What follows belongs to an exercise in optimizing a design on an open flow for small area and a short achievable clock period; a production flow would make more cautious choices. At most, simulation tests tie the RTL to the original design; equivalence was not proved. Some runs may be left out. An edit can pass the tests and still lose a function that they never use. For runs 2 to 7, 10 and 11, only the layout was checked, not whether the RTL still works.

==> design/flow/design.v <==
module yuv422_to_rgb
(
    input       wire        clk     ,
    input       wire        cke     ,
    input       wire        yuv_hs  ,
    input       wire        yuv_vs  ,
    input       wire        yuv_de  ,
    input       wire [9 :0] yuv_y   ,
    input       wire [9 :0] yuv_c   ,
    output      wire        rgb_hs  ,
    output      wire        rgb_vs  ,
    output      wire        rgb_de  ,
    output      wire [23:0] rgb_dat
);
reg        cr;
reg [1 :0] sft_hs;
reg [1 :0] sft_vs;
reg [1 :0] sft_de;
reg [9 :0] yuv_y_r;
wire       yuv444_hs  = sft_hs[1];
wire       yuv444_vs  = sft_vs[1];
wire       yuv444_de  = sft_de[1];
reg [9 :0] yuv444_y;
reg [9 :0] yuv444_cb;
reg [9 :0] yuv444_cr;
always @(posedge clk) begin
    if (cke) begin
        yuv_y_r   <= yuv_y;
        yuv444_y  <= yuv_y_r;
        sft_hs    <= {sft_hs, yuv_hs};
        sft_vs    <= {sft_vs, yuv_vs};
        sft_de    <= {sft_de, yuv_de};
    end
end
always @(posedge clk) begin
    if(cke)begin
        if (yuv_de) begin
            cr <= ~cr;
        end else begin
            cr <= 1'd0;
        end
    end
end
reg signed [9:0]buffer_cb;
always @(posedge clk) begin
    if(cke&&yuv_de)begin
        if (cr==0) begin
            buffer_cb <= yuv_c;
        end else begin
            yuv444_cb <= buffer_cb;
            yuv444_cr <= yuv_c;
        end
    end
end
wire        [7 :0] yuv444_8b_y   =  (yuv444_y[9:2] < 16 )?16  :
                                    (yuv444_y[9:2] > 235)?235 :
                                     yuv444_y[9:2];
wire        [7 :0] yuv444_8b_cb  =  (yuv444_cb[9:2] < 16 )?16 :
                                    (yuv444_cb[9:2] > 239)?239:
                                     yuv444_cb[9:2];      
wire        [7 :0] yuv444_8b_cr  =  (yuv444_cr[9:2] < 16 )?16 :
                                    (yuv444_cr[9:2] > 239)?239:
                                     yuv444_cr[9:2];  
reg signed [8 :0]y_coe;
reg signed [8 :0]u_coe;
reg signed [8 :0]v_coe;
reg signed [19:0]rgb_int0;
reg signed [19:0]rgb_int1;
reg signed [19:0]rgb_int2;
reg signed [19:0]rgb_int3;
reg signed [19:0]rgb_int4;
reg signed [19:0]rgb_b;
reg signed [19:0]rgb_g;
reg signed [19:0]rgb_r;
wire signed[9:0]rgb_b_cut=rgb_b>>10;
wire signed[9:0]rgb_g_cut=rgb_g>>10;
wire signed[9:0]rgb_r_cut=rgb_r>>10;
reg signed [7 :0]rgb_8b_b;
reg signed [7 :0]rgb_8b_g;
reg signed [7 :0]rgb_8b_r;
reg        [3:0]sft_yuv444_hs;
reg        [3:0]sft_yuv444_vs;
reg        [3:0]sft_yuv444_de;
assign rgb_hs = sft_yuv444_hs[3];
assign rgb_vs = sft_yuv444_vs[3];
assign rgb_de = sft_yuv444_de[3];
assign rgb_dat = {rgb_8b_r,rgb_8b_g,rgb_8b_b};
always @(posedge clk) begin
    if (cke) begin
        y_coe <= yuv444_8b_y  -  16;
        u_coe <= yuv444_8b_cb - 128;
        v_coe <= yuv444_8b_cr - 128;
        rgb_int0 <= 1192*y_coe;
        rgb_int1 <= 1634*v_coe;
        rgb_int2 <= 833 *v_coe;
        rgb_int3 <= 400 *u_coe;
        rgb_int4 <= 2066*u_coe;
        rgb_r    <= rgb_int0 + rgb_int1;
        rgb_g    <= rgb_int0 - rgb_int2 - rgb_int3;
        rgb_b    <= rgb_int0 + rgb_int4;
        rgb_8b_b <= (rgb_b_cut>255)?255:
                    (rgb_b_cut<  0)?0  :
                     rgb_b_cut[7:0];
        rgb_8b_g <= (rgb_g_cut>255)?255:
                    (rgb_g_cut<  0)?0  :
                     rgb_g_cut[7:0];
        rgb_8b_r <= (rgb_r_cut>255)?255:
                    (rgb_r_cut<  0)?0  :
                     rgb_r_cut[7:0];
        sft_yuv444_hs <= {sft_yuv444_hs,yuv444_hs};
        sft_yuv444_vs <= {sft_yuv444_vs,yuv444_vs};
        sft_yuv444_de <= {sft_yuv444_de,yuv444_de};
    end
end
endmodule
==> design/flow/run.sh <==
#!/bin/bash
# synth_recipe.tcl (not shown) runs the flow's synth.tcl, then flattens the netlist and writes it again
# the make line also repeats each setting of config.mk as NAME=value (left out here)
make -C /OpenROAD-flow-scripts/flow DESIGN_CONFIG=/design/flow/config.mk WORK_HOME=/design/flow/orfs CLKGATE_MAP_FILE= SYNTH_SCRIPT=/design/flow/synth_recipe.tcl finish
==> design/flow/config.mk <==
export PLATFORM = sky130hd
export DESIGN_NAME = yuv422_to_rgb
export DESIGN_NICKNAME = yuv422_to_rgb
export VERILOG_FILES = /design/flow/design.v
export SDC_FILE = /design/flow/constraint.sdc
export NUM_CORES = 4
export LEC_CHECK = 0
export CAP_MARGIN = 20
export CORE_MARGIN = 2
export CORE_UTILIZATION = 40
export SLEW_MARGIN = 20
==> design/flow/constraint.sdc <==
create_clock -name core_clock -period 4.5 [get_ports {clk}]
set_input_delay 0.9000 -clock core_clock [delete_from_list [all_inputs] [get_ports {clk}]]
set_output_delay 0.9000 -clock core_clock [all_outputs]
set_load 0.01 [all_outputs]
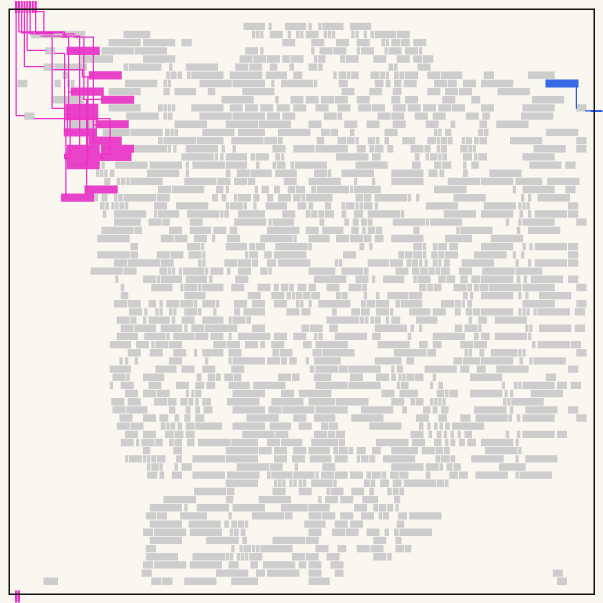
**Above:** run 1 (nets reached from selected ports).
(3 px per um)
legend:
  blue:
    port: rgb_hs
    bits: 1
    direction: output
    edge: east
    end_cells: 1
    buffers: 1
    wire: 9.90 um
  magenta:
    port: yuv_c
    bits: 10
    direction: input
    edge: 8 north, 2 south
    end_cells: 16
    buffers: 8
    wire: 562 um

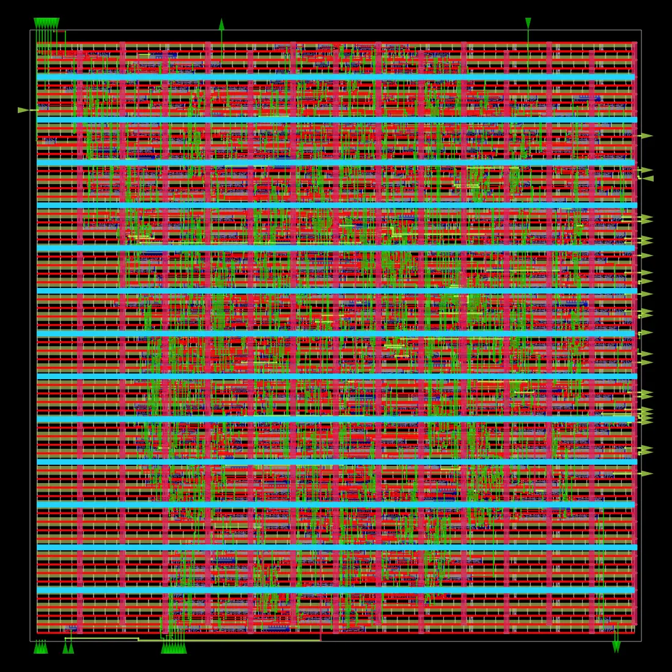
**Above:** run 1 (full-chip view from the flow's report step).
die width: 194 um
IO Pins: 52
Final Instance Area: 16400 um2

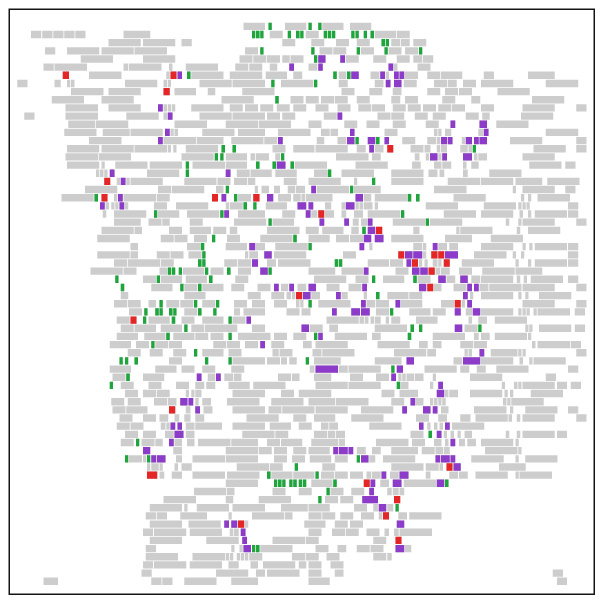
**Above:** run 1 (logic cells by family).
(3 px per um)
legend:
  purple:
    family: aoi and oai cells
    cells: 145
    most_used: a21oi_1
  red:
    family: and/or cells
    cells: 28
    most_used: and3_1
  green:
    family: inv cells
    cells: 140
    most_used: inv_1

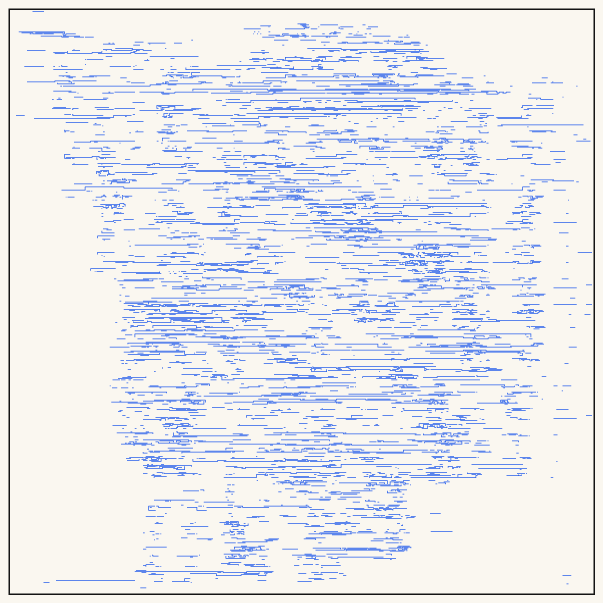
**Above:** run 1 (met1 routing).
(3 px per um)
main direction: horizontal
share of all routed wire: 47%
wire length on this layer: 12000 um
longest straight run: 51.5 um
nets with wire on the layer: 1512

==> flow_summary.ini, run 1 <==
[status]
outcome = finished clean

[worst_setup_path]
worstSetupPathType = register to register
cp-end-kind = register
path_buf_inv = 2
cp_max_fo = 6
crit_family = adder cells
slowest_stage = edfxtp_1
startpoint_type = register
critPathMaxStageDelay_ns = 0.54
cp_cell_sequence = ha_1, inv_1, fa_1, inv_1, fa_1, fa_1, ha_1, ha_1, nand2_1, o211ai_1, nand3_1, or4b_1, nand3_1
worstPathRequired_ns = 4.87
cp.arrival_ns = 4.65

[worst_hold_path]
holdPathEnd = sft_de[1]
hold_class = register to register
hold_depth = 0

[finish]
nonClkBufAreaFrac_pct = 3.51
multi_input_gates = 808
utilization_pct = 46.0
clk_share_pct = 4.69
nets = 1588
drive_gt1_share_pct = 4.75
largest_class = multi-input gates
syn_to_final_growth_pct = 13.1
sh_seq_area_pct = 40.3
nNonClkBuffers = 59
clockBufferCount = 28
inv_count = 140
regArea_um2 = 6610
fillers = 3193

[timing]
rsz0062_at_grt = no
hold_ws_ns = 0.417
relSlewSlack_pct = 47.2
skew_ns = 0.0219
slew_viol_final = 0
fin_tns_setup_ns = 0
fin_crit_sh_pct = 95.2
hold_violations = 0
max_freq_mhz = 233

[yosys]
synth_xor_area_share_pct = 4.41
synth_top_family_by_area = adder cells
syn_inst = 1180
synth.avg_cell_area_um2 = 12.3
yosys.area_share.adder_pct = 29.7
synth_edf_count = 220
synth_commonest_cells = 252 x ha_1, 220 x edfxtp_1, 140 x inv_1, 107 x nor2_1, 60 x a21oi_1
ys_warn_count = 1
synth-seq-area-share_pct = 45.5
synth_simple_gate_area_share_pct = 7.53
synth_compound_area_share_pct = 8.73
ys_ff_latch = 220
synth.most_common_cell = ha_1
synth_top_area_cell = edfxtp_1
synthArstFlopShare_pct = 0
netlist_top_cells_area = edfxtp_1 46%, ha_1 22%, fa_1 8.0%, inv_1 3.6%, xnor2_1 3.1%

[clocking]
cts_root_buf = clkbuf_16
post-cts-setup-buffers = 0
cts_buffers = 24
cts-htree-levels = 1
clkTransAtPathRegs_ns = 0.06
clkLatencyLatePin_ns = 0.52
cts_hold_buffers = 0
ctsResizeCount = 0
cts_tree = built
cts.sinks = 220

[detailed_routing]
met2_length_mm = 12.5
vias = 8555
drt_iter0_markers = 415
wl_met1_mm = 12.0
top_layer = met4
post_drt_via_cell_ratio = 4.96
dr_wl_met3_um = 651
drc = 0
wl_mm = 25.7

[grt]
grt.overflow.total = 0
grt.total_usage_pct = 13.9
grt_pass1_wl_mm = 42.4
met1_usage_pct = 18.4
antenna_found_initial = 0
top_usage_layer = met2
grt_max_degree = 116
use_met3_pct = 1.60

[die]
core-area_um2 = 35700
initial_core_util_pct = 40.7

[placement]
place.gp.congestion = 0.807
dp_hpwl_mm = 20.5
placed_cells = 1688
port_buffers = 47
## run 1: sequential cells by signal, indices dropped and copies added (netlist names), 9 cells and up
name and flops:
rgb_b 10, rgb_g 10, rgb_int0 17, rgb_int1 15, rgb_int2 20, rgb_int3 11
rgb_int4 19, rgb_r 10, y_coe 9
## run 1: through the flow
step | setup slack, ns | instance area [um2]
CTS | 0.0965 | 16400
floorplan | 0.203 | 14500
global placement | 0.0956 | 15600
finish | 0.215 | 16400
detailed placement | 0.120 | 15600
global route | 0.0198 | 16400
## run 1: placed cells by master, fill, tap and decap left out, types with 4 or more instances in the layout
cell type,count
o21bai_1,12
and3_1,10
or2_2,6
a211oi_1,11
a211o_1,5
or3_1,8
nand4_1,7
clkbuf_1,4
o21a_1,8
o21ai_1,4
nor3_1,13
a31oi_1,6
a21oi_1,60
xnor2_1,52
nor3b_1,6
fa_1,58
edfxtp_1,220
bufinv_16,4
o21ai_0,19
ha_1,250
o211ai_1,6
nand2b_1,8
buf_4,11
nor2b_1,9
clkbuf_16,24
xor2_1,21
inv_1,140
clkdlybuf4s50_1,46
nor2_1,107
nand2_1,40
a21o_1,22
nand3_1,13
## Run 2: what changed since run 1
==> design/flow/design.v (replaced) <==
module yuv422_to_rgb
(
    input       wire        clk     ,
    input       wire        cke     ,
    input       wire        yuv_hs  ,
    input       wire        yuv_vs  ,
    input       wire        yuv_de  ,
    input       wire [9 :0] yuv_y   ,
    input       wire [9 :0] yuv_c   ,
    output      wire        rgb_hs  ,
    output      wire        rgb_vs  ,
    output      wire        rgb_de  ,
    output      wire [23:0] rgb_dat
);
wire [7:0] y8 = yuv_y[9:2];
wire [7:0] c8 = yuv_c[9:2];
wire [7:0] y_in = (y8 < 8'd16) ? 8'd0 : (y8 > 8'd235) ? 8'd219 : (y8 - 8'd16);
wire [7:0] c_cl = (c8 < 8'd16) ? 8'd16 : (c8 > 8'd239) ? 8'd239 : c8;
wire [7:0] c_in = {~c_cl[7], c_cl[6:0]};    
reg        cr;
reg  [7:0] s1_y;
reg  [7:0] cbuf;
reg [14:0] s2_t;
reg  [7:0] p_u, p_v;
reg  [2:0] sy1, sy2, sy3, sy4, sy5, sy6;
always @(posedge clk) begin
    if (cke) begin
        cr   <= yuv_de & ~cr;
        s1_y <= y_in;
        if (yuv_de & ~cr) cbuf <= c_in;
        if (yuv_de &  cr) begin
            p_u <= cbuf;
            p_v <= c_in;
        end
        s2_t <= s1_y * 8'd149;
        sy1 <= {yuv_hs, yuv_vs, yuv_de};
        sy2 <= sy1; sy3 <= sy2; sy4 <= sy3; sy5 <= sy4; sy6 <= sy5;
    end
end
wire signed [8:0]  su = {p_u[7], p_u};
wire signed [8:0]  sv = {p_v[7], p_v};
wire signed [20:0] t8 = {3'b000, s2_t, 3'b000};
wire signed [20:0] sum_r = t8 + 21'sd1634 * sv;
wire signed [20:0] sum_g = t8 - 21'sd833 * sv - 21'sd400 * su;
wire signed [20:0] sum_b = t8 + 21'sd2066 * su;
reg [9:0] s3_r, s3_g, s3_b;
reg [7:0] s4_r, s4_g, s4_b, s5_r, s5_g, s5_b, s6_r, s6_g, s6_b;
function [7:0] sat;
    input [9:0] v;
    sat = v[9] ? 8'd0 : v[8] ? 8'd255 : v[7:0];
endfunction
always @(posedge clk) begin
    if (cke) begin
        s3_r <= sum_r[19:10];
        s3_g <= sum_g[19:10];
        s3_b <= sum_b[19:10];
        s4_r <= sat(s3_r); s4_g <= sat(s3_g); s4_b <= sat(s3_b);
        s5_r <= s4_r; s5_g <= s4_g; s5_b <= s4_b;
        s6_r <= s5_r; s6_g <= s5_g; s6_b <= s5_b;
    end
end
assign {rgb_hs, rgb_vs, rgb_de} = sy6;
assign rgb_dat = {s6_r, s6_g, s6_b};
endmodule
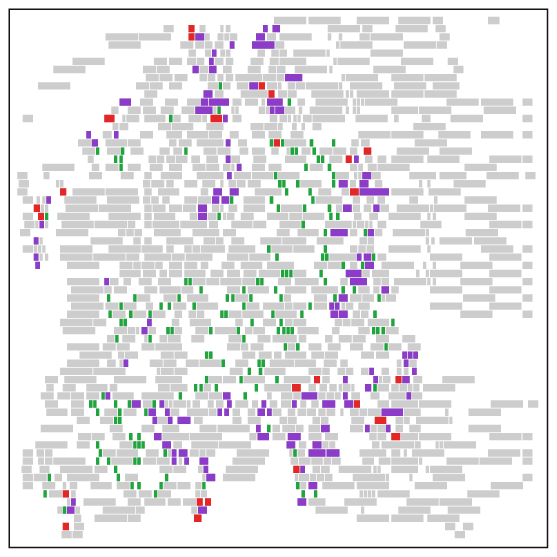
**Above:** run 2 (logic cells by family).
(3 px per um)
legend:
  purple:
    family: aoi and oai cells
    cells: 120
    most_used: a21oi_1
  red:
    family: and/or cells
    cells: 25
    most_used: and3_1
  green:
    family: inv cells
    cells: 165
    most_used: inv_1

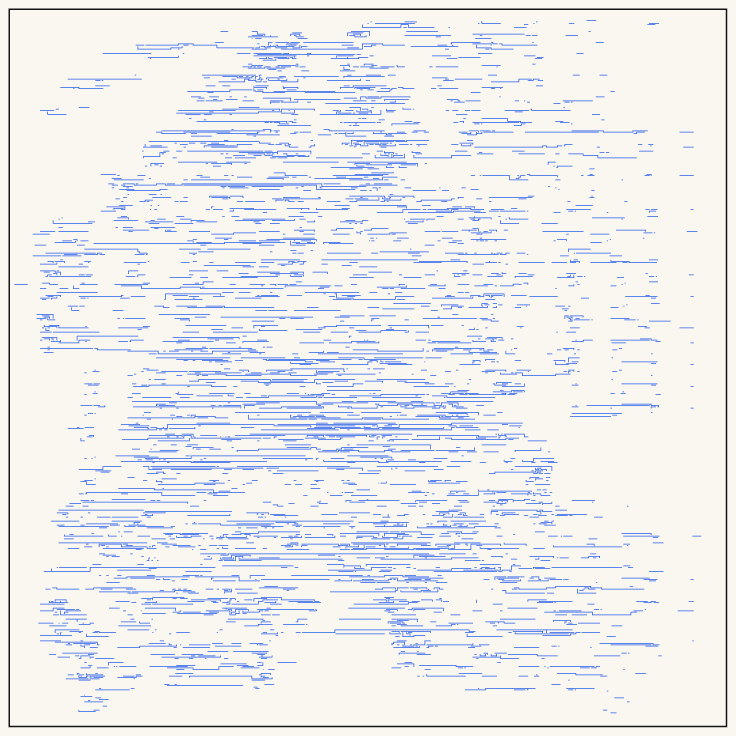
**Above:** run 2 (met1 routing).
(4 px per um)
share of all routed wire: 48%
nets with wire on the layer: 1462
main direction: horizontal

==> flow_summary.ini, run 2 <==
[worst_setup_path]
cp-end-kind = register
worstPathRequired_ns = 4.70
crit_start = p_u[2]
slowest_stage = fa_1
startpoint_type = register
crit_family = adder cells
critPathMaxStageDelay_ns = 0.57
worstSetupPathType = register to register
regToRegStartpoint = p_u[2]
r2r_cells = 21
cp.arrival_ns = 6.26
path_buf_inv = 1
rrSetupSlack_ns = -1.56
cp.depth = 21
cp_max_fo = 4
cp_cell_sequence = ha_4, fa_1, ha_4, ha_4, a21o_1, a21oi_2, xnor2_1, ha_1, fa_1, fa_1, fa_1, fa_1, inv_2, ha_4, a21o_1, a21oi_4, o21ai_2, and2_4, a41oi_4, a21oi_2, xor2_1

[detailed_routing]
detail-route-antenna-nets = 0
top_layer = met4
post_drt_wl_per_cell_um = 13.7
met2_length_mm = 10.8
drc = 0
wl_met1_mm = 10.8
dr_wl_met3_um = 626
vias = 7833
wl_mm = 22.7
drt_iter0_markers = 301
post_drt_via_cell_ratio = 4.74

[yosys]
synth_mux_area_share_pct = 0.164
synth_simple_gate_area_share_pct = 7.08
synth-seq-area-share_pct = 41.2
synth_flop_cell = edfxtp_1
synth_top_area_cell = edfxtp_1
synth_top_family_by_area = adder cells
synthArstFlopShare_pct = 0
synth_commonest_cells = 230 x ha_1, 168 x edfxtp_1, 165 x inv_1, 83 x nor2_1, 61 x fa_1
synth_edf_count = 168
ys_warn_count = 1
ys_ff_latch = 168
synth.most_common_cell = ha_1
synth_compound_area_share_pct = 8.37
syn_inst = 1038
synth.avg_cell_area_um2 = 11.8
syn_nets = 1354
netlist_area_um2 = 12200
netlist_top_cells_area = edfxtp_1 41%, ha_1 24%, fa_1 10%, inv_1 5.1%, xnor2_1 2.6%
yosys.area_share.adder_pct = 33.5
synth_xor_area_share_pct = 4.29

[grt]
antenna_found_initial = 0
top_usage_layer = met2
grt.total_usage_pct = 15.0
grt_max_degree = 88
grt_pass1_wl_mm = 37.1
met1_usage_pct = 19.9
grt.overflow.total = 0
use_met3_pct = 2.54

[timing]
slew_viol_final = 0
fin_tns_setup_ns = -18.33
setup_ws_ns = -1.56
hold_violations = 0
period_needed_ns = 6.06
hold_ws_ns = 0.420
fin_crit_sh_pct = 135
relSlewSlack_pct = 56.1
setup-violations-final = 16
skew_ns = 0.0132
max_freq_mhz = 165
rsz0062_at_grt = yes

[die]
die_w_um = 179
initial_core_util_pct = 40.3
die_area_um2 = 32000
die_h_um = 179
core-area_um2 = 30300
ios = 52
rows = 64

[clocking]
post-cts-setup-buffers = 30
clkLatencyLatePin_ns = 0.45
clock_path_buffers = 2
cts_root_buf = clkbuf_16
cts_hold_buffers = 0
ctsResizeCount = 31
clkTransAtPathRegs_ns = 0.07
cts.sinks = 168
cts-htree-levels = 4
cts_tree = built
cts_buffers = 17

[status]
so_faults = setup timing
outcome = failed layout checks

[finish]
largest_reg_flops = 15
largest_register = s2_t
postLayoutCellArea_um2 = 15500
utilization_pct = 51.1
final_common_cell = ha_1
drive_gt1_share_pct = 22.3
final_cell_mix = 212 x ha_1, 168 x edfxtp_1, 154 x inv_1, 135 x buf_4, 78 x nor2_1
nets = 1561
diodes = 0
syn_to_final_growth_pct = 26.6
stdcell_count = 1654

[placement]
dp_slack_ns = -1.63
port_buffers = 47
place.gp.congestion = 0.815
dp_hpwl_mm = 17.5
placed_cells = 1588
dpl-instance-area_um2 = 14300

[worst_hold_path]
hold_depth = 0
hold_class = register to register
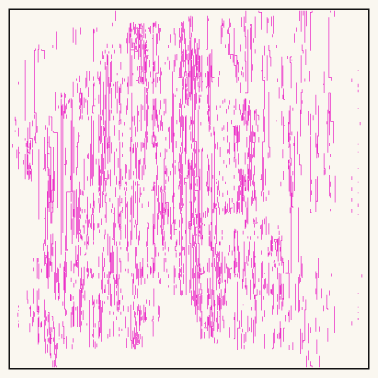
**Above:** run 2 (signal wires on met2).
(2 px per um)
nets with wire on the layer: 1238
main direction: vertical
longest straight run: 77.9 um
wire length on this layer: 10800 um
share of all routed wire: 48%

run 2: changes by cell type in the layout (fill, tap and decap cells not counted), sizes merged, moves of 16 or more:
cell,before,now
inv,141,170
nor2,107,83
xnor2,52,36
edfxtp,220,168
buf,12,153
ha,252,230
run 2: layout make-up:
type,instances,area [um2]
Tap cell,396,495
Sequential cell,168,5040
Timing Repair Buffer,199,1690
Clock buffer,17,425
Fill cell,2652,14800
Clock inverter,15,183
Multi-Input combinational cell,694,7050
Inverter,165,619
run 2: how the worst min path moves through the flow:
stage                     slack, ns  startpoint       to
final                          0.42     s5_r[2]  s6_r[2]
after global routing           0.42     s4_g[4]  s5_g[4]
after CTS                      0.42     s4_g[4]  s5_g[4]
after detailed placement       0.40     cbuf[1]   p_u[1]
after global placement         0.40     s4_g[7]  s5_g[7]
after floorplan                0.40     cbuf[0]   p_u[0]
## Run 3: what changed since run 2
==> design/flow/design.v (replaced) <==
module yuv422_to_rgb
(
    input       wire        clk     ,
    input       wire        cke     ,
    input       wire        yuv_hs  ,
    input       wire        yuv_vs  ,
    input       wire        yuv_de  ,
    input       wire [9 :0] yuv_y   ,
    input       wire [9 :0] yuv_c   ,
    output      wire        rgb_hs  ,
    output      wire        rgb_vs  ,
    output      wire        rgb_de  ,
    output      wire [23:0] rgb_dat
);
wire [7:0] y8 = yuv_y[9:2];
wire [7:0] c8 = yuv_c[9:2];
wire [7:0] y_in = (y8 < 8'd16) ? 8'd0 : (y8 > 8'd235) ? 8'd219 : (y8 - 8'd16);
wire [7:0] c_cl = (c8 < 8'd16) ? 8'd16 : (c8 > 8'd239) ? 8'd239 : c8;
wire [7:0] c_in = {~c_cl[7], c_cl[6:0]};
reg        cr;
reg  [7:0] s1_y;
reg  [7:0] cbuf;
reg [14:0] s2_t, s3_t;
reg  [7:0] p_u, p_v;
reg signed [15:0] c_r, c_g, c_b;
reg  [2:0] sy1, sy2, sy3, sy4, sy5, sy6;
wire signed [8:0]  su = {p_u[7], p_u};
wire signed [8:0]  sv = {p_v[7], p_v};
wire signed [19:0] m_r = (sv<<<9)+(sv<<<8)+(sv<<<5)+(sv<<<4)+sv;
wire signed [19:0] m_g = -((sv<<<9)+(sv<<<8)+(sv<<<6)+sv) - ((su<<<8)+(su<<<7)+(su<<<4));
wire signed [19:0] m_b = (su<<<10)+(su<<<3)+su;
always @(posedge clk) begin
    if (cke) begin
        cr   <= yuv_de & ~cr;
        s1_y <= y_in;
        if (yuv_de & ~cr) cbuf <= c_in;
        if (yuv_de &  cr) begin
            p_u <= cbuf;
            p_v <= c_in;
        end
        s2_t <= {s1_y,7'b0} + {s1_y,4'b0} + {s1_y,2'b0} + s1_y;
        s3_t <= s2_t;
        c_r  <= m_r[17:2];
        c_g  <= m_g[18:3];
        c_b  <= m_b[17:2];
        sy1 <= {yuv_hs, yuv_vs, yuv_de};
        sy2 <= sy1; sy3 <= sy2; sy4 <= sy3; sy5 <= sy4; sy6 <= sy5;
    end
end
wire signed [16:0] t17 = {2'b00, s3_t};
wire signed [16:0] sum_r = t17 + c_r;
wire signed [16:0] sum_g = t17 + c_g;
wire signed [16:0] sum_b = t17 + c_b;
reg [9:0] s4_r, s4_g, s4_b;
reg [7:0] s5_r, s5_g, s5_b, s6_r, s6_g, s6_b;
function [7:0] sat;
    input [9:0] v;
    sat = v[9] ? 8'd0 : v[8] ? 8'd255 : v[7:0];
endfunction
always @(posedge clk) begin
    if (cke) begin
        s4_r <= sum_r[16:7];
        s4_g <= sum_g[16:7];
        s4_b <= sum_b[16:7];
        s5_r <= sat(s4_r); s5_g <= sat(s4_g); s5_b <= sat(s4_b);
        s6_r <= s5_r; s6_g <= s5_g; s6_b <= s5_b;
    end
end
assign {rgb_hs, rgb_vs, rgb_de} = sy6;
assign rgb_dat = {s6_r, s6_g, s6_b};
endmodule
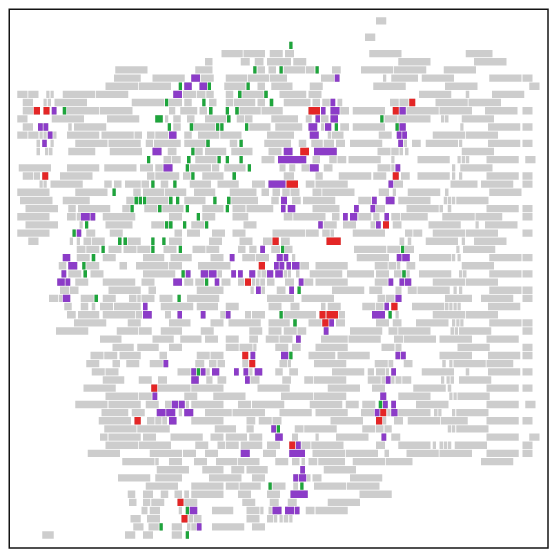
**Above:** run 3 (logic cells by family).
(3 px per um)
legend:
  red:
    family: and/or cells
    cells: 27
    most_used: and3_1
  green:
    family: inv cells
    cells: 89
    most_used: inv_1
  purple:
    family: aoi and oai cells
    cells: 133
    most_used: a21oi_1

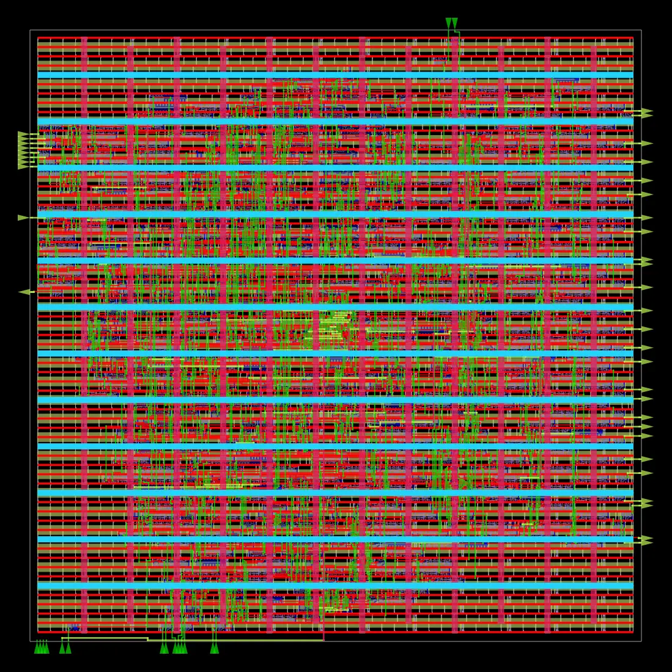
**Above:** run 3 (full-chip view from the flow's report step).
die area: 32100 um2
Final Instance Area: 14600 um2

==> flow_summary.ini, run 3 <==
[clocking]
clkTransAtPathRegs_ns = 0.06
cts.sinks = 207
cts_tree = built
cts_root_buf = clkbuf_16
clkLatencyLatePin_ns = 0.52
cts-htree-levels = 1
cts_buffers = 23

[yosys]
synth_simple_gate_area_share_pct = 6.94
yosys.area_share.adder_pct = 24.7
synth_top_area_cell = edfxtp_1
synthArstFlopShare_pct = 0
synth.most_common_cell = edfxtp_1
synth_top_family_by_area = adder cells
synth_edf_count = 207
synth_compound_area_share_pct = 9.44
synth-seq-area-share_pct = 50.7
syn_inst = 945
synth_commonest_cells = 207 x edfxtp_1, 152 x ha_1, 90 x nor2_1, 89 x inv_1, 65 x a21oi_1
synth_xor_area_share_pct = 5.21
ys_ff_latch = 207
synth.avg_cell_area_um2 = 13.0
ys_warn_count = 1
netlist_top_cells_area = edfxtp_1 51%, ha_1 16%, fa_1 9.1%, xnor2_1 3.9%, nor2_1 2.8%

[die]
rows = 64
core-area_um2 = 30300
ios = 52
die_w_um = 179
initial_core_util_pct = 40.4
die_h_um = 179

[timing]
skew_ns = 0.0146
period_needed_ns = 4.54
setup_ws_ns = -0.0427
slew_viol_final = 0
rsz0062_at_grt = yes
hold_ws_ns = 0.413
max_freq_mhz = 220
setup-violations-final = 4
fin_tns_setup_ns = -0.108
fin_crit_sh_pct = 101

[worst_hold_path]
hold_class = register to register
hold_depth = 0
hp-start = s2_t[1]
holdPathEnd = s3_t[1]

[worst_setup_path]
cp_cell_sequence = ha_2, fa_2, a21oi_2, nor2_1, nor2_2, xnor2_2, inv_1, fa_1, fa_1, fa_1, ha_4, ha_4, and2_4, a311oi_4, o21ai_1, a21oi_1, xnor2_1
crit_family = adder cells
r2r_cells = 17
cp.arrival_ns = 4.82
startpoint_type = register
crit_start = p_v[1]
worstPathRequired_ns = 4.78
cp.depth = 17
worstSetupPathType = register to register
cp_max_fo = 5
cp-end-kind = register

[detailed_routing]
post_drt_wl_per_cell_um = 14.4
post_drt_via_cell_ratio = 4.82
drc = 0
vias = 7072
detail-route-antenna-nets = 0
wl_mm = 21.2

[placement]
dp_hpwl_mm = 16.0
port_buffers = 47
placed_cells = 1419
dpl-instance-area_um2 = 13700
place.gp.congestion = 0.855
dp_slack_ns = -0.214

[grt]
grt_pass1_wl_mm = 34.1
antenna_found_initial = 0
grt.total_usage_pct = 13.5
grt.overflow.total = 0

[finish]
diodes = 0
top_regs = c_b: 16 flops, c_g: 16 flops, c_r: 16 flops
stdcell_count = 1466
nets = 1286
utilization_pct = 48.0
syn_to_final_growth_pct = 18.8
drive_gt1_share_pct = 12.8
final_cell_mix = 207 x edfxtp_1, 139 x ha_1, 89 x nor2_1, 87 x inv_1, 56 x a21oi_1
final_common_cell = edfxtp_1
fillers = 2711

[status]
so_faults = setup timing
outcome = failed layout checks
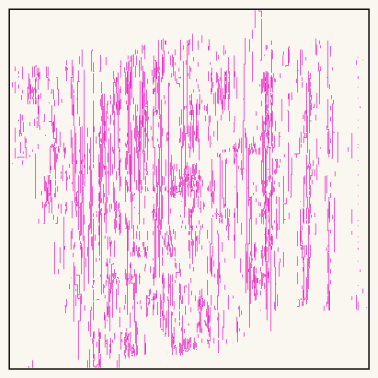
**Above:** run 3 (signal wires on met2).
(2 px per um)
main direction: vertical
wire length on this layer: 9760 um
longest straight run: 70.7 um
share of all routed wire: 46%
nets with wire on the layer: 1012

[run 3: changes by cell type in the layout (fill, tap and decap cells not counted), moves of 7 or more]
cell and change:
nor2_1 +11, edfxtp_1 +39, nand4_1 -7, inv_1 -67
inv_2 -10, a21oi_1 +24, buf_6 -14, buf_4 -91
a31oi_1 +7, ha_1 -73, xnor2_1 +18
[run 3: routing by layer]
layer / wire [um] / GRT usage [%] / vias to the layer above / share of wire [%]
li1: - / - / 3618 / -
met1: 10100 / 18.1 / 3301 / 48
met2: 9760 / 22.8 / 117 / 46
met3: 778 / 2.23 / 36 / 3.7
met4: 492 / 3.59 / 0 / 2.3
met5: 0 / 0 / - / 0
[run 3: final cells by class]
class                      count  area, um2  area share, %
inverter                      89        338           2.32
timing repair buffer          94        845           5.80
clock inverter                15        146           1.01
sequential                   207       6220           42.7
clock buffer                  27        591           4.06
multi-input combinational    638       5930           40.7
tap                          396        495           3.40
[run 3: timing repair]
item                                   CTS  global route
endpoints found under the hold margin    0             0
pin swaps                               17             4
setup endpoints to repair                5             6
setup buffers                            5             0
hold buffers                             0             0
resized for setup                       13            13
==> run 4: a larger rewrite; changed files in full <==
==> design/flow/design.v <==
module yuv422_to_rgb
(
    input       wire        clk     ,
    input       wire        cke     ,
    input       wire        yuv_hs  ,
    input       wire        yuv_vs  ,
    input       wire        yuv_de  ,
    input       wire [9 :0] yuv_y   ,
    input       wire [9 :0] yuv_c   ,
    output      wire        rgb_hs  ,
    output      wire        rgb_vs  ,
    output      wire        rgb_de  ,
    output      wire [23:0] rgb_dat
);
wire [7:0] y8 = yuv_y[9:2];
wire [7:0] c8 = yuv_c[9:2];
wire [7:0] y_cl = (y8[7:4] == 4'd0) ? 8'd16 : (y8 > 8'd235) ? 8'd235 : y8;
wire [7:0] c_cl = (c8[7:4] == 4'd0) ? 8'd16 : (c8[7:4] == 4'd15) ? 8'd239 : c8;
reg        cr;
reg  [7:0] s1_y, cbuf, s2_y, p_u, p_v;
reg [13:0] p_gu;
reg [15:0] s3_t, s3_r, s3_g, s3_b;
reg  [9:0] s4_r, s4_g, s4_b;
reg  [7:0] s5_r, s5_g, s5_b, s6_r, s6_g, s6_b;
reg  [2:0] sy1, sy2, sy3, sy4, sy5, sy6;
wire [15:0] tyh;
assign tyh[0] = 16'h0000 >> s2_y[7:4];
assign tyh[1] = 16'h0000 >> s2_y[7:4];
assign tyh[2] = 16'h0000 >> s2_y[7:4];
assign tyh[3] = 16'h0000 >> s2_y[7:4];
assign tyh[4] = 16'haaaa >> s2_y[7:4];
assign tyh[5] = 16'hcccc >> s2_y[7:4];
assign tyh[6] = 16'h5a5a >> s2_y[7:4];
assign tyh[7] = 16'h936c >> s2_y[7:4];
assign tyh[8] = 16'hb6da >> s2_y[7:4];
assign tyh[9] = 16'hdb6c >> s2_y[7:4];
assign tyh[10] = 16'h1c70 >> s2_y[7:4];
assign tyh[11] = 16'hb52a >> s2_y[7:4];
assign tyh[12] = 16'h264c >> s2_y[7:4];
assign tyh[13] = 16'h3870 >> s2_y[7:4];
assign tyh[14] = 16'h3f80 >> s2_y[7:4];
assign tyh[15] = 16'hc000 >> s2_y[7:4];
wire [11:0] tyl;
assign tyl[0] = 16'haaaa >> s2_y[3:0];
assign tyl[1] = 16'hcccc >> s2_y[3:0];
assign tyl[2] = 16'h5a5a >> s2_y[3:0];
assign tyl[3] = 16'h936c >> s2_y[3:0];
assign tyl[4] = 16'hb6da >> s2_y[3:0];
assign tyl[5] = 16'hdb6c >> s2_y[3:0];
assign tyl[6] = 16'h1c70 >> s2_y[3:0];
assign tyl[7] = 16'hb52a >> s2_y[3:0];
assign tyl[8] = 16'h264c >> s2_y[3:0];
assign tyl[9] = 16'h3870 >> s2_y[3:0];
assign tyl[10] = 16'h3f80 >> s2_y[3:0];
assign tyl[11] = 16'hc000 >> s2_y[3:0];
wire [15:0] trh;
assign trh[0] = 16'h0000 >> p_v[7:4];
assign trh[1] = 16'h0000 >> p_v[7:4];
assign trh[2] = 16'haaaa >> p_v[7:4];
assign trh[3] = 16'hcccc >> p_v[7:4];
assign trh[4] = 16'h0f0f >> p_v[7:4];
assign trh[5] = 16'h0ff0 >> p_v[7:4];
assign trh[6] = 16'h5aaa >> p_v[7:4];
assign trh[7] = 16'h3999 >> p_v[7:4];
assign trh[8] = 16'h52d2 >> p_v[7:4];
assign trh[9] = 16'h631c >> p_v[7:4];
assign trh[10] = 16'h294a >> p_v[7:4];
assign trh[11] = 16'h18c6 >> p_v[7:4];
assign trh[12] = 16'had6b >> p_v[7:4];
assign trh[13] = 16'h318c >> p_v[7:4];
assign trh[14] = 16'hc1f0 >> p_v[7:4];
assign trh[15] = 16'hfe00 >> p_v[7:4];
wire [11:0] trl;
assign trl[0] = 16'hf0f0 >> p_v[3:0];
assign trl[1] = 16'hff00 >> p_v[3:0];
assign trl[2] = 16'haaaa >> p_v[3:0];
assign trl[3] = 16'h6666 >> p_v[3:0];
assign trl[4] = 16'hb4b4 >> p_v[3:0];
assign trl[5] = 16'hc738 >> p_v[3:0];
assign trl[6] = 16'had6a >> p_v[3:0];
assign trl[7] = 16'h9ce6 >> p_v[3:0];
assign trl[8] = 16'hd6b4 >> p_v[3:0];
assign trl[9] = 16'he738 >> p_v[3:0];
assign trl[10] = 16'h07c0 >> p_v[3:0];
assign trl[11] = 16'hf800 >> p_v[3:0];
wire [15:0] tbh;
assign tbh[0] = 16'h0000 >> p_u[7:4];
assign tbh[1] = 16'h0000 >> p_u[7:4];
assign tbh[2] = 16'haaaa >> p_u[7:4];
assign tbh[3] = 16'hcccc >> p_u[7:4];
assign tbh[4] = 16'h0f0e >> p_u[7:4];
assign tbh[5] = 16'ha55a >> p_u[7:4];
assign tbh[6] = 16'h366c >> p_u[7:4];
assign tbh[7] = 16'hc78e >> p_u[7:4];
assign tbh[8] = 16'hf80e >> p_u[7:4];
assign tbh[9] = 16'hfff0 >> p_u[7:4];
assign tbh[10] = 16'hfffe >> p_u[7:4];
assign tbh[11] = 16'h0000 >> p_u[7:4];
assign tbh[12] = 16'h5554 >> p_u[7:4];
assign tbh[13] = 16'h9998 >> p_u[7:4];
assign tbh[14] = 16'he1e0 >> p_u[7:4];
assign tbh[15] = 16'hfe00 >> p_u[7:4];
wire [11:0] tbl;
assign tbl[0] = 16'hf0f0 >> p_u[3:0];
assign tbl[1] = 16'h55aa >> p_u[3:0];
assign tbl[2] = 16'h66cc >> p_u[3:0];
assign tbl[3] = 16'h78f0 >> p_u[3:0];
assign tbl[4] = 16'h7f00 >> p_u[3:0];
assign tbl[5] = 16'h8000 >> p_u[3:0];
assign tbl[6] = 16'h0000 >> p_u[3:0];
assign tbl[7] = 16'h0000 >> p_u[3:0];
assign tbl[8] = 16'haaaa >> p_u[3:0];
assign tbl[9] = 16'hcccc >> p_u[3:0];
assign tbl[10] = 16'hf0f0 >> p_u[3:0];
assign tbl[11] = 16'hff00 >> p_u[3:0];
wire [15:0] tgvh;
assign tgvh[0] = 16'h0000 >> p_v[7:4];
assign tgvh[1] = 16'h2aaa >> p_v[7:4];
assign tgvh[2] = 16'h6666 >> p_v[7:4];
assign tgvh[3] = 16'h61e1 >> p_v[7:4];
assign tgvh[4] = 16'h601f >> p_v[7:4];
assign tgvh[5] = 16'h1fff >> p_v[7:4];
assign tgvh[6] = 16'h7fff >> p_v[7:4];
assign tgvh[7] = 16'h5555 >> p_v[7:4];
assign tgvh[8] = 16'h4ccc >> p_v[7:4];
assign tgvh[9] = 16'h6969 >> p_v[7:4];
assign tgvh[10] = 16'h0e71 >> p_v[7:4];
assign tgvh[11] = 16'h252b >> p_v[7:4];
assign tgvh[12] = 16'h6318 >> p_v[7:4];
assign tgvh[13] = 16'h60f8 >> p_v[7:4];
assign tgvh[14] = 16'h1ff8 >> p_v[7:4];
assign tgvh[15] = 16'h0007 >> p_v[7:4];
wire [10:0] tgvl;
assign tgvl[0] = 16'h01fe >> p_v[3:0];
assign tgvl[1] = 16'h0001 >> p_v[3:0];
assign tgvl[2] = 16'h0000 >> p_v[3:0];
assign tgvl[3] = 16'h5555 >> p_v[3:0];
assign tgvl[4] = 16'h3333 >> p_v[3:0];
assign tgvl[5] = 16'h5a5a >> p_v[3:0];
assign tgvl[6] = 16'h639c >> p_v[3:0];
assign tgvl[7] = 16'h294a >> p_v[3:0];
assign tgvl[8] = 16'h18c6 >> p_v[3:0];
assign tgvl[9] = 16'h07c1 >> p_v[3:0];
assign tgvl[10] = 16'h003f >> p_v[3:0];
wire [13:0] tguh;
assign tguh[0] = 16'h0000 >> cbuf[7:4];
assign tguh[1] = 16'h0000 >> cbuf[7:4];
assign tguh[2] = 16'h0000 >> cbuf[7:4];
assign tguh[3] = 16'h0000 >> cbuf[7:4];
assign tguh[4] = 16'h0000 >> cbuf[7:4];
assign tguh[5] = 16'h2aaa >> cbuf[7:4];
assign tguh[6] = 16'h1999 >> cbuf[7:4];
assign tguh[7] = 16'h0787 >> cbuf[7:4];
assign tguh[8] = 16'h2ad5 >> cbuf[7:4];
assign tguh[9] = 16'h3319 >> cbuf[7:4];
assign tguh[10] = 16'h16b4 >> cbuf[7:4];
assign tguh[11] = 16'h0e73 >> cbuf[7:4];
assign tguh[12] = 16'h01f0 >> cbuf[7:4];
assign tguh[13] = 16'h000f >> cbuf[7:4];
wire [9:0] tgul;
assign tgul[0] = 16'h0000 >> cbuf[3:0];
assign tgul[1] = 16'h5555 >> cbuf[3:0];
assign tgul[2] = 16'h3333 >> cbuf[3:0];
assign tgul[3] = 16'h0f0f >> cbuf[3:0];
assign tgul[4] = 16'h55aa >> cbuf[3:0];
assign tgul[5] = 16'h6633 >> cbuf[3:0];
assign tgul[6] = 16'h2d69 >> cbuf[3:0];
assign tgul[7] = 16'h1ce7 >> cbuf[3:0];
assign tgul[8] = 16'h03e0 >> cbuf[3:0];
assign tgul[9] = 16'h001f >> cbuf[3:0];
wire [16:0] sum_r = s3_t + s3_r;
wire [16:0] sum_g = s3_t + s3_g;
wire [16:0] sum_b = s3_t + s3_b;
function [7:0] sat;
    input [9:0] z;
    sat = z[9] ? 8'd255 : (z[8] ? z[7:0] : 8'd0);
endfunction
always @(posedge clk) begin
    if (cke) begin
        cr   <= yuv_de & ~cr;
        s1_y <= y_cl;
        if (yuv_de & ~cr) cbuf <= c_cl;
        if (yuv_de &  cr) begin
            p_u <= cbuf;
            p_v <= c_cl;
            p_gu <= tguh + tgul;
        end
        s2_y <= s1_y;
        s3_t <= tyh + tyl;
        s3_r <= trh + trl;
        s3_g <= tgvh + tgvl + p_gu;
        s3_b <= tbh + tbl;
        s4_r <= sum_r[16:7];
        s4_g <= sum_g[16:7];
        s4_b <= sum_b[16:7];
        s5_r <= sat(s4_r); s5_g <= sat(s4_g); s5_b <= sat(s4_b);
        s6_r <= s5_r; s6_g <= s5_g; s6_b <= s5_b;
        sy1 <= {yuv_hs, yuv_vs, yuv_de};
        sy2 <= sy1; sy3 <= sy2; sy4 <= sy3; sy5 <= sy4; sy6 <= sy5;
    end
end
assign {rgb_hs, rgb_vs, rgb_de} = sy6;
assign rgb_dat = {s6_r, s6_g, s6_b};
endmodule
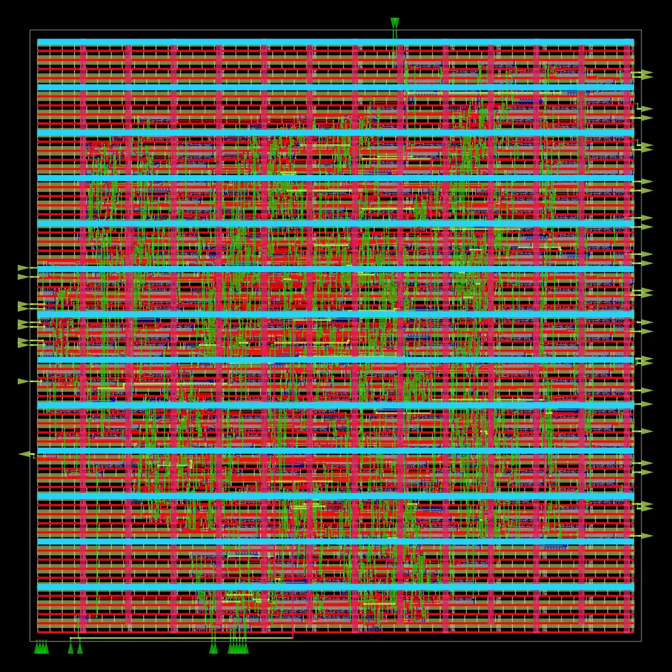
**Above:** run 4 (full-chip view from the flow's report step).
Util after Layout: 45.7%
Final Instance Area: 14400 um2
die area: 33500 um2
die width: 183 um
Finished Layout Cells: 1570

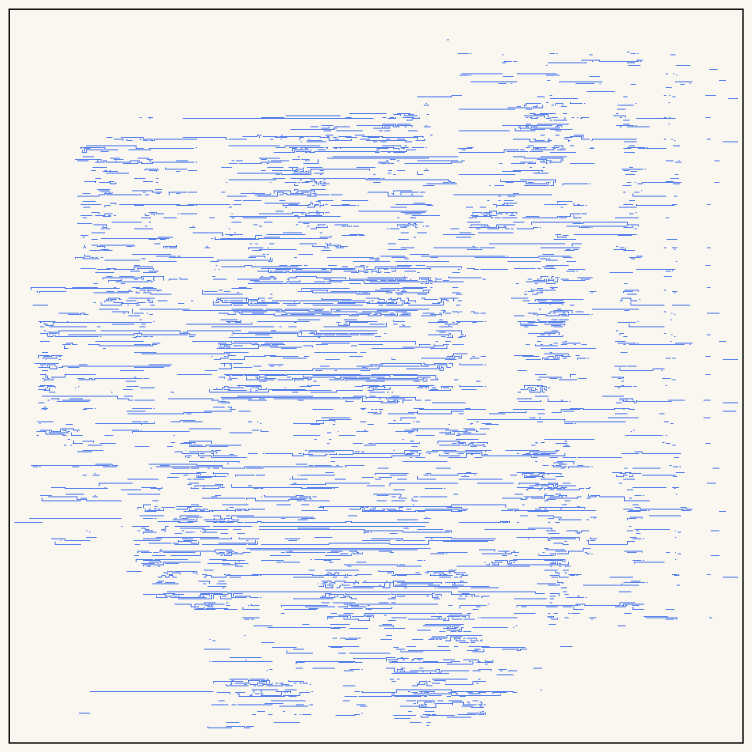
**Above:** run 4 (met1 routing).
(4 px per um)
main direction: horizontal
longest straight run: 55.4 um
share of all routed wire: 48%
nets with wire on the layer: 1219
wire length on this layer: 11100 um

==> flow_summary.ini, run 4 <==
[finish]
nNonClkBuffers = 54
largest_class = flip-flops and latches
nets = 1322
final_cell_mix = 214 x edfxtp_1, 131 x ha_1, 90 x a21oi_1, 85 x nor2_1, 77 x inv_1
regArea_um2 = 6430
inv_count = 77
multi_input_area_um2 = 5950
seq_cells = 214
final_common_cell = edfxtp_1
clk_share_pct = 4.90
diodes = 0
multi_input_area_share_pct = 41.3

[timing]
max_freq_mhz = 260
slew_viol_final = 0
hold_ws_ns = 0.416
relSlewSlack_pct = 52.0
fin_tns_setup_ns = 0

[yosys]
syn_nets = 1278
synth-seq-area-share_pct = 50.1
synth_flop_cell = edfxtp_1
synth_commonest_cells = 214 x edfxtp_1, 131 x ha_1, 90 x a21oi_1, 85 x nor2_1, 77 x inv_1
ys_ff_latch = 214
synth.most_common_cell = edfxtp_1
synth_top_area_cell = edfxtp_1
netlist_area_um2 = 12800

[die]
core-area_um2 = 31600
taps = 402
initial_core_util_pct = 40.6
rows = 65

[status]
outcome = finished clean

[clocking]
clock_path_buffers = 3
clkLatencyLatePin_ns = 0.52
cts.sinks = 214
ctsResizeCount = 0
clkTransAtPathRegs_ns = 0.06

[grt]
grt_pass1_wl_mm = 38.3
grt_max_degree = 106
grt.overflow.total = 0
antenna_found_initial = 0

[detailed_routing]
drt_iter0_markers = 449
detail-route-antenna-nets = 0
wl_mm = 23.1
drc = 0

[worst_hold_path]
hold_class = register to register

[worst_setup_path]
crit_family = adder cells
worstSetupPathType = register to register
regToRegStartpoint = p_v[7]
path_buf_inv = 0

[placement]
dp_hpwl_mm = 17.1
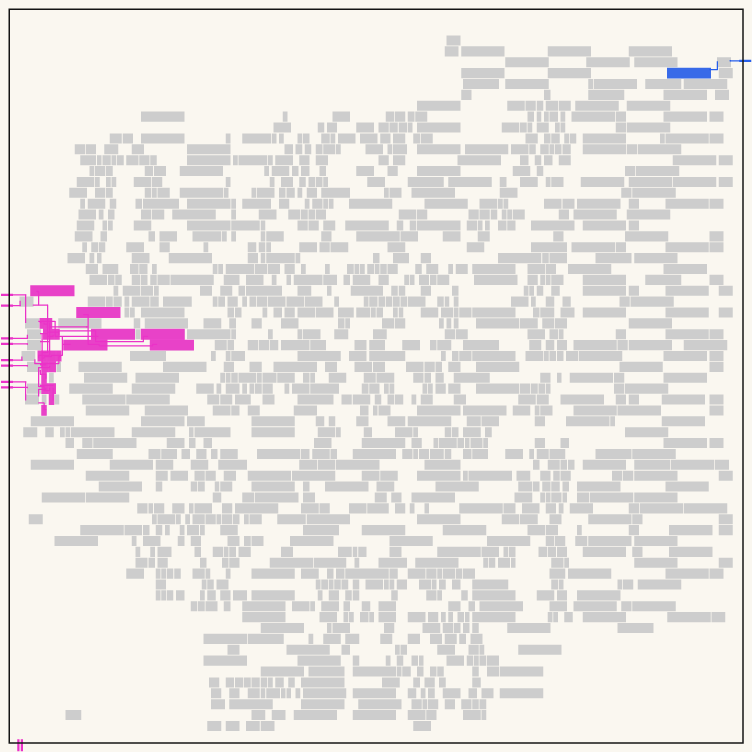
**Above:** run 4 (nets reached from selected ports).
(4 px per um)
legend:
  blue:
    port: rgb_hs
    bits: 1
    direction: output
    edge: east
    end_cells: 1
    buffers: 1
    wire: 6.80 um
  magenta:
    port: yuv_c
    bits: 10
    direction: input
    edge: 8 west, 2 south
    end_cells: 21
    buffers: 8
    wire: 229 um

==> run 4: how the worst min path moves through the flow <==
stage | endpoint | cells past startpoint | start | slack [ns]
6_report | s6_b[2] | 0 | s5_b[2] | 0.42
5_1_grt | s2_y[3] | 0 | s1_y[3] | 0.41
4_1_cts | s2_y[3] | 0 | s1_y[3] | 0.41
3_5_place_dp | s6_b[4] | 0 | s5_b[4] | 0.40
3_3_place_gp | s6_g[4] | 0 | s5_g[4] | 0.40
2_1_floorplan | s2_y[0] | 0 | s1_y[0] | 0.40
==> run 4: logic make-up after synthesis <==
kind of cell,share of synthesized area (%)
compound gates,15.4
xor+xnor,5.19
fa+ha+maj,15.0
buf+inv,3.49
flops,50.1
mux,2.16
simple gates,8.72
==> run 4: metal layers <==
metal,global-route usage [%],part of all wire [%]
met5,0,0
met4,3.74,2.4
met3,1.89,2.9
met1,18.9,48
met2,23.8,47
==> run 4: per-stage QoR <==
step	area, um2	worst slack, ns
after global routing	14400	0.384
after floorplan	12800	0.848
after detailed placement	13700	0.678
after global placement	13700	0.711
after CTS	14400	0.667
final	14400	0.655
## Run 5: what changed since run 4
--- a/design/flow/config.mk
+++ b/design/flow/config.mk
@@ -9,3 +9,4 @@
 export CORE_MARGIN = 2
 export CORE_UTILIZATION = 40
+export SETUP_SLACK_MARGIN = 1.0
 export SLEW_MARGIN = 20
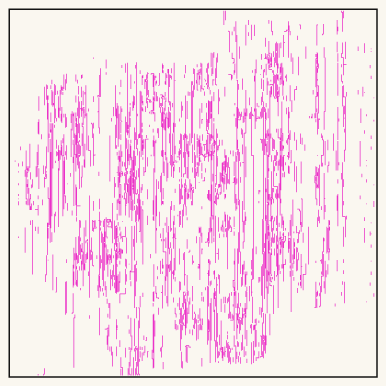
**Above:** run 5 (signal wires on met2).
(2 px per um)
wire length on this layer: 10500 um
main direction: vertical
nets with wire on the layer: 1032
share of all routed wire: 46%

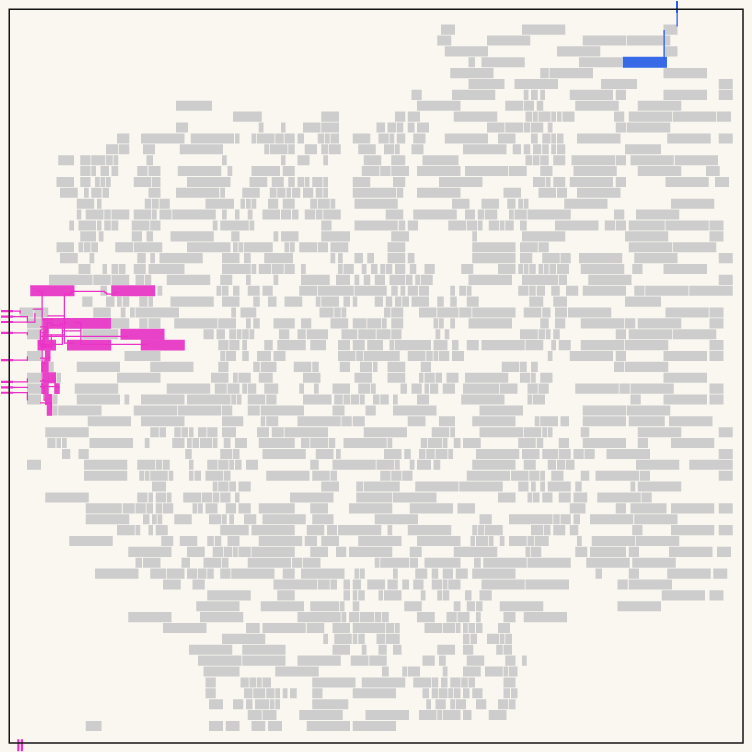
**Above:** run 5 (nets reached from selected ports).
(4 px per um)
legend:
  magenta:
    port: yuv_c
    bits: 10
    direction: input
    edge: 8 west, 2 south
    end_cells: 21
    buffers: 8
    wire: 220 um
  blue:
    port: rgb_hs
    bits: 1
    direction: output
    edge: north
    end_cells: 1
    buffers: 1
    wire: 10.9 um

==> flow_summary.ini, run 5 <==
[status]
outcome = finished clean

[detailed_routing]
post_drt_wl_per_cell_um = 14.6
detail-route-antenna-nets = 0

[worst_setup_path]
r2r_cells = 11
cp.arrival_ns = 3.63
worstSetupPathType = register to register
cp_max_fo = 8
slowest_stage = edfxtp_1
cp_cell_sequence = nand2_2, mux2_2, fa_1, ha_2, fa_1, a21o_1, nand3_1, a31oi_1, a211oi_2, a21oi_1, xor2_1
cp-end-kind = register
path_buf_inv = 0

[worst_hold_path]
hold_depth = 0
hold_class = register to register
hp-start = sy2[1]

[clocking]
post-cts-setup-buffers = 3
cts_hold_buffers = 0
cts-htree-levels = 1
clkTransAtPathRegs_ns = 0.06
clock_path_buffers = 3

[placement]
place.gp.congestion = 0.830
dp_hpwl_mm = 17.0

[yosys]
synth_edf_count = 214
synth_commonest_cells = 214 x edfxtp_1, 131 x ha_1, 90 x a21oi_1, 85 x nor2_1, 77 x inv_1
synth.avg_cell_area_um2 = 11.6
synth.most_common_cell = edfxtp_1
netlist_area_um2 = 12800

[finish]
regArea_um2 = 6430
nets = 1329
utilization_pct = 46.5
clk_share_pct = 5.78
fillers = 2897
stdcell_count = 1576
inv_count = 77
final_common_cell = edfxtp_1
nNonClkBuffers = 60
postLayoutCellArea_um2 = 14700

[timing]
rsz0062_at_grt = yes
slew_viol_final = 0
relSlewSlack_pct = 51.6
hold_ws_ns = 0.416
hold_violations = 0
setup-violations-final = 0
setup_ws_ns = 1.13
skew_ns = 0.0134

[die]
rows = 65
ios = 52
die_h_um = 183

[grt]
grt_max_degree = 79
grt.overflow.total = 0
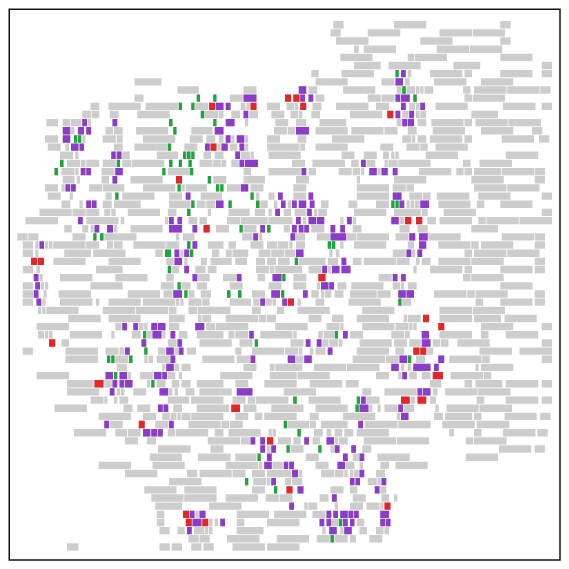
**Above:** run 5 (logic cells by family).
(3 px per um)
legend:
  green:
    family: inv cells
    cells: 77
    most_used: inv_1
  red:
    family: and/or cells
    cells: 32
    most_used: and3_1
  purple:
    family: aoi and oai cells
    cells: 218
    most_used: a21oi_1

==> run 5: cell counts after synthesis <==
Identical to the previous run, type by type.
==> run 5: per-layer routing <==
layer  up-vias  GRT usage (%)  routed length [um]  share of wire [%]
met3        46           1.89                 804                3.5
met2       140           23.2               10500                 46
met4         0           5.09                 757                3.3
li1       4204              -                   -                  -
met1      3734           18.6               10900                 47
met5         -              0                   0                  0
==> run 5: kinds of logic (layout without fill, tap and decap cells) <==
kind of cell	after synthesis	count (layout)	share of synthesized area [%]
flops	214	214	50.1
mux	24	24	2.16
buf+inv	113	179	3.49
xor+xnor	76	76	5.19
simple gates	233	233	8.72
compound gates	303	303	15.4
fa+ha+maj	145	145	15.0
==> run 5: worst max-delay path by stage <==
stage          startpoint  endpoint  slack, ns  cells after the start
6_report           p_v[7]  s3_g[14]       1.13                     11
5_1_grt            p_v[7]  s3_g[14]       0.91                     13
4_1_cts            p_v[5]  s3_g[15]       0.95                     14
3_5_place_dp       p_v[5]  s3_g[15]       0.82                     14
3_3_place_gp       p_v[5]  s3_g[15]       0.87                     14
2_1_floorplan      p_v[4]  s3_g[15]       1.02                     15
## Run 6: what changed since run 5
--- a/design/flow/config.mk
+++ b/design/flow/config.mk
@@ -9,4 +9,4 @@
 export CORE_MARGIN = 2
 export CORE_UTILIZATION = 40
-export SETUP_SLACK_MARGIN = 1.0
+export SETUP_SLACK_MARGIN = 1.5
 export SLEW_MARGIN = 20
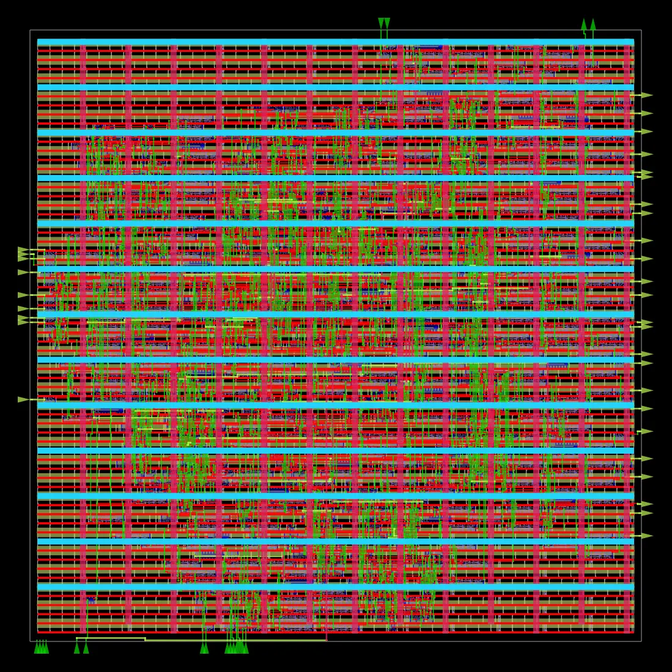
**Above:** run 6 (full-chip view from the flow's report step).
Finished Layout Cells: 1624
drt total wl: 23.7 mm
Final Instance Area: 15200 um2

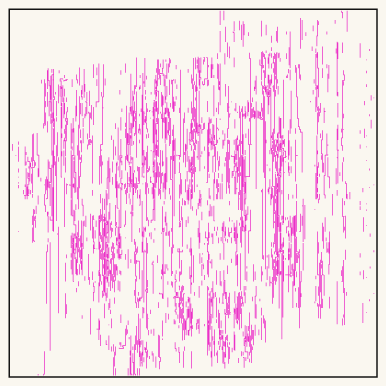
**Above:** run 6 (signal wires on met2).
(2 px per um)
nets with wire on the layer: 1073
longest straight run: 73.8 um
share of all routed wire: 47%

==> flow_summary.ini, run 6 <==
[status]
outcome = finished clean

[worst_setup_path]
startpoint_type = register
cp_max_fo = 5
critPathMaxStageDelay_ns = 0.51
regToRegStartpoint = p_v[5]
r2r_cells = 14
worstPathRequired_ns = 4.75
cp.arrival_ns = 3.60
cp-end-kind = register
worstSetupPathType = register to register
slowest_stage = fa_1
cp_cell_sequence = clkinvlp_4, ha_4, nor2_4, a21oi_2, mux2i_1, fa_1, inv_2, fa_2, a21o_1, nand3_2, a31oi_4, a211oi_2, a21oi_1, xor2_1
path_buf_inv = 2

[placement]
dp_slack_ns = 0.848
dp_hpwl_mm = 16.8
place.gp.congestion = 0.838
dpl-instance-area_um2 = 13800
placed_cells = 1527
port_buffers = 47

[grt]
grt_util_met2_pct = 23.8
met1_usage_pct = 18.6
top_usage_layer = met2
grt.total_usage_pct = 13.9
grt.overflow.total = 0
grt_pass1_wl_mm = 38.2
antenna_found_initial = 0
use_met3_pct = 1.87

[yosys]
syn_inst = 1108
synth.most_common_cell = edfxtp_1
synth_xor_area_share_pct = 5.19
synth_simple_gate_area_share_pct = 8.72
synth_edf_count = 214
synth_mux_area_share_pct = 2.16
synth.avg_cell_area_um2 = 11.6
synthArstFlopShare_pct = 0
synth_top_family_by_area = compound AO/OA/AOI/OAI gates
netlist_area_um2 = 12800
netlist_top_cells_area = edfxtp_1 50%, ha_1 13%, xnor2_1 3.6%, a21oi_1 3.5%, a21o_1 3.0%
ys_warn_count = 1
synth_compound_area_share_pct = 15.4
syn_nets = 1278
ys_ff_latch = 214
synth_top_area_cell = edfxtp_1
yosys.area_share.adder_pct = 15.0
synth-seq-area-share_pct = 50.1
synth_commonest_cells = 214 x edfxtp_1, 131 x ha_1, 90 x a21oi_1, 85 x nor2_1, 77 x inv_1

[worst_hold_path]
holdPathEnd = sy4[1]
hold_class = register to register
hp-start = sy3[1]
hold_depth = 0

[timing]
hold_violations = 0
period_needed_ns = 3.35
fin_crit_sh_pct = 74.4
slew_viol_final = 0
max_freq_mhz = 299
setup_ws_ns = 1.15
skew_ns = 0.00794
hold_ws_ns = 0.412
setup-violations-final = 0

[clocking]
cts_root_buf = clkbuf_16
clock_path_buffers = 3
clkTransAtPathRegs_ns = 0.06
clkLatencyLatePin_ns = 0.50
cts_tree = built
cts_hold_buffers = 0
cts.sinks = 214
ctsResizeCount = 29
post-cts-setup-buffers = 26

[detailed_routing]
met2_length_mm = 11.2
post_drt_via_cell_ratio = 5.11
dr_wl_met3_um = 828
drc = 0
wl_met1_mm = 11.1
vias = 8296

[finish]
utilization_pct = 48.0
nets = 1376
syn_to_final_growth_pct = 18.1
diodes = 0
final_cell_mix = 214 x edfxtp_1, 121 x ha_1, 80 x nor2_1, 78 x a21oi_1, 71 x inv_1
final_common_cell = edfxtp_1

[die]
ios = 52
die_h_um = 183
die_area_um2 = 33500
initial_core_util_pct = 40.6
die_w_um = 183
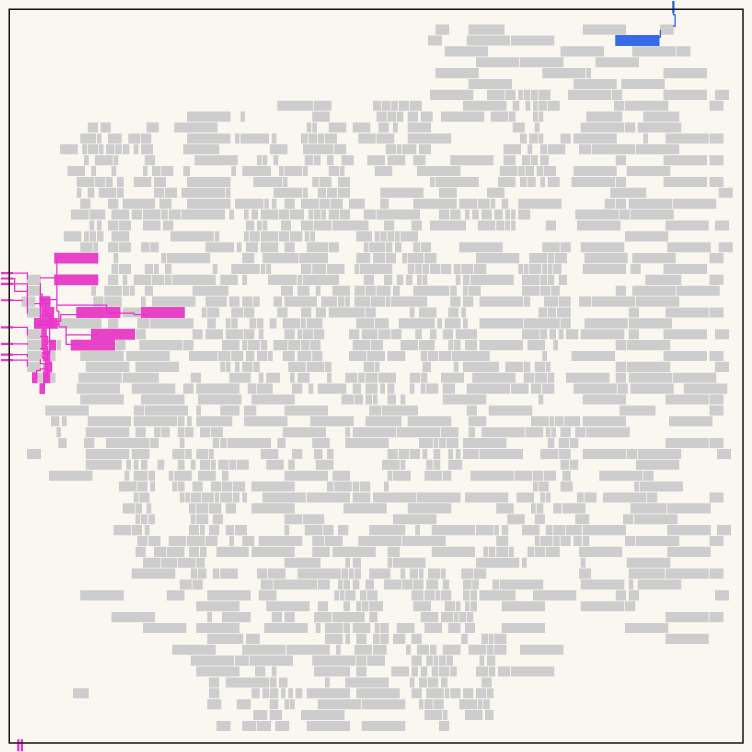
**Above:** run 6 (nets reached from selected ports).
(4 px per um)
legend:
  blue:
    port: rgb_hs
    bits: 1
    direction: output
    edge: north
    end_cells: 1
    buffers: 1
    wire: 6.90 um
  magenta:
    port: yuv_c
    bits: 10
    direction: input
    edge: 8 west, 2 south
    end_cells: 21
    buffers: 8
    wire: 221 um

==> run 6: cell counts after synthesis <==
Identical to the previous run, type by type.
==> run 6: worst max-delay path by stage <==
stage / slack, ns / end / from / cells after the start
2_1_floorplan: 1.17 / s3_g[14] / p_v[5] / 15
3_3_place_gp: 0.83 / s3_g[14] / p_v[0] / 13
3_5_place_dp: 0.85 / s3_g[14] / p_v[0] / 13
4_1_cts: 1.17 / s3_g[14] / p_v[5] / 14
5_1_grt: 1.05 / s3_g[14] / p_v[5] / 14
6_report: 1.15 / s3_g[14] / p_v[5] / 14
==> run 6: layout make-up <==
cell class,instances,area (um2)
Multi-Input combinational cell,781,6230
Sequential cell,214,6430
Inverter,77,293
Timing Repair Buffer,108,953
Fill cell,2853,16400
Tap cell,402,503
Clock buffer,31,648
Clock inverter,11,101
## Run 7: what changed since run 6
--- a/design/flow/config.mk
+++ b/design/flow/config.mk
@@ -8,5 +8,5 @@
 export CAP_MARGIN = 20
 export CORE_MARGIN = 2
-export CORE_UTILIZATION = 40
-export SETUP_SLACK_MARGIN = 1.5
+export CORE_UTILIZATION = 65
+export CTS_BUF_LIST = sky130_fd_sc_hd__clkbuf_4
 export SLEW_MARGIN = 20
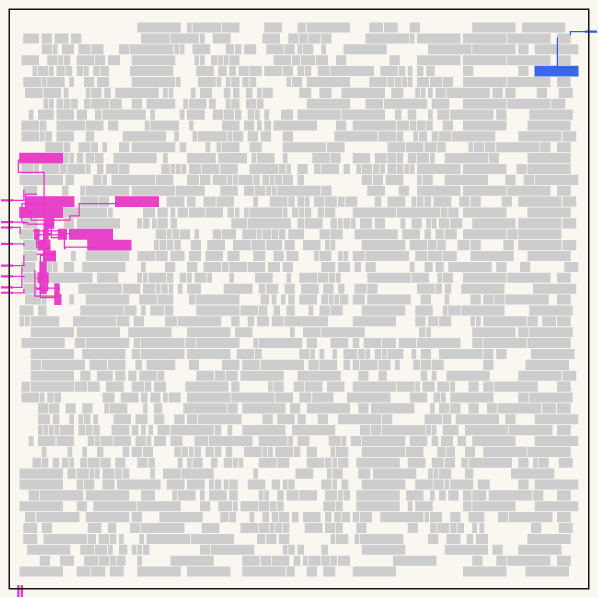
**Above:** run 7 (nets reached from selected ports).
(4 px per um)
legend:
  blue:
    port: rgb_hs
    bits: 1
    direction: output
    edge: east
    end_cells: 1
    buffers: 1
    wire: 17.1 um
  magenta:
    port: yuv_c
    bits: 10
    direction: input
    edge: 8 west, 2 south
    end_cells: 21
    buffers: 8
    wire: 224 um

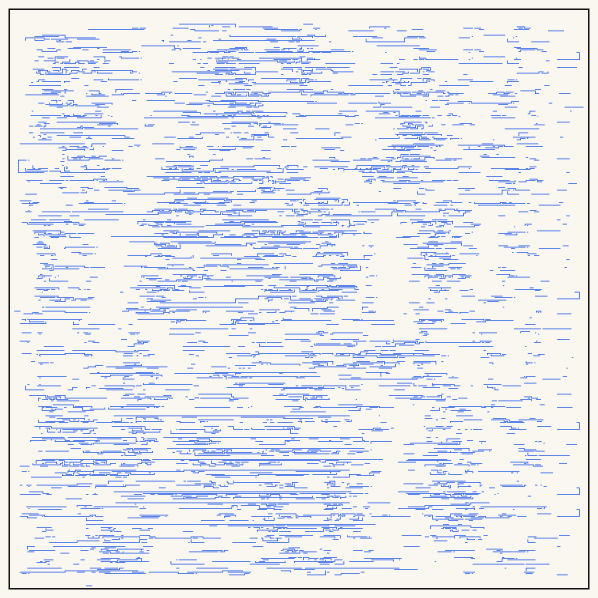
**Above:** run 7 (met1 routing).
(4 px per um)
longest straight run: 72.2 um
share of all routed wire: 45%
nets with wire on the layer: 1245
wire length on this layer: 10200 um
main direction: horizontal

==> flow_summary.ini, run 7 <==
[status]
outcome = finished clean

[timing]
slew_viol_final = 0
period_needed_ns = 3.86
fin_crit_sh_pct = 85.7
fin_tns_setup_ns = 0
hold_ws_ns = 0.408
setup_ws_ns = 0.642
rsz0062_at_grt = no
hold_violations = 0

[detailed_routing]
detail-route-antenna-nets = 0
drc = 0
wl_mm = 22.5
vias = 8359
post_drt_wl_per_cell_um = 15.1
drt_iter0_markers = 480

[worst_setup_path]
cp.arrival_ns = 4.24
startpoint_type = register
cp_max_fo = 8
regToRegStartpoint = p_v[0]
worstSetupPathType = register to register
rrSetupSlack_ns = 0.64
r2r_cells = 13
crit_start = p_v[0]
cp-end-kind = register

[die]
core-area_um2 = 19400
die_h_um = 144
die_w_um = 144
rows = 51
die_area_um2 = 20900

[finish]
final_common_cell = edfxtp_1
utilization_pct = 73.4
fillers = 1434
multi_input_area_um2 = 5950
syn_to_final_growth_pct = 11.1
postLayoutCellArea_um2 = 14200
drive_gt1_share_pct = 9.08
nets = 1350
stdcell_count = 1489

[clocking]
cts_tree = built
cts_buffers = 53
clkTransAtPathRegs_ns = 0.06
cts_root_buf = clkbuf_4
post-cts-setup-buffers = 0
cts.sinks = 214
clock_path_buffers = 3
clkLatencyLatePin_ns = 0.64
cts-htree-levels = 2

[yosys]
synth_commonest_cells = 214 x edfxtp_1, 131 x ha_1, 90 x a21oi_1, 85 x nor2_1, 77 x inv_1
synthArstFlopShare_pct = 0
synth_simple_gate_area_share_pct = 8.72
ys_warn_count = 1
synth_compound_area_share_pct = 15.4
synth_flop_cell = edfxtp_1
synth_mux_area_share_pct = 2.16
synth-seq-area-share_pct = 50.1
synth_top_area_cell = edfxtp_1
synth.avg_cell_area_um2 = 11.6
netlist_top_cells_area = edfxtp_1 50%, ha_1 13%, xnor2_1 3.6%, a21oi_1 3.5%, a21o_1 3.0%
syn_nets = 1278
ys_ff_latch = 214
synth_xor_area_share_pct = 5.19
synth_top_family_by_area = compound AO/OA/AOI/OAI gates
syn_inst = 1108
synth_edf_count = 214
yosys.area_share.adder_pct = 15.0
synth.most_common_cell = edfxtp_1
netlist_area_um2 = 12800

[placement]
place.gp.congestion = 0.875
port_buffers = 47
dp_hpwl_mm = 16.4
dpl-instance-area_um2 = 13500
dp_slack_ns = 0.673

[grt]
grt.total_usage_pct = 21.9
antenna_found_initial = 1
grt_max_degree = 179
grt.overflow.total = 0

[worst_hold_path]
hold_class = register to register
hold_depth = 0
hp-start = s5_r[2]
holdPathEnd = s6_r[2]
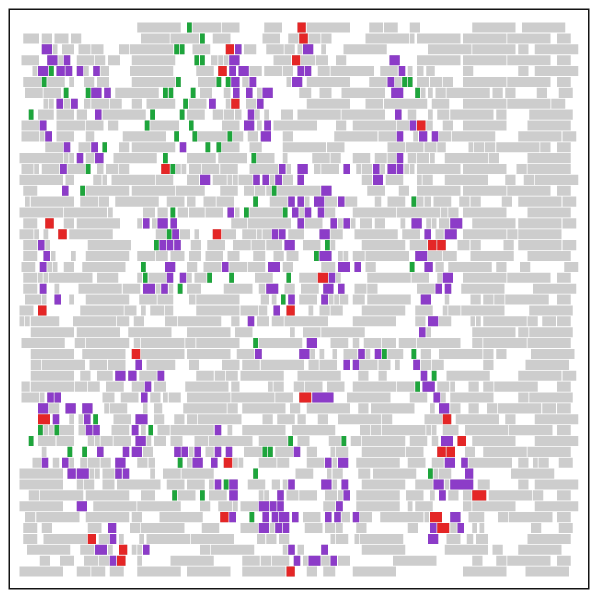
**Above:** run 7 (logic cells by family).
(4 px per um)
legend:
  red:
    family: and/or cells
    cells: 32
    most_used: and3_1
    where: widely spread
  green:
    family: inv cells
    cells: 77
    most_used: inv_1
  purple:
    family: aoi and oai cells
    cells: 218
    most_used: a21oi_1
    where: widely spread

==> run 7: cell counts after synthesis <==
No cell type changed its count.
==> run 7: layer usage <==
| metal | wire (um) | vias up | GRT usage (%) | share of wire (%) |
|---|---|---|---|---|
| met5 | 0 | - | 0 | 0 |
| met4 | 453 | 0 | 6.80 | 2.0 |
| met3 | 1140 | 34 | 4.24 | 5.1 |
| met2 | 10700 | 214 | 36.2 | 48 |
| met1 | 10200 | 3838 | 29.4 | 45 |
| li1 | - | 4273 | - | - |
==> run 7: worst max-delay path, cell delays in order (launching register included) <==
cell and delay (ns):
edfxtp_1 0.56, inv_1 0.14, ha_1 0.40, nor2_1 0.20, a21oi_1 0.06, o21ai_0 0.43
fa_1 0.51, inv_1 0.07, ha_1 0.27, a21oi_1 0.15, a31oi_1 0.07, a211oi_1 0.41
a21oi_1 0.16, xor2_1 0.17
==> run 7: layout make-up <==
type,count,area share (%)
Antenna cell,1,0.0176
Inverter,77,2.03
Timing Repair Buffer,53,3.77
Sequential cell,214,45.1
Tap cell,265,2.33
Clock buffer,74,3.90
Clock inverter,24,1.05
Multi-Input combinational cell,781,41.8
## Run 8: what changed since run 7
--- a/design/flow/design.v
+++ b/design/flow/design.v
@@ -19,8 +19,7 @@
 reg        cr;
 reg  [7:0] s1_y, cbuf, s2_y, p_u, p_v;
-reg [13:0] p_gu;
-reg [15:0] s3_t, s3_r, s3_g, s3_b;
-reg  [9:0] s4_r, s4_g, s4_b;
-reg  [7:0] s5_r, s5_g, s5_b, s6_r, s6_g, s6_b;
+reg [15:0] s3_t, s3_r, s3_b, s3_gv;
+reg [13:0] s3_gu;
+reg  [7:0] s4_r, s4_g, s4_b, s5_r, s5_g, s5_b, s6_r, s6_g, s6_b;
 reg  [2:0] sy1, sy2, sy3, sy4, sy5, sy6;
 wire [15:0] tyh;
@@ -144,31 +143,31 @@
 assign tgvl[10] = 16'h003f >> p_v[3:0];
 wire [13:0] tguh;
-assign tguh[0] = 16'h0000 >> cbuf[7:4];
-assign tguh[1] = 16'h0000 >> cbuf[7:4];
-assign tguh[2] = 16'h0000 >> cbuf[7:4];
-assign tguh[3] = 16'h0000 >> cbuf[7:4];
-assign tguh[4] = 16'h0000 >> cbuf[7:4];
-assign tguh[5] = 16'h2aaa >> cbuf[7:4];
-assign tguh[6] = 16'h1999 >> cbuf[7:4];
-assign tguh[7] = 16'h0787 >> cbuf[7:4];
-assign tguh[8] = 16'h2ad5 >> cbuf[7:4];
-assign tguh[9] = 16'h3319 >> cbuf[7:4];
-assign tguh[10] = 16'h16b4 >> cbuf[7:4];
-assign tguh[11] = 16'h0e73 >> cbuf[7:4];
-assign tguh[12] = 16'h01f0 >> cbuf[7:4];
-assign tguh[13] = 16'h000f >> cbuf[7:4];
+assign tguh[0] = 16'h0000 >> p_u[7:4];
+assign tguh[1] = 16'h0000 >> p_u[7:4];
+assign tguh[2] = 16'h0000 >> p_u[7:4];
+assign tguh[3] = 16'h0000 >> p_u[7:4];
+assign tguh[4] = 16'h0000 >> p_u[7:4];
+assign tguh[5] = 16'h2aaa >> p_u[7:4];
+assign tguh[6] = 16'h1999 >> p_u[7:4];
+assign tguh[7] = 16'h0787 >> p_u[7:4];
+assign tguh[8] = 16'h2ad5 >> p_u[7:4];
+assign tguh[9] = 16'h3319 >> p_u[7:4];
+assign tguh[10] = 16'h16b4 >> p_u[7:4];
+assign tguh[11] = 16'h0e73 >> p_u[7:4];
+assign tguh[12] = 16'h01f0 >> p_u[7:4];
+assign tguh[13] = 16'h000f >> p_u[7:4];
 wire [9:0] tgul;
-assign tgul[0] = 16'h0000 >> cbuf[3:0];
-assign tgul[1] = 16'h5555 >> cbuf[3:0];
-assign tgul[2] = 16'h3333 >> cbuf[3:0];
-assign tgul[3] = 16'h0f0f >> cbuf[3:0];
-assign tgul[4] = 16'h55aa >> cbuf[3:0];
-assign tgul[5] = 16'h6633 >> cbuf[3:0];
-assign tgul[6] = 16'h2d69 >> cbuf[3:0];
-assign tgul[7] = 16'h1ce7 >> cbuf[3:0];
-assign tgul[8] = 16'h03e0 >> cbuf[3:0];
-assign tgul[9] = 16'h001f >> cbuf[3:0];
+assign tgul[0] = 16'h0000 >> p_u[3:0];
+assign tgul[1] = 16'h5555 >> p_u[3:0];
+assign tgul[2] = 16'h3333 >> p_u[3:0];
+assign tgul[3] = 16'h0f0f >> p_u[3:0];
+assign tgul[4] = 16'h55aa >> p_u[3:0];
+assign tgul[5] = 16'h6633 >> p_u[3:0];
+assign tgul[6] = 16'h2d69 >> p_u[3:0];
+assign tgul[7] = 16'h1ce7 >> p_u[3:0];
+assign tgul[8] = 16'h03e0 >> p_u[3:0];
+assign tgul[9] = 16'h001f >> p_u[3:0];
 wire [16:0] sum_r = s3_t + s3_r;
-wire [16:0] sum_g = s3_t + s3_g;
+wire [16:0] sum_g = s3_t + s3_gv + s3_gu;
 wire [16:0] sum_b = s3_t + s3_b;
 function [7:0] sat;
@@ -184,15 +183,15 @@
             p_u <= cbuf;
             p_v <= c_cl;
-            p_gu <= tguh + tgul;
         end
         s2_y <= s1_y;
         s3_t <= tyh + tyl;
         s3_r <= trh + trl;
-        s3_g <= tgvh + tgvl + p_gu;
+        s3_gv <= tgvh + tgvl;
+        s3_gu <= tguh + tgul;
         s3_b <= tbh + tbl;
-        s4_r <= sum_r[16:7];
-        s4_g <= sum_g[16:7];
-        s4_b <= sum_b[16:7];
-        s5_r <= sat(s4_r); s5_g <= sat(s4_g); s5_b <= sat(s4_b);
+        s4_r <= sat(sum_r[16:7]);
+        s4_g <= sat(sum_g[16:7]);
+        s4_b <= sat(sum_b[16:7]);
+        s5_r <= s4_r; s5_g <= s4_g; s5_b <= s4_b;
         s6_r <= s5_r; s6_g <= s5_g; s6_b <= s5_b;
         sy1 <= {yuv_hs, yuv_vs, yuv_de};
--- a/design/flow/config.mk
+++ b/design/flow/config.mk
@@ -8,5 +8,5 @@
 export CAP_MARGIN = 20
 export CORE_MARGIN = 2
-export CORE_UTILIZATION = 65
-export CTS_BUF_LIST = sky130_fd_sc_hd__clkbuf_4
+export CORE_UTILIZATION = 40
+export SETUP_SLACK_MARGIN = 1.9
 export SLEW_MARGIN = 20
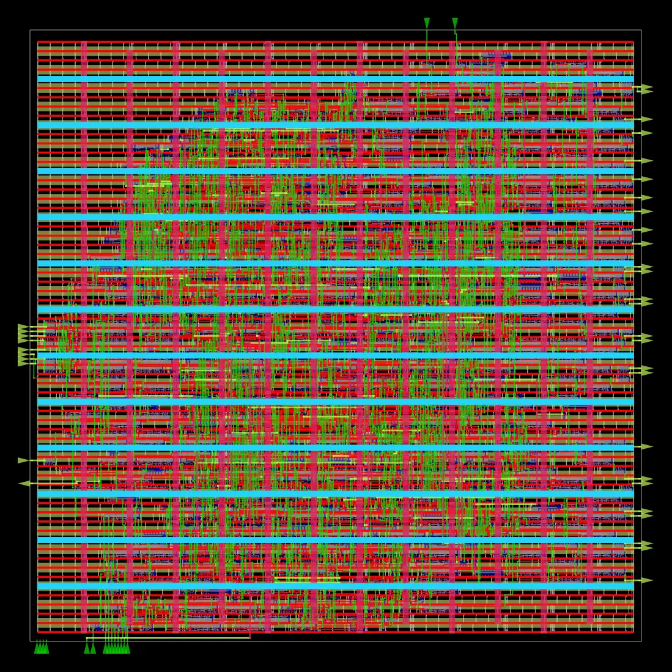
**Above:** run 8 (full-chip view from the flow's report step).
Die H: 180 um
Final Instance Area: 16900 um2

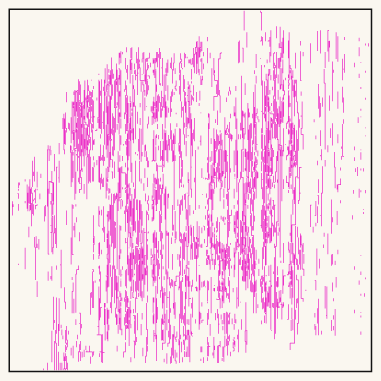
**Above:** run 8 (signal wires on met2).
(2 px per um)
main direction: vertical
longest straight run: 53.8 um
nets with wire on the layer: 1188
share of all routed wire: 48%

==> flow_summary.ini, run 8 <==
[status]
outcome = finished clean

[grt]
met1_usage_pct = 22.6
grt.overflow.total = 0
antenna_found_initial = 0
grt.total_usage_pct = 16.4
grt_pass1_wl_mm = 43.8
use_met3_pct = 1.88

[die]
core-area_um2 = 30600
ios = 52
rows = 64
die_area_um2 = 32500

[timing]
setup_ws_ns = 1.50
hold_ws_ns = 0.408
fin_crit_sh_pct = 66.6
slew_viol_final = 0
hold_violations = 0
setup-violations-final = 0
max_freq_mhz = 334
rsz0062_at_grt = yes
fin_tns_setup_ns = 0

[detailed_routing]
dr_wl_met3_mm = 1.02
drt_iter0_markers = 518
post_drt_via_cell_ratio = 5.23
detail-route-antenna-nets = 0
drc = 0
wl_mm = 28.1
met2_length_mm = 13.5
post_drt_wl_per_cell_um = 16.8

[worst_setup_path]
slowest_stage = fa_1
worstSetupPathType = register to register
cp_cell_sequence = fa_1, ha_1, nand4b_1, a221oi_4, buf_6, a211oi_4, o21ai_2, a31oi_4, xnor2_4, a31o_2
worstPathRequired_ns = 4.76
cp-end-kind = register
cp_max_fo = 8

[clocking]
clock_path_buffers = 3
cts_tree = built
clkLatencyLatePin_ns = 0.51
clkTransAtPathRegs_ns = 0.06
cts_buffers = 23
cts-htree-levels = 1

[placement]
port_buffers = 47
dpl-instance-area_um2 = 13700
place.gp.congestion = 0.846
dp_slack_ns = 1.18

[yosys]
synthArstFlopShare_pct = 0
netlist_top_cells_area = edfxtp_1 50%, ha_1 13%, a21oi_1 3.6%, xnor2_1 2.8%, fa_1 2.7%
netlist_area_um2 = 12400
synth_flop_cell = edfxtp_1
synth_top_area_cell = edfxtp_1
synth-seq-area-share_pct = 50.0
synth.most_common_cell = edfxtp_1
syn_nets = 1218
synth_commonest_cells = 207 x edfxtp_1, 125 x ha_1, 89 x a21oi_1, 67 x nor2_1, 60 x o21ai_0
synth.avg_cell_area_um2 = 11.8

[finish]
utilization_pct = 55.1
fillers = 2523
drive_gt1_share_pct = 34.0
diodes = 0
nets = 1430
final_common_cell = edfxtp_1
final_cell_mix = 207 x edfxtp_1, 129 x buf_4, 71 x ha_1, 63 x nor2_1, 52 x a21oi_1

[worst_hold_path]
hold_class = register to register
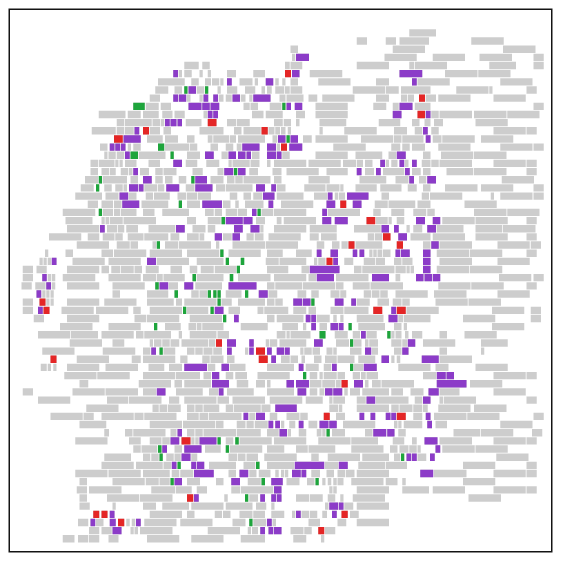
**Above:** run 8 (logic cells by family).
(3 px per um)
legend:
  red:
    family: and/or cells
    cells: 32
    most_used: or3_1
  purple:
    family: aoi and oai cells
    cells: 230
    most_used: a21oi_1
  green:
    family: inv cells
    cells: 56
    most_used: inv_1

run 8: logic make-up after synthesis:
group | synth area share [%]
compound gates | 14.7
xor+xnor | 4.93
fa+ha+maj | 15.3
buf+inv | 2.80
flops | 50.0
mux | 3.46
simple gates | 8.84
run 8: path summary, 6_finish.rpt:
kind	from	endpoint	slack, ns	cells past startpoint
setup / recovery	s3_t[2]	s4_g[0]	1.50	10
hold / removal	sy3[0]	sy4[0]	0.41	0
hold reg to reg	sy3[0]	sy4[0]	0.41	0
setup reg to reg	s3_t[2]	s4_g[0]	1.50	10
run 8: layout make-up:
class	instances	area (um2)	area share (%)
multi-input combinational	755	7210	42.8
sequential	207	6220	36.9
timing repair buffer	220	1970	11.7
clock buffer	25	583	3.46
tap	396	495	2.94
inverter	56	226	1.34
clock inverter	15	159	0.943
run 8: timing repair:
| action | in CTS | in global routing |
|---|---|---|
| resized for setup | 152 | 90 |
| hold buffers | 0 | 0 |
| pin swaps | 109 | 83 |
| setup buffers | 131 | 36 |
| setup endpoints to repair | 60 | 61 |
## Run 9: what changed since run 8
--- a/design/flow/config.mk
+++ b/design/flow/config.mk
@@ -9,4 +9,4 @@
 export CORE_MARGIN = 2
 export CORE_UTILIZATION = 40
-export SETUP_SLACK_MARGIN = 1.9
+export SETUP_SLACK_MARGIN = 1.5
 export SLEW_MARGIN = 20
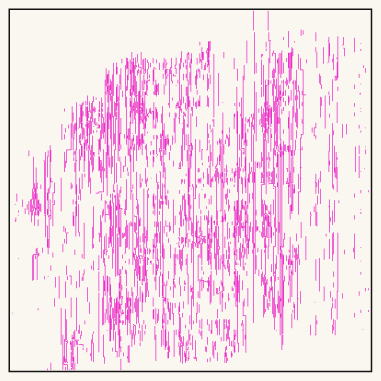
**Above:** run 9 (signal wires on met2).
(2 px per um)
nets with wire on the layer: 1089
share of all routed wire: 47%
longest straight run: 94.2 um

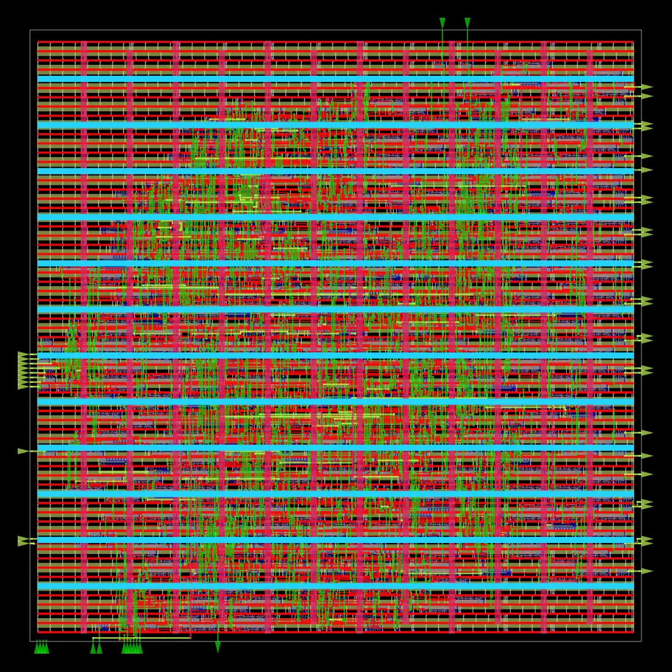
**Above:** run 9 (full-chip view from the flow's report step).
Util after Layout: 49.8%
drt total wl: 25.2 mm
die area: 32500 um2

==> flow_summary.ini, run 9 <==
[worst_hold_path]
hold_class = register to register
hp-start = s4_r[4]

[timing]
rsz0062_at_grt = yes
max_freq_mhz = 334
skew_ns = 0.0172
fin_crit_sh_pct = 66.5
hold_violations = 0
relSlewSlack_pct = 52.1

[detailed_routing]
post_drt_wl_per_cell_um = 15.8

[die]
ios = 52
taps = 396
die_w_um = 180
initial_core_util_pct = 40.7

[yosys]
yosys.area_share.adder_pct = 15.3
synth_compound_area_share_pct = 14.7
synth_commonest_cells = 207 x edfxtp_1, 125 x ha_1, 89 x a21oi_1, 67 x nor2_1, 60 x o21ai_0
synth_xor_area_share_pct = 4.93
ys_ff_latch = 207
synth_top_area_cell = edfxtp_1

[worst_setup_path]
cp-end-kind = register
cp_cell_sequence = buf_6, inv_8, ha_4, nand2b_4, o211ai_1, o21ai_1, ha_1, a31oi_4, o21ba_4, o211ai_1, nand4_1, nand3_2, mux2i_1, o21ai_1
regToRegStartpoint = p_v[4]
cp.arrival_ns = 3.23
slowest_stage = edfxtp_1

[finish]
syn_to_final_growth_pct = 22.6
regArea_um2 = 6220
final_common_cell = edfxtp_1
postLayoutCellArea_um2 = 15200
diodes = 0

[placement]
dpl-instance-area_um2 = 13400

[status]
outcome = finished clean

[clocking]
cts.sinks = 207
cts_buffers = 23
clkTransAtPathRegs_ns = 0.06

[grt]
grt_pass1_wl_mm = 39.6
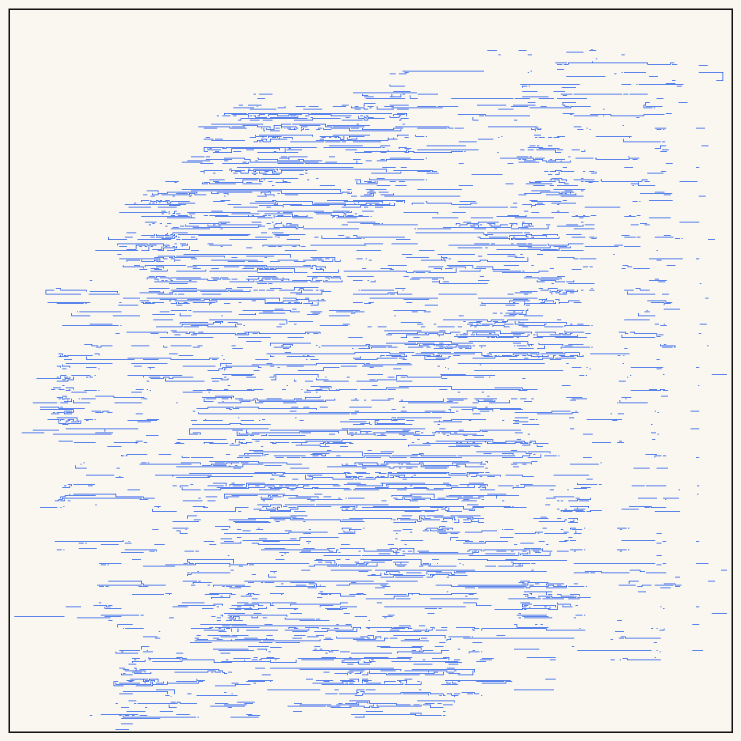
**Above:** run 9 (met1 routing).
(4 px per um)
nets with wire on the layer: 1245
share of all routed wire: 48%
main direction: horizontal

run 9: cell count changes in the layout (fill, tap and decap cells not counted), sizes merged:
cell and delta:
clkinv -3, clkinvlp -1, buf -80, clkbuf +4, bufinv +1
run 9: layer usage:
metal	track usage, %	up-vias	share of wire [%]
met4	3.55	0	1.7
li1	-	4178	-
met1	21.4	3945	48
met5	0	-	0
met2	23.1	159	47
met3	2.45	35	4.0
run 9: timing repair:
| item | CTS | global route |
|---|---|---|
| setup endpoints to repair | 33 | 32 |
| gates resized for setup | 47 | 66 |
| pin swaps | 24 | 57 |
| gates cloned | 0 | 1 |
| buffers inserted | 35 | 52 |
run 9: worst paths after layout:
check	slack (ns)	to
setup / recovery	1.51	s3_gv[14]
hold / removal	0.41	s5_r[4]
hold reg to reg	0.41	s5_r[4]
setup reg to reg	1.51	s3_gv[14]
run 9: stage by stage:
step / std cells / worst slack (ns) / hold WS [ns]
floorplan: 1051 / 1.49 / 0.400
global placement: 1466 / 1.08 / 0.400
detailed placement: 1466 / 1.05 / 0.405
CTS: 1542 / 1.46 / 0.412
global route: 1595 / 1.39 / 0.419
finish: 1595 / 1.51 / 0.414
--- run 10 (changed files replaced; the others as in run 9) ---
==> design/flow/design.v <==
module yuv422_to_rgb
(
    input       wire        clk     ,
    input       wire        cke     ,
    input       wire        yuv_hs  ,
    input       wire        yuv_vs  ,
    input       wire        yuv_de  ,
    input       wire [9 :0] yuv_y   ,
    input       wire [9 :0] yuv_c   ,
    output      wire        rgb_hs  ,
    output      wire        rgb_vs  ,
    output      wire        rgb_de  ,
    output      wire [23:0] rgb_dat
);
wire [7:0] y8 = yuv_y[9:2];
wire [7:0] c8 = yuv_c[9:2];
wire [7:0] y_cl = (y8[7:4] == 4'd0) ? 8'd16 : (y8 > 8'd235) ? 8'd235 : y8;
wire [7:0] c_cl = (c8[7:4] == 4'd0) ? 8'd16 : (c8[7:4] == 4'd15) ? 8'd239 : c8;
reg        cr;
reg  [7:0] s1_y, cbuf, s2_y, p_u, p_v;
reg [15:0] s3_t;      
reg [17:0] s3_p;      
reg [12:0] s3_m;      
reg [15:0] s3_b;      
reg  [7:0] s4_r, s4_g, s4_b, s5_r, s5_g, s5_b, s6_r, s6_g, s6_b;
reg  [2:0] sy1, sy2, sy3, sy4, sy5, sy6;
wire [15:0] tyh;
assign tyh[0] = 16'h0000 >> s2_y[7:4];
assign tyh[1] = 16'h0000 >> s2_y[7:4];
assign tyh[2] = 16'h0000 >> s2_y[7:4];
assign tyh[3] = 16'h0000 >> s2_y[7:4];
assign tyh[4] = 16'haaaa >> s2_y[7:4];
assign tyh[5] = 16'hcccc >> s2_y[7:4];
assign tyh[6] = 16'h5a5a >> s2_y[7:4];
assign tyh[7] = 16'h936c >> s2_y[7:4];
assign tyh[8] = 16'hb6da >> s2_y[7:4];
assign tyh[9] = 16'hdb6c >> s2_y[7:4];
assign tyh[10] = 16'h1c70 >> s2_y[7:4];
assign tyh[11] = 16'hb52a >> s2_y[7:4];
assign tyh[12] = 16'h264c >> s2_y[7:4];
assign tyh[13] = 16'h3870 >> s2_y[7:4];
assign tyh[14] = 16'h3f80 >> s2_y[7:4];
assign tyh[15] = 16'hc000 >> s2_y[7:4];
wire [11:0] tyl;
assign tyl[0] = 16'haaaa >> s2_y[3:0];
assign tyl[1] = 16'hcccc >> s2_y[3:0];
assign tyl[2] = 16'h5a5a >> s2_y[3:0];
assign tyl[3] = 16'h936c >> s2_y[3:0];
assign tyl[4] = 16'hb6da >> s2_y[3:0];
assign tyl[5] = 16'hdb6c >> s2_y[3:0];
assign tyl[6] = 16'h1c70 >> s2_y[3:0];
assign tyl[7] = 16'hb52a >> s2_y[3:0];
assign tyl[8] = 16'h264c >> s2_y[3:0];
assign tyl[9] = 16'h3870 >> s2_y[3:0];
assign tyl[10] = 16'h3f80 >> s2_y[3:0];
assign tyl[11] = 16'hc000 >> s2_y[3:0];
wire [17:0] tph;
assign tph[0] = 16'h0000 >> p_v[7:4];
assign tph[1] = 16'h0000 >> p_v[7:4];
assign tph[2] = 16'h0000 >> p_v[7:4];
assign tph[3] = 16'h0000 >> p_v[7:4];
assign tph[4] = 16'h2aaa >> p_v[7:4];
assign tph[5] = 16'h4ccc >> p_v[7:4];
assign tph[6] = 16'h0f0f >> p_v[7:4];
assign tph[7] = 16'h0ff0 >> p_v[7:4];
assign tph[8] = 16'h5aaa >> p_v[7:4];
assign tph[9] = 16'h3999 >> p_v[7:4];
assign tph[10] = 16'h52d2 >> p_v[7:4];
assign tph[11] = 16'h631c >> p_v[7:4];
assign tph[12] = 16'h294a >> p_v[7:4];
assign tph[13] = 16'h18c6 >> p_v[7:4];
assign tph[14] = 16'h2d6b >> p_v[7:4];
assign tph[15] = 16'h318c >> p_v[7:4];
assign tph[16] = 16'h41f0 >> p_v[7:4];
assign tph[17] = 16'h7e00 >> p_v[7:4];
wire [13:0] tpl;
assign tpl[0] = 16'haaaa >> p_v[3:0];
assign tpl[1] = 16'hcccc >> p_v[3:0];
assign tpl[2] = 16'hf0f0 >> p_v[3:0];
assign tpl[3] = 16'hff00 >> p_v[3:0];
assign tpl[4] = 16'haaaa >> p_v[3:0];
assign tpl[5] = 16'h6666 >> p_v[3:0];
assign tpl[6] = 16'hb4b4 >> p_v[3:0];
assign tpl[7] = 16'hc738 >> p_v[3:0];
assign tpl[8] = 16'had6a >> p_v[3:0];
assign tpl[9] = 16'h9ce6 >> p_v[3:0];
assign tpl[10] = 16'hd6b4 >> p_v[3:0];
assign tpl[11] = 16'he738 >> p_v[3:0];
assign tpl[12] = 16'h07c0 >> p_v[3:0];
assign tpl[13] = 16'hf800 >> p_v[3:0];
wire [8:0]  m_a = p_v + p_u;
wire [9:0]  m_b = {p_u, 1'b0} + p_u;
wire [18:0] sum_r = {1'b0, s3_t, 2'b00} + s3_p;
wire [19:0] sum_g = {1'b0, s3_t, 3'b000} - s3_p - {s3_m, 4'b0000} + 20'd417856;
wire [16:0] sum_b = s3_t + s3_b;
function [7:0] sat;
    input [9:0] z;
    sat = z[9] ? 8'd255 : (z[8] ? z[7:0] : 8'd0);
endfunction
always @(posedge clk) begin
    if (cke) begin
        cr   <= yuv_de & ~cr;
        s1_y <= y_cl;
        if (yuv_de & ~cr) cbuf <= c_cl;
        if (yuv_de &  cr) begin
            p_u <= cbuf;
            p_v <= c_cl;
        end
        s2_y <= s1_y;
        s3_t <= tyh + tyl;
        s3_p <= tph + tpl;
        s3_m <= m_a + {m_b, 3'b000};
        s3_b <= {p_u, 2'b00, p_u[7:2]} + {p_u, 1'b0} - 16'd2672;
        s4_r <= sat(sum_r[18:9]);
        s4_g <= sat(sum_g[19:10]);
        s4_b <= sat(sum_b[16:7]);
        s5_r <= s4_r; s5_g <= s4_g; s5_b <= s4_b;
        s6_r <= s5_r; s6_g <= s5_g; s6_b <= s5_b;
        sy1 <= {yuv_hs, yuv_vs, yuv_de};
        sy2 <= sy1; sy3 <= sy2; sy4 <= sy3; sy5 <= sy4; sy6 <= sy5;
    end
end
assign {rgb_hs, rgb_vs, rgb_de} = sy6;
assign rgb_dat = {s6_r, s6_g, s6_b};
endmodule
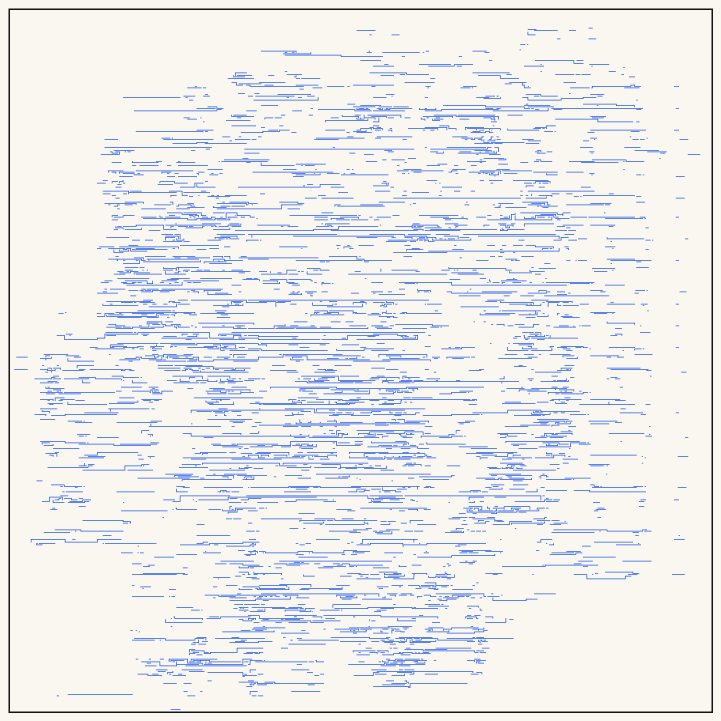
**Above:** run 10 (met1 routing).
(4 px per um)
wire length on this layer: 10700 um
main direction: horizontal
longest straight run: 48.3 um

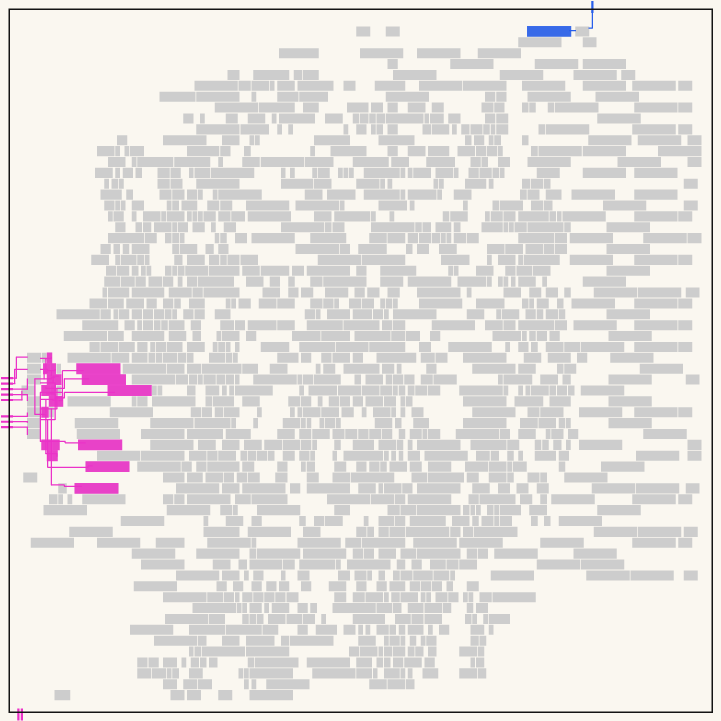
**Above:** run 10 (nets reached from selected ports).
(4 px per um)
legend:
  blue:
    port: rgb_hs
    bits: 1
    direction: output
    edge: north
    end_cells: 1
    buffers: 1
    wire: 6.80 um
  magenta:
    port: yuv_c
    bits: 10
    direction: input
    edge: 8 west, 2 south
    end_cells: 21
    buffers: 8
    wire: 254 um

==> flow_summary.ini, run 10 <==
[status]
outcome = finished clean

[timing]
setup_ws_ns = 1.13
rsz0062_at_grt = yes
skew_ns = 0.0165
hold_violations = 0
fin_crit_sh_pct = 74.9
setup-violations-final = 0
max_freq_mhz = 297
hold_ws_ns = 0.416
relSlewSlack_pct = 46.6
slew_viol_final = 0

[worst_setup_path]
cp_max_fo = 3
critPathMaxStageDelay_ns = 0.55
worstPathRequired_ns = 4.69
cp-end-kind = register
startpoint_type = register
cp_cell_sequence = inv_2, fa_1, inv_2, ha_4, ha_4, o21a_4, buf_6, o22ai_4, o21ai_2, a31oi_2, a31o_2, a21oi_4, a21boi_2, a211o_1
crit_family = compound AO/OA/AOI/OAI gates
worstSetupPathType = register to register
slowest_stage = fa_1

[clocking]
clock_path_buffers = 2
clkTransAtPathRegs_ns = 0.08
cts.sinks = 194
cts_hold_buffers = 0
cts-htree-levels = 4
cts_tree = built
cts_buffers = 17
cts_root_buf = clkbuf_16

[yosys]
synth_mux_area_share_pct = 1.28
yosys.area_share.adder_pct = 19.4
synth_simple_gate_area_share_pct = 6.88
ys_ff_latch = 194
synthArstFlopShare_pct = 0
synth.avg_cell_area_um2 = 11.8
syn_nets = 1185
netlist_area_um2 = 11700
synth_xor_area_share_pct = 5.06
ys_warn_count = 1
synth_flop_cell = edfxtp_1
synth_commonest_cells = 194 x edfxtp_1, 144 x ha_1, 110 x inv_1, 76 x a21oi_1, 62 x nor2_1
synth_compound_area_share_pct = 13.6
synth_top_area_cell = edfxtp_1
synth_top_family_by_area = adder cells
netlist_top_cells_area = edfxtp_1 50%, ha_1 15%, fa_1 4.1%, inv_1 3.5%, xnor2_1 3.3%

[grt]
antenna_found_initial = 0
grt.total_usage_pct = 15.3
grt_max_degree = 148
grt.overflow.total = 0
grt_pass1_wl_mm = 37.3

[die]
die_h_um = 175
core-area_um2 = 28800
die_w_um = 175
initial_core_util_pct = 40.8
rows = 62
ios = 52

[placement]
place.gp.congestion = 0.825
port_buffers = 47

[finish]
diodes = 0
final_cell_mix = 194 x edfxtp_1, 113 x ha_1, 92 x inv_1, 90 x buf_4, 54 x a21oi_1
largest_reg_flops = 18
drive_gt1_share_pct = 27.3
postLayoutCellArea_um2 = 15100
utilization_pct = 52.6
syn_to_final_growth_pct = 28.9
nets = 1350
fillers = 2385
top_regs = s3_p: 18 flops, s3_b: 16 flops, s3_t: 16 flops
multi_input_area_um2 = 6330

[detailed_routing]
post_drt_via_cell_ratio = 5.05
drc = 0
drt_iter0_markers = 439
detail-route-antenna-nets = 0

[worst_hold_path]
hold_class = register to register

[power]
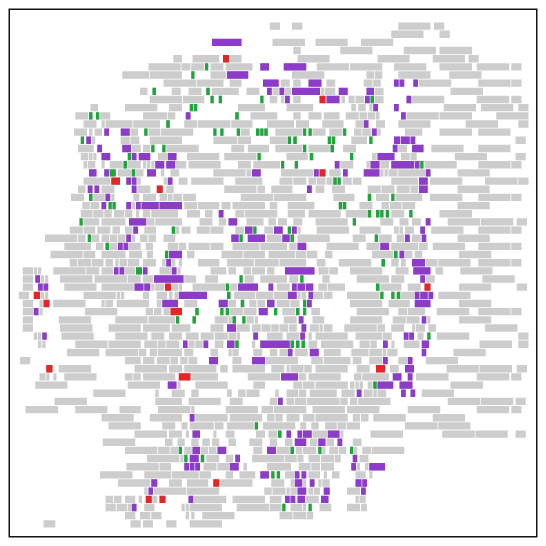
**Above:** run 10 (logic cells by family).
(3 px per um)
legend:
  green:
    family: inv cells
    cells: 110
    most_used: inv_1
  red:
    family: and/or cells
    cells: 16
    most_used: or3_1
  purple:
    family: aoi and oai cells
    cells: 194
    most_used: a21oi_1

==> run 10: path summary, 6_finish.rpt <==
check	startpoint	endpoint	slack (ns)	cells past startpoint
max	s3_t[1]	s4_g[7]	1.13	14
max reg2reg	s3_t[1]	s4_g[7]	1.13	14
min	sy5[1]	sy6[1]	0.42	0
min reg2reg	sy5[1]	sy6[1]	0.42	0
==> run 10: metal layers <==
layer	track usage (%)	part of all wire, %
met3	2.64	2.7
met5	0	0
met2	26.3	49
met1	19.3	45
met4	6.08	3.2
==> run 10: timing repair <==
action | 4_1_cts | 5_1_grt
setup endpoints to repair | 36 | 44
gates resized for setup | 69 | 142
pin swaps | 50 | 77
setup buffers | 84 | 34
==> run 10: cell type report <==
cell class | count | area share [%]
clock inverter | 15 | 1.12
timing repair buffer | 166 | 9.85
inverter | 110 | 2.76
sequential | 194 | 38.5
clock buffer | 17 | 2.81
tap | 384 | 3.17
multi-input combinational | 668 | 41.8
## Run 11: what changed since run 10
--- a/design/flow/design.v
+++ b/design/flow/design.v
@@ -89,9 +89,7 @@
 assign tpl[12] = 16'h07c0 >> p_v[3:0];
 assign tpl[13] = 16'hf800 >> p_v[3:0];
-wire [8:0]  m_a = p_v + p_u;
-wire [9:0]  m_b = {p_u, 1'b0} + p_u;
 wire [18:0] sum_r = {1'b0, s3_t, 2'b00} + s3_p;
 wire [19:0] sum_g = {1'b0, s3_t, 3'b000} - s3_p - {s3_m, 4'b0000} + 20'd417856;
-wire [16:0] sum_b = s3_t + s3_b;
+wire [16:0] sum_b = s3_t + s3_b - 17'd2672;
 function [7:0] sat;
     input [9:0] z;
@@ -110,6 +108,6 @@
         s3_t <= tyh + tyl;
         s3_p <= tph + tpl;
-        s3_m <= m_a + {m_b, 3'b000};
-        s3_b <= {p_u, 2'b00, p_u[7:2]} + {p_u, 1'b0} - 16'd2672;
+        s3_m <= p_v + {p_u, 4'b0000} + {p_u, 3'b000} + p_u;
+        s3_b <= {p_u, 2'b00, p_u[7:2]} + {p_u, 1'b0};
         s4_r <= sat(sum_r[18:9]);
         s4_g <= sat(sum_g[19:10]);
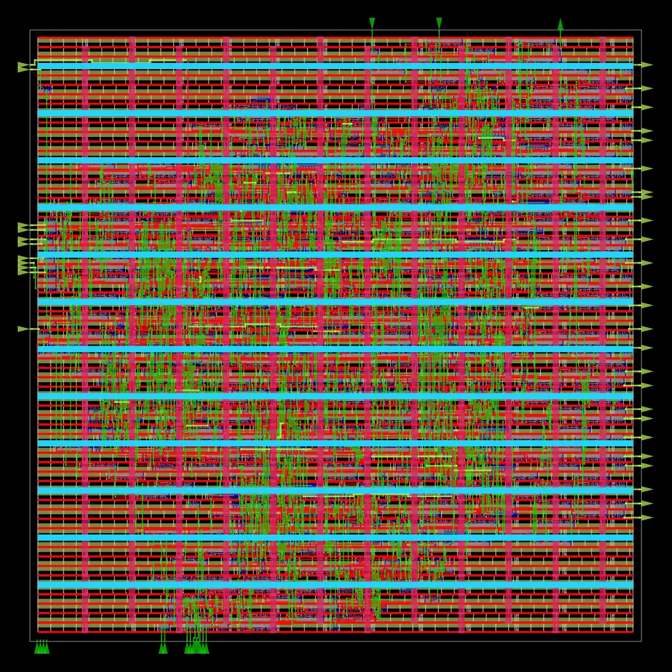
**Above:** run 11 (full-chip view from the flow's report step).
Util after Layout: 49.0%
num rows: 63
die width: 176 um
Finished Layout Cells: 1521

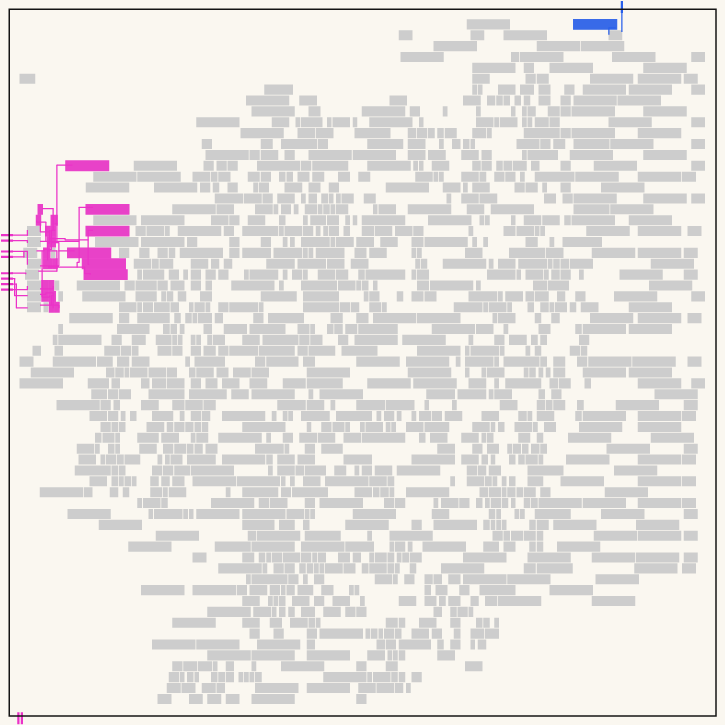
**Above:** run 11 (nets reached from selected ports).
(4 px per um)
legend:
  magenta:
    port: yuv_c
    bits: 10
    direction: input
    edge: 8 west, 2 south
    end_cells: 21
    buffers: 8
    wire: 232 um
  blue:
    port: rgb_hs
    bits: 1
    direction: output
    edge: north
    end_cells: 1
    buffers: 1
    wire: 8.50 um

==> flow_summary.ini, run 11 <==
[worst_setup_path]
critPathMaxStageDelay_ns = 0.53
startpoint_type = register
path_buf_inv = 2
cp-end-kind = register
cp_cell_sequence = inv_2, fa_1, inv_1, ha_1, ha_1, o21a_1, o2111ai_2, o21ai_2, a31o_4, a21o_4, a21oi_4, o31ai_1

[die]
initial_core_util_pct = 40.4

[detailed_routing]
drt_iter0_markers = 428
post_drt_via_cell_ratio = 4.95
met2_length_mm = 11.2
vias = 7525
wl_mm = 22.2
detail-route-antenna-nets = 0

[finish]
postLayoutCellArea_um2 = 14400
diodes = 0
multi_input_area_um2 = 6010
final_cell_mix = 194 x edfxtp_1, 130 x ha_1, 108 x inv_1, 68 x buf_4, 65 x nor2_1
regArea_um2 = 5830

[yosys]
synth_edf_count = 194
synth.most_common_cell = edfxtp_1
synth_compound_area_share_pct = 12.5
synth_mux_area_share_pct = 1.55
synth_simple_gate_area_share_pct = 7.43
synth_top_area_cell = edfxtp_1
synthArstFlopShare_pct = 0
ys_warn_count = 1
netlist_top_cells_area = edfxtp_1 49%, ha_1 16%, fa_1 4.6%, inv_1 3.8%, a21oi_1 3.0%

[placement]
place.gp.congestion = 0.860

[clocking]
cts_tree = built
cts-htree-levels = 4

[timing]
period_needed_ns = 3.10
hold_ws_ns = 0.417

[grt]
met1_usage_pct = 18.4

[status]
outcome = finished clean
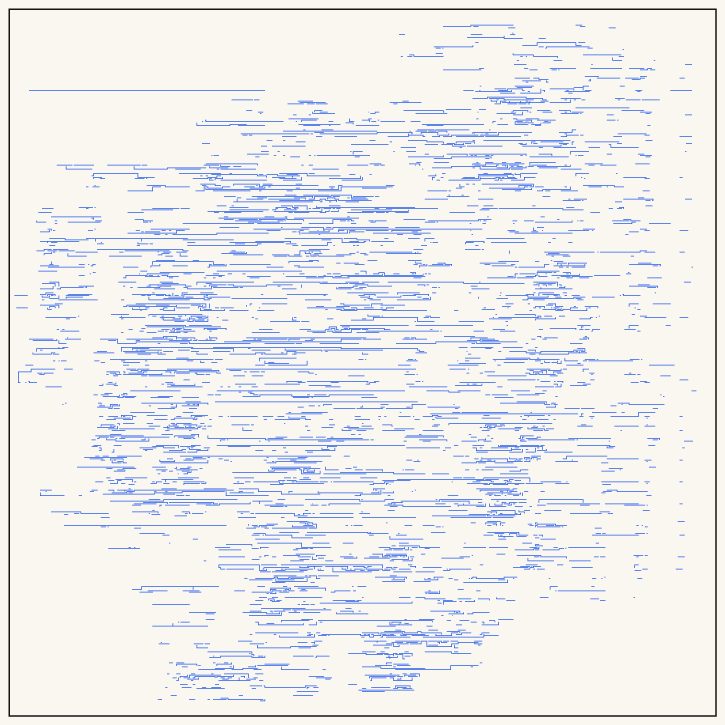
**Above:** run 11 (met1 routing).
(4 px per um)
share of all routed wire: 46%
nets with wire on the layer: 1227
wire length on this layer: 10200 um
longest straight run: 58.9 um
main direction: horizontal

==> run 11: cell types whose count changed after synthesis, sizes merged, moves of 5 or more <==
cell | before | now
a2111oi | 7 | 2
o21ai | 62 | 52
nand2 | 50 | 38
a21oi | 79 | 73
nor2 | 62 | 68
nor3 | 11 | 6
inv | 110 | 120
ha | 144 | 151
nand2b | 6 | 12
==> run 11: final cells by class <==
| cell class | count | share of cell area (%) |
|---|---|---|
| multi-input cells | 665 | 41.7 |
| flip-flops and latches | 194 | 40.5 |
| repair buffers | 120 | 7.28 |
| well taps | 390 | 3.39 |
| inverters | 120 | 3.15 |
| clock buffers | 17 | 2.96 |
| clock inverters | 15 | 1.03 |
==> run 11: worst paths after layout <==
path	startpoint	cells after the start	to	slack [ns]
worst max-delay path	s3_t[2]	12	s4_g[3]	1.40
worst min-delay path	sy5[0]	0	sy6[0]	0.42
worst max register to register	s3_t[2]	12	s4_g[3]	1.40
worst min register to register	sy5[0]	0	sy6[0]	0.42
==> run 11: timing repair <==
item,4_1_cts,5_1_grt
gates cloned,0,0
setup endpoints to repair,35,39
hold buffers,0,0
endpoints found under the hold margin,0,0
gates resized for setup,35,51
pin swaps,30,27
buffers inserted,42,30

==> layout pictures side by side <==
Full-chip view from the flow's report step.
image #1
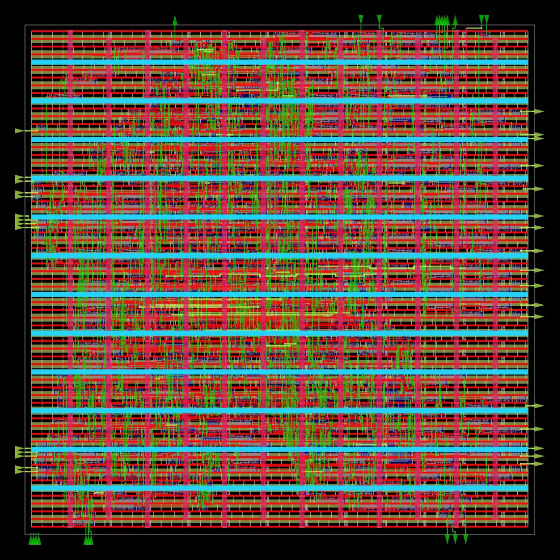
image #2
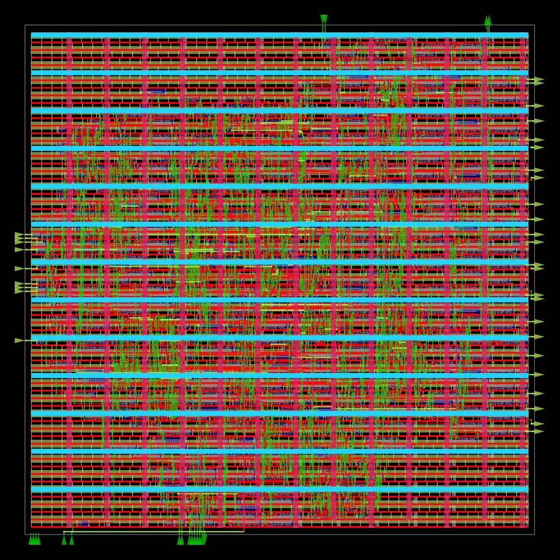
image #3
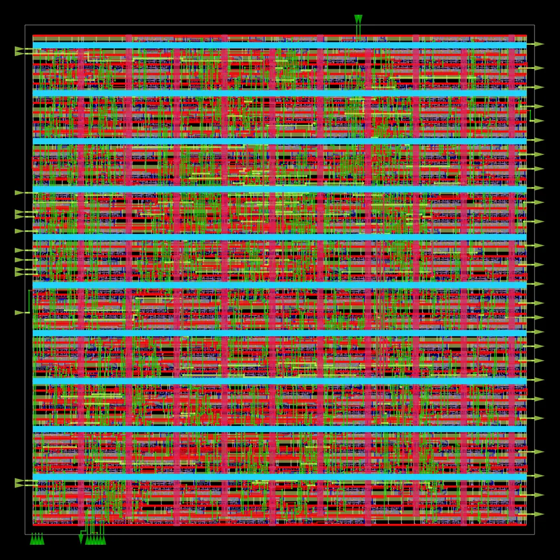
| from | picture |
|---|---|
| run 5 | image #2 |
| run 7 | image #3 |
| run 2 | image #1 |
- smallest die: image #3


==> gallery <==
Nets reached from selected ports.
(4 px per um)
picture 1
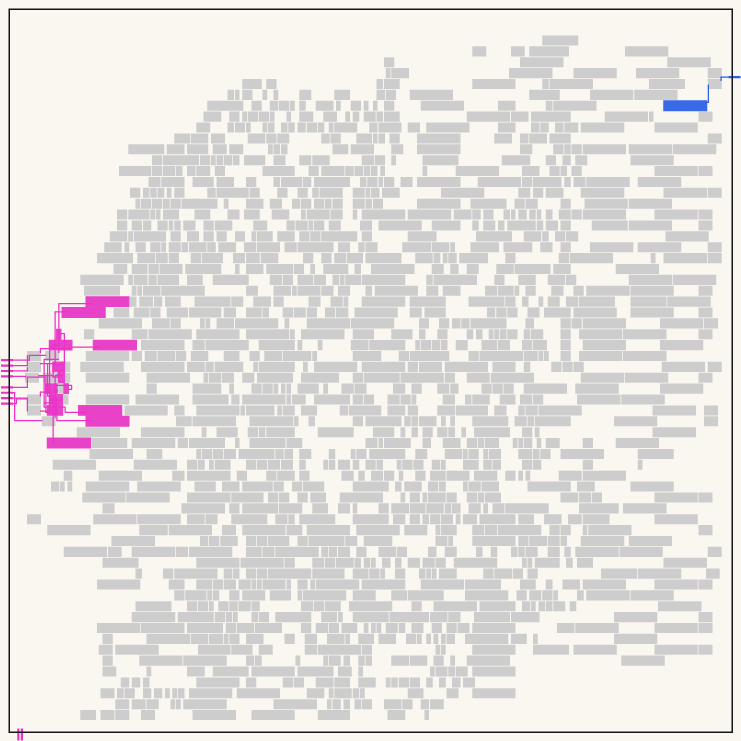
picture 2
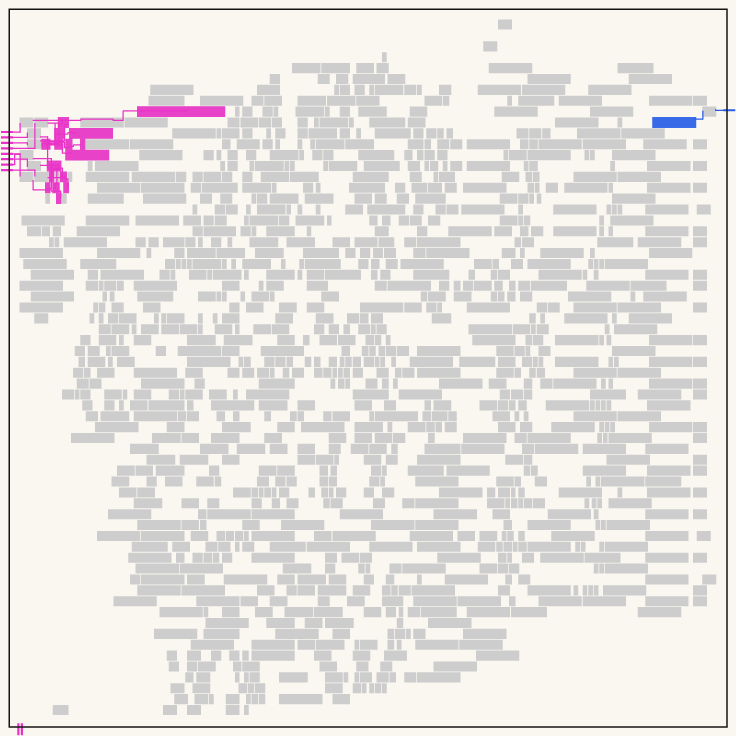
picture 3
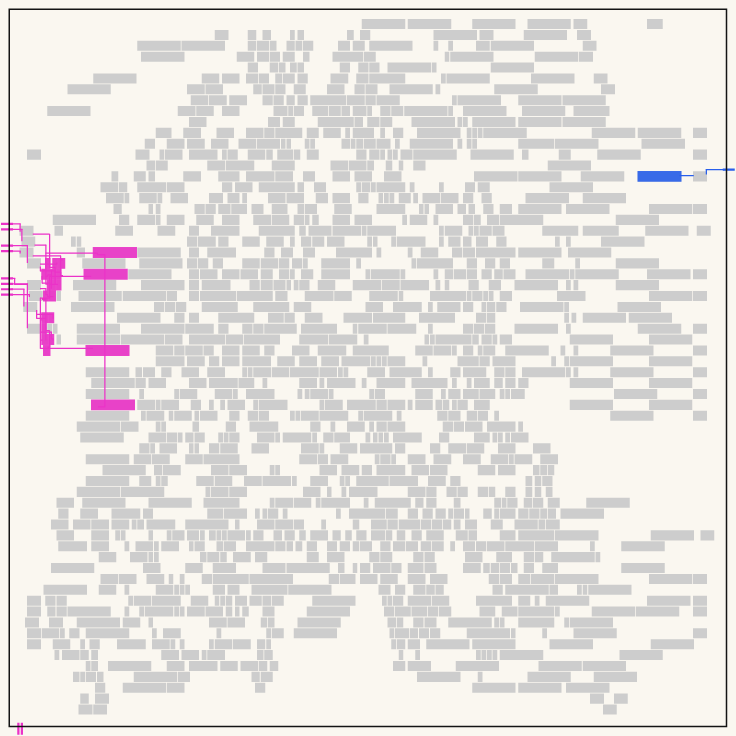
picture 2: run 3
picture 1: run 8
picture 3: run 2

Key to picture 3:
legend:
  blue:
    port: rgb_hs
    bits: 1
    direction: output
    edge: east
    end_cells: 1
    buffers: 1
    wire: 9.10 um
  magenta:
    port: yuv_c
    bits: 10
    direction: input
    edge: 8 west, 2 south
    end_cells: 20
    buffers: 8
    wire: 257 um

## static timing again, ports no longer ideal
No port has a modelled driver above. Below, the same layouts with a new extraction and two added sets of constraints.
Step 1 (the two cells are an assumption about what drives the block):
set clk [get_ports {clk}]
set_driving_cell -lib_cell sky130_fd_sc_hd__clkbuf_16 $clk
set_driving_cell -lib_cell sky130_fd_sc_hd__buf_2 [delete_from_list [all_inputs] $clk]
Step 2, shift: input delay + t, output delay - t, t = (earliest + latest rising clock arrival at the registers) / 2. This alone moves slack from input paths to output paths.
Three values: ideal, step 1, step 2; two values: the first two.
run	t (ns)	setup slack, ns	latest minus earliest clock arrival (ns)	slew at the worst register clock pin (ns)	pins driven straight from the clock port
run 1	0.560	0.215 / 0.215 / 0.215	0.023 / 0.022	0.06 / 0.06	1
run 2	0.487	-1.563 / -1.563 / -1.563	0.016 / 0.016	0.08 / 0.08	1
run 3	0.560	-0.043 / -0.043 / -0.043	0.015 / 0.015	0.06 / 0.06	1
run 4	0.559	0.655 / 0.655 / 0.655	0.019 / 0.019	0.06 / 0.06	1
run 5	0.564	1.135 / 1.135 / 1.135	0.014 / 0.013	0.06 / 0.06	1
run 6	0.545	1.152 / 1.152 / 1.152	0.010 / 0.010	0.06 / 0.06	1
run 7	0.669	0.642 / 0.642 / 0.642	0.033 / 0.033	0.08 / 0.08	1
run 8	0.554	1.504 / 1.504 / 1.504	0.016 / 0.016	0.06 / 0.06	1
run 9	0.554	1.506 / 1.506 / 1.506	0.017 / 0.017	0.06 / 0.06	1
run 10	0.479	1.128 / 1.128 / 1.128	0.016 / 0.016	0.08 / 0.08	1
run 11	0.488	1.396 / 1.396 / 1.396	0.013 / 0.013	0.08 / 0.08	1
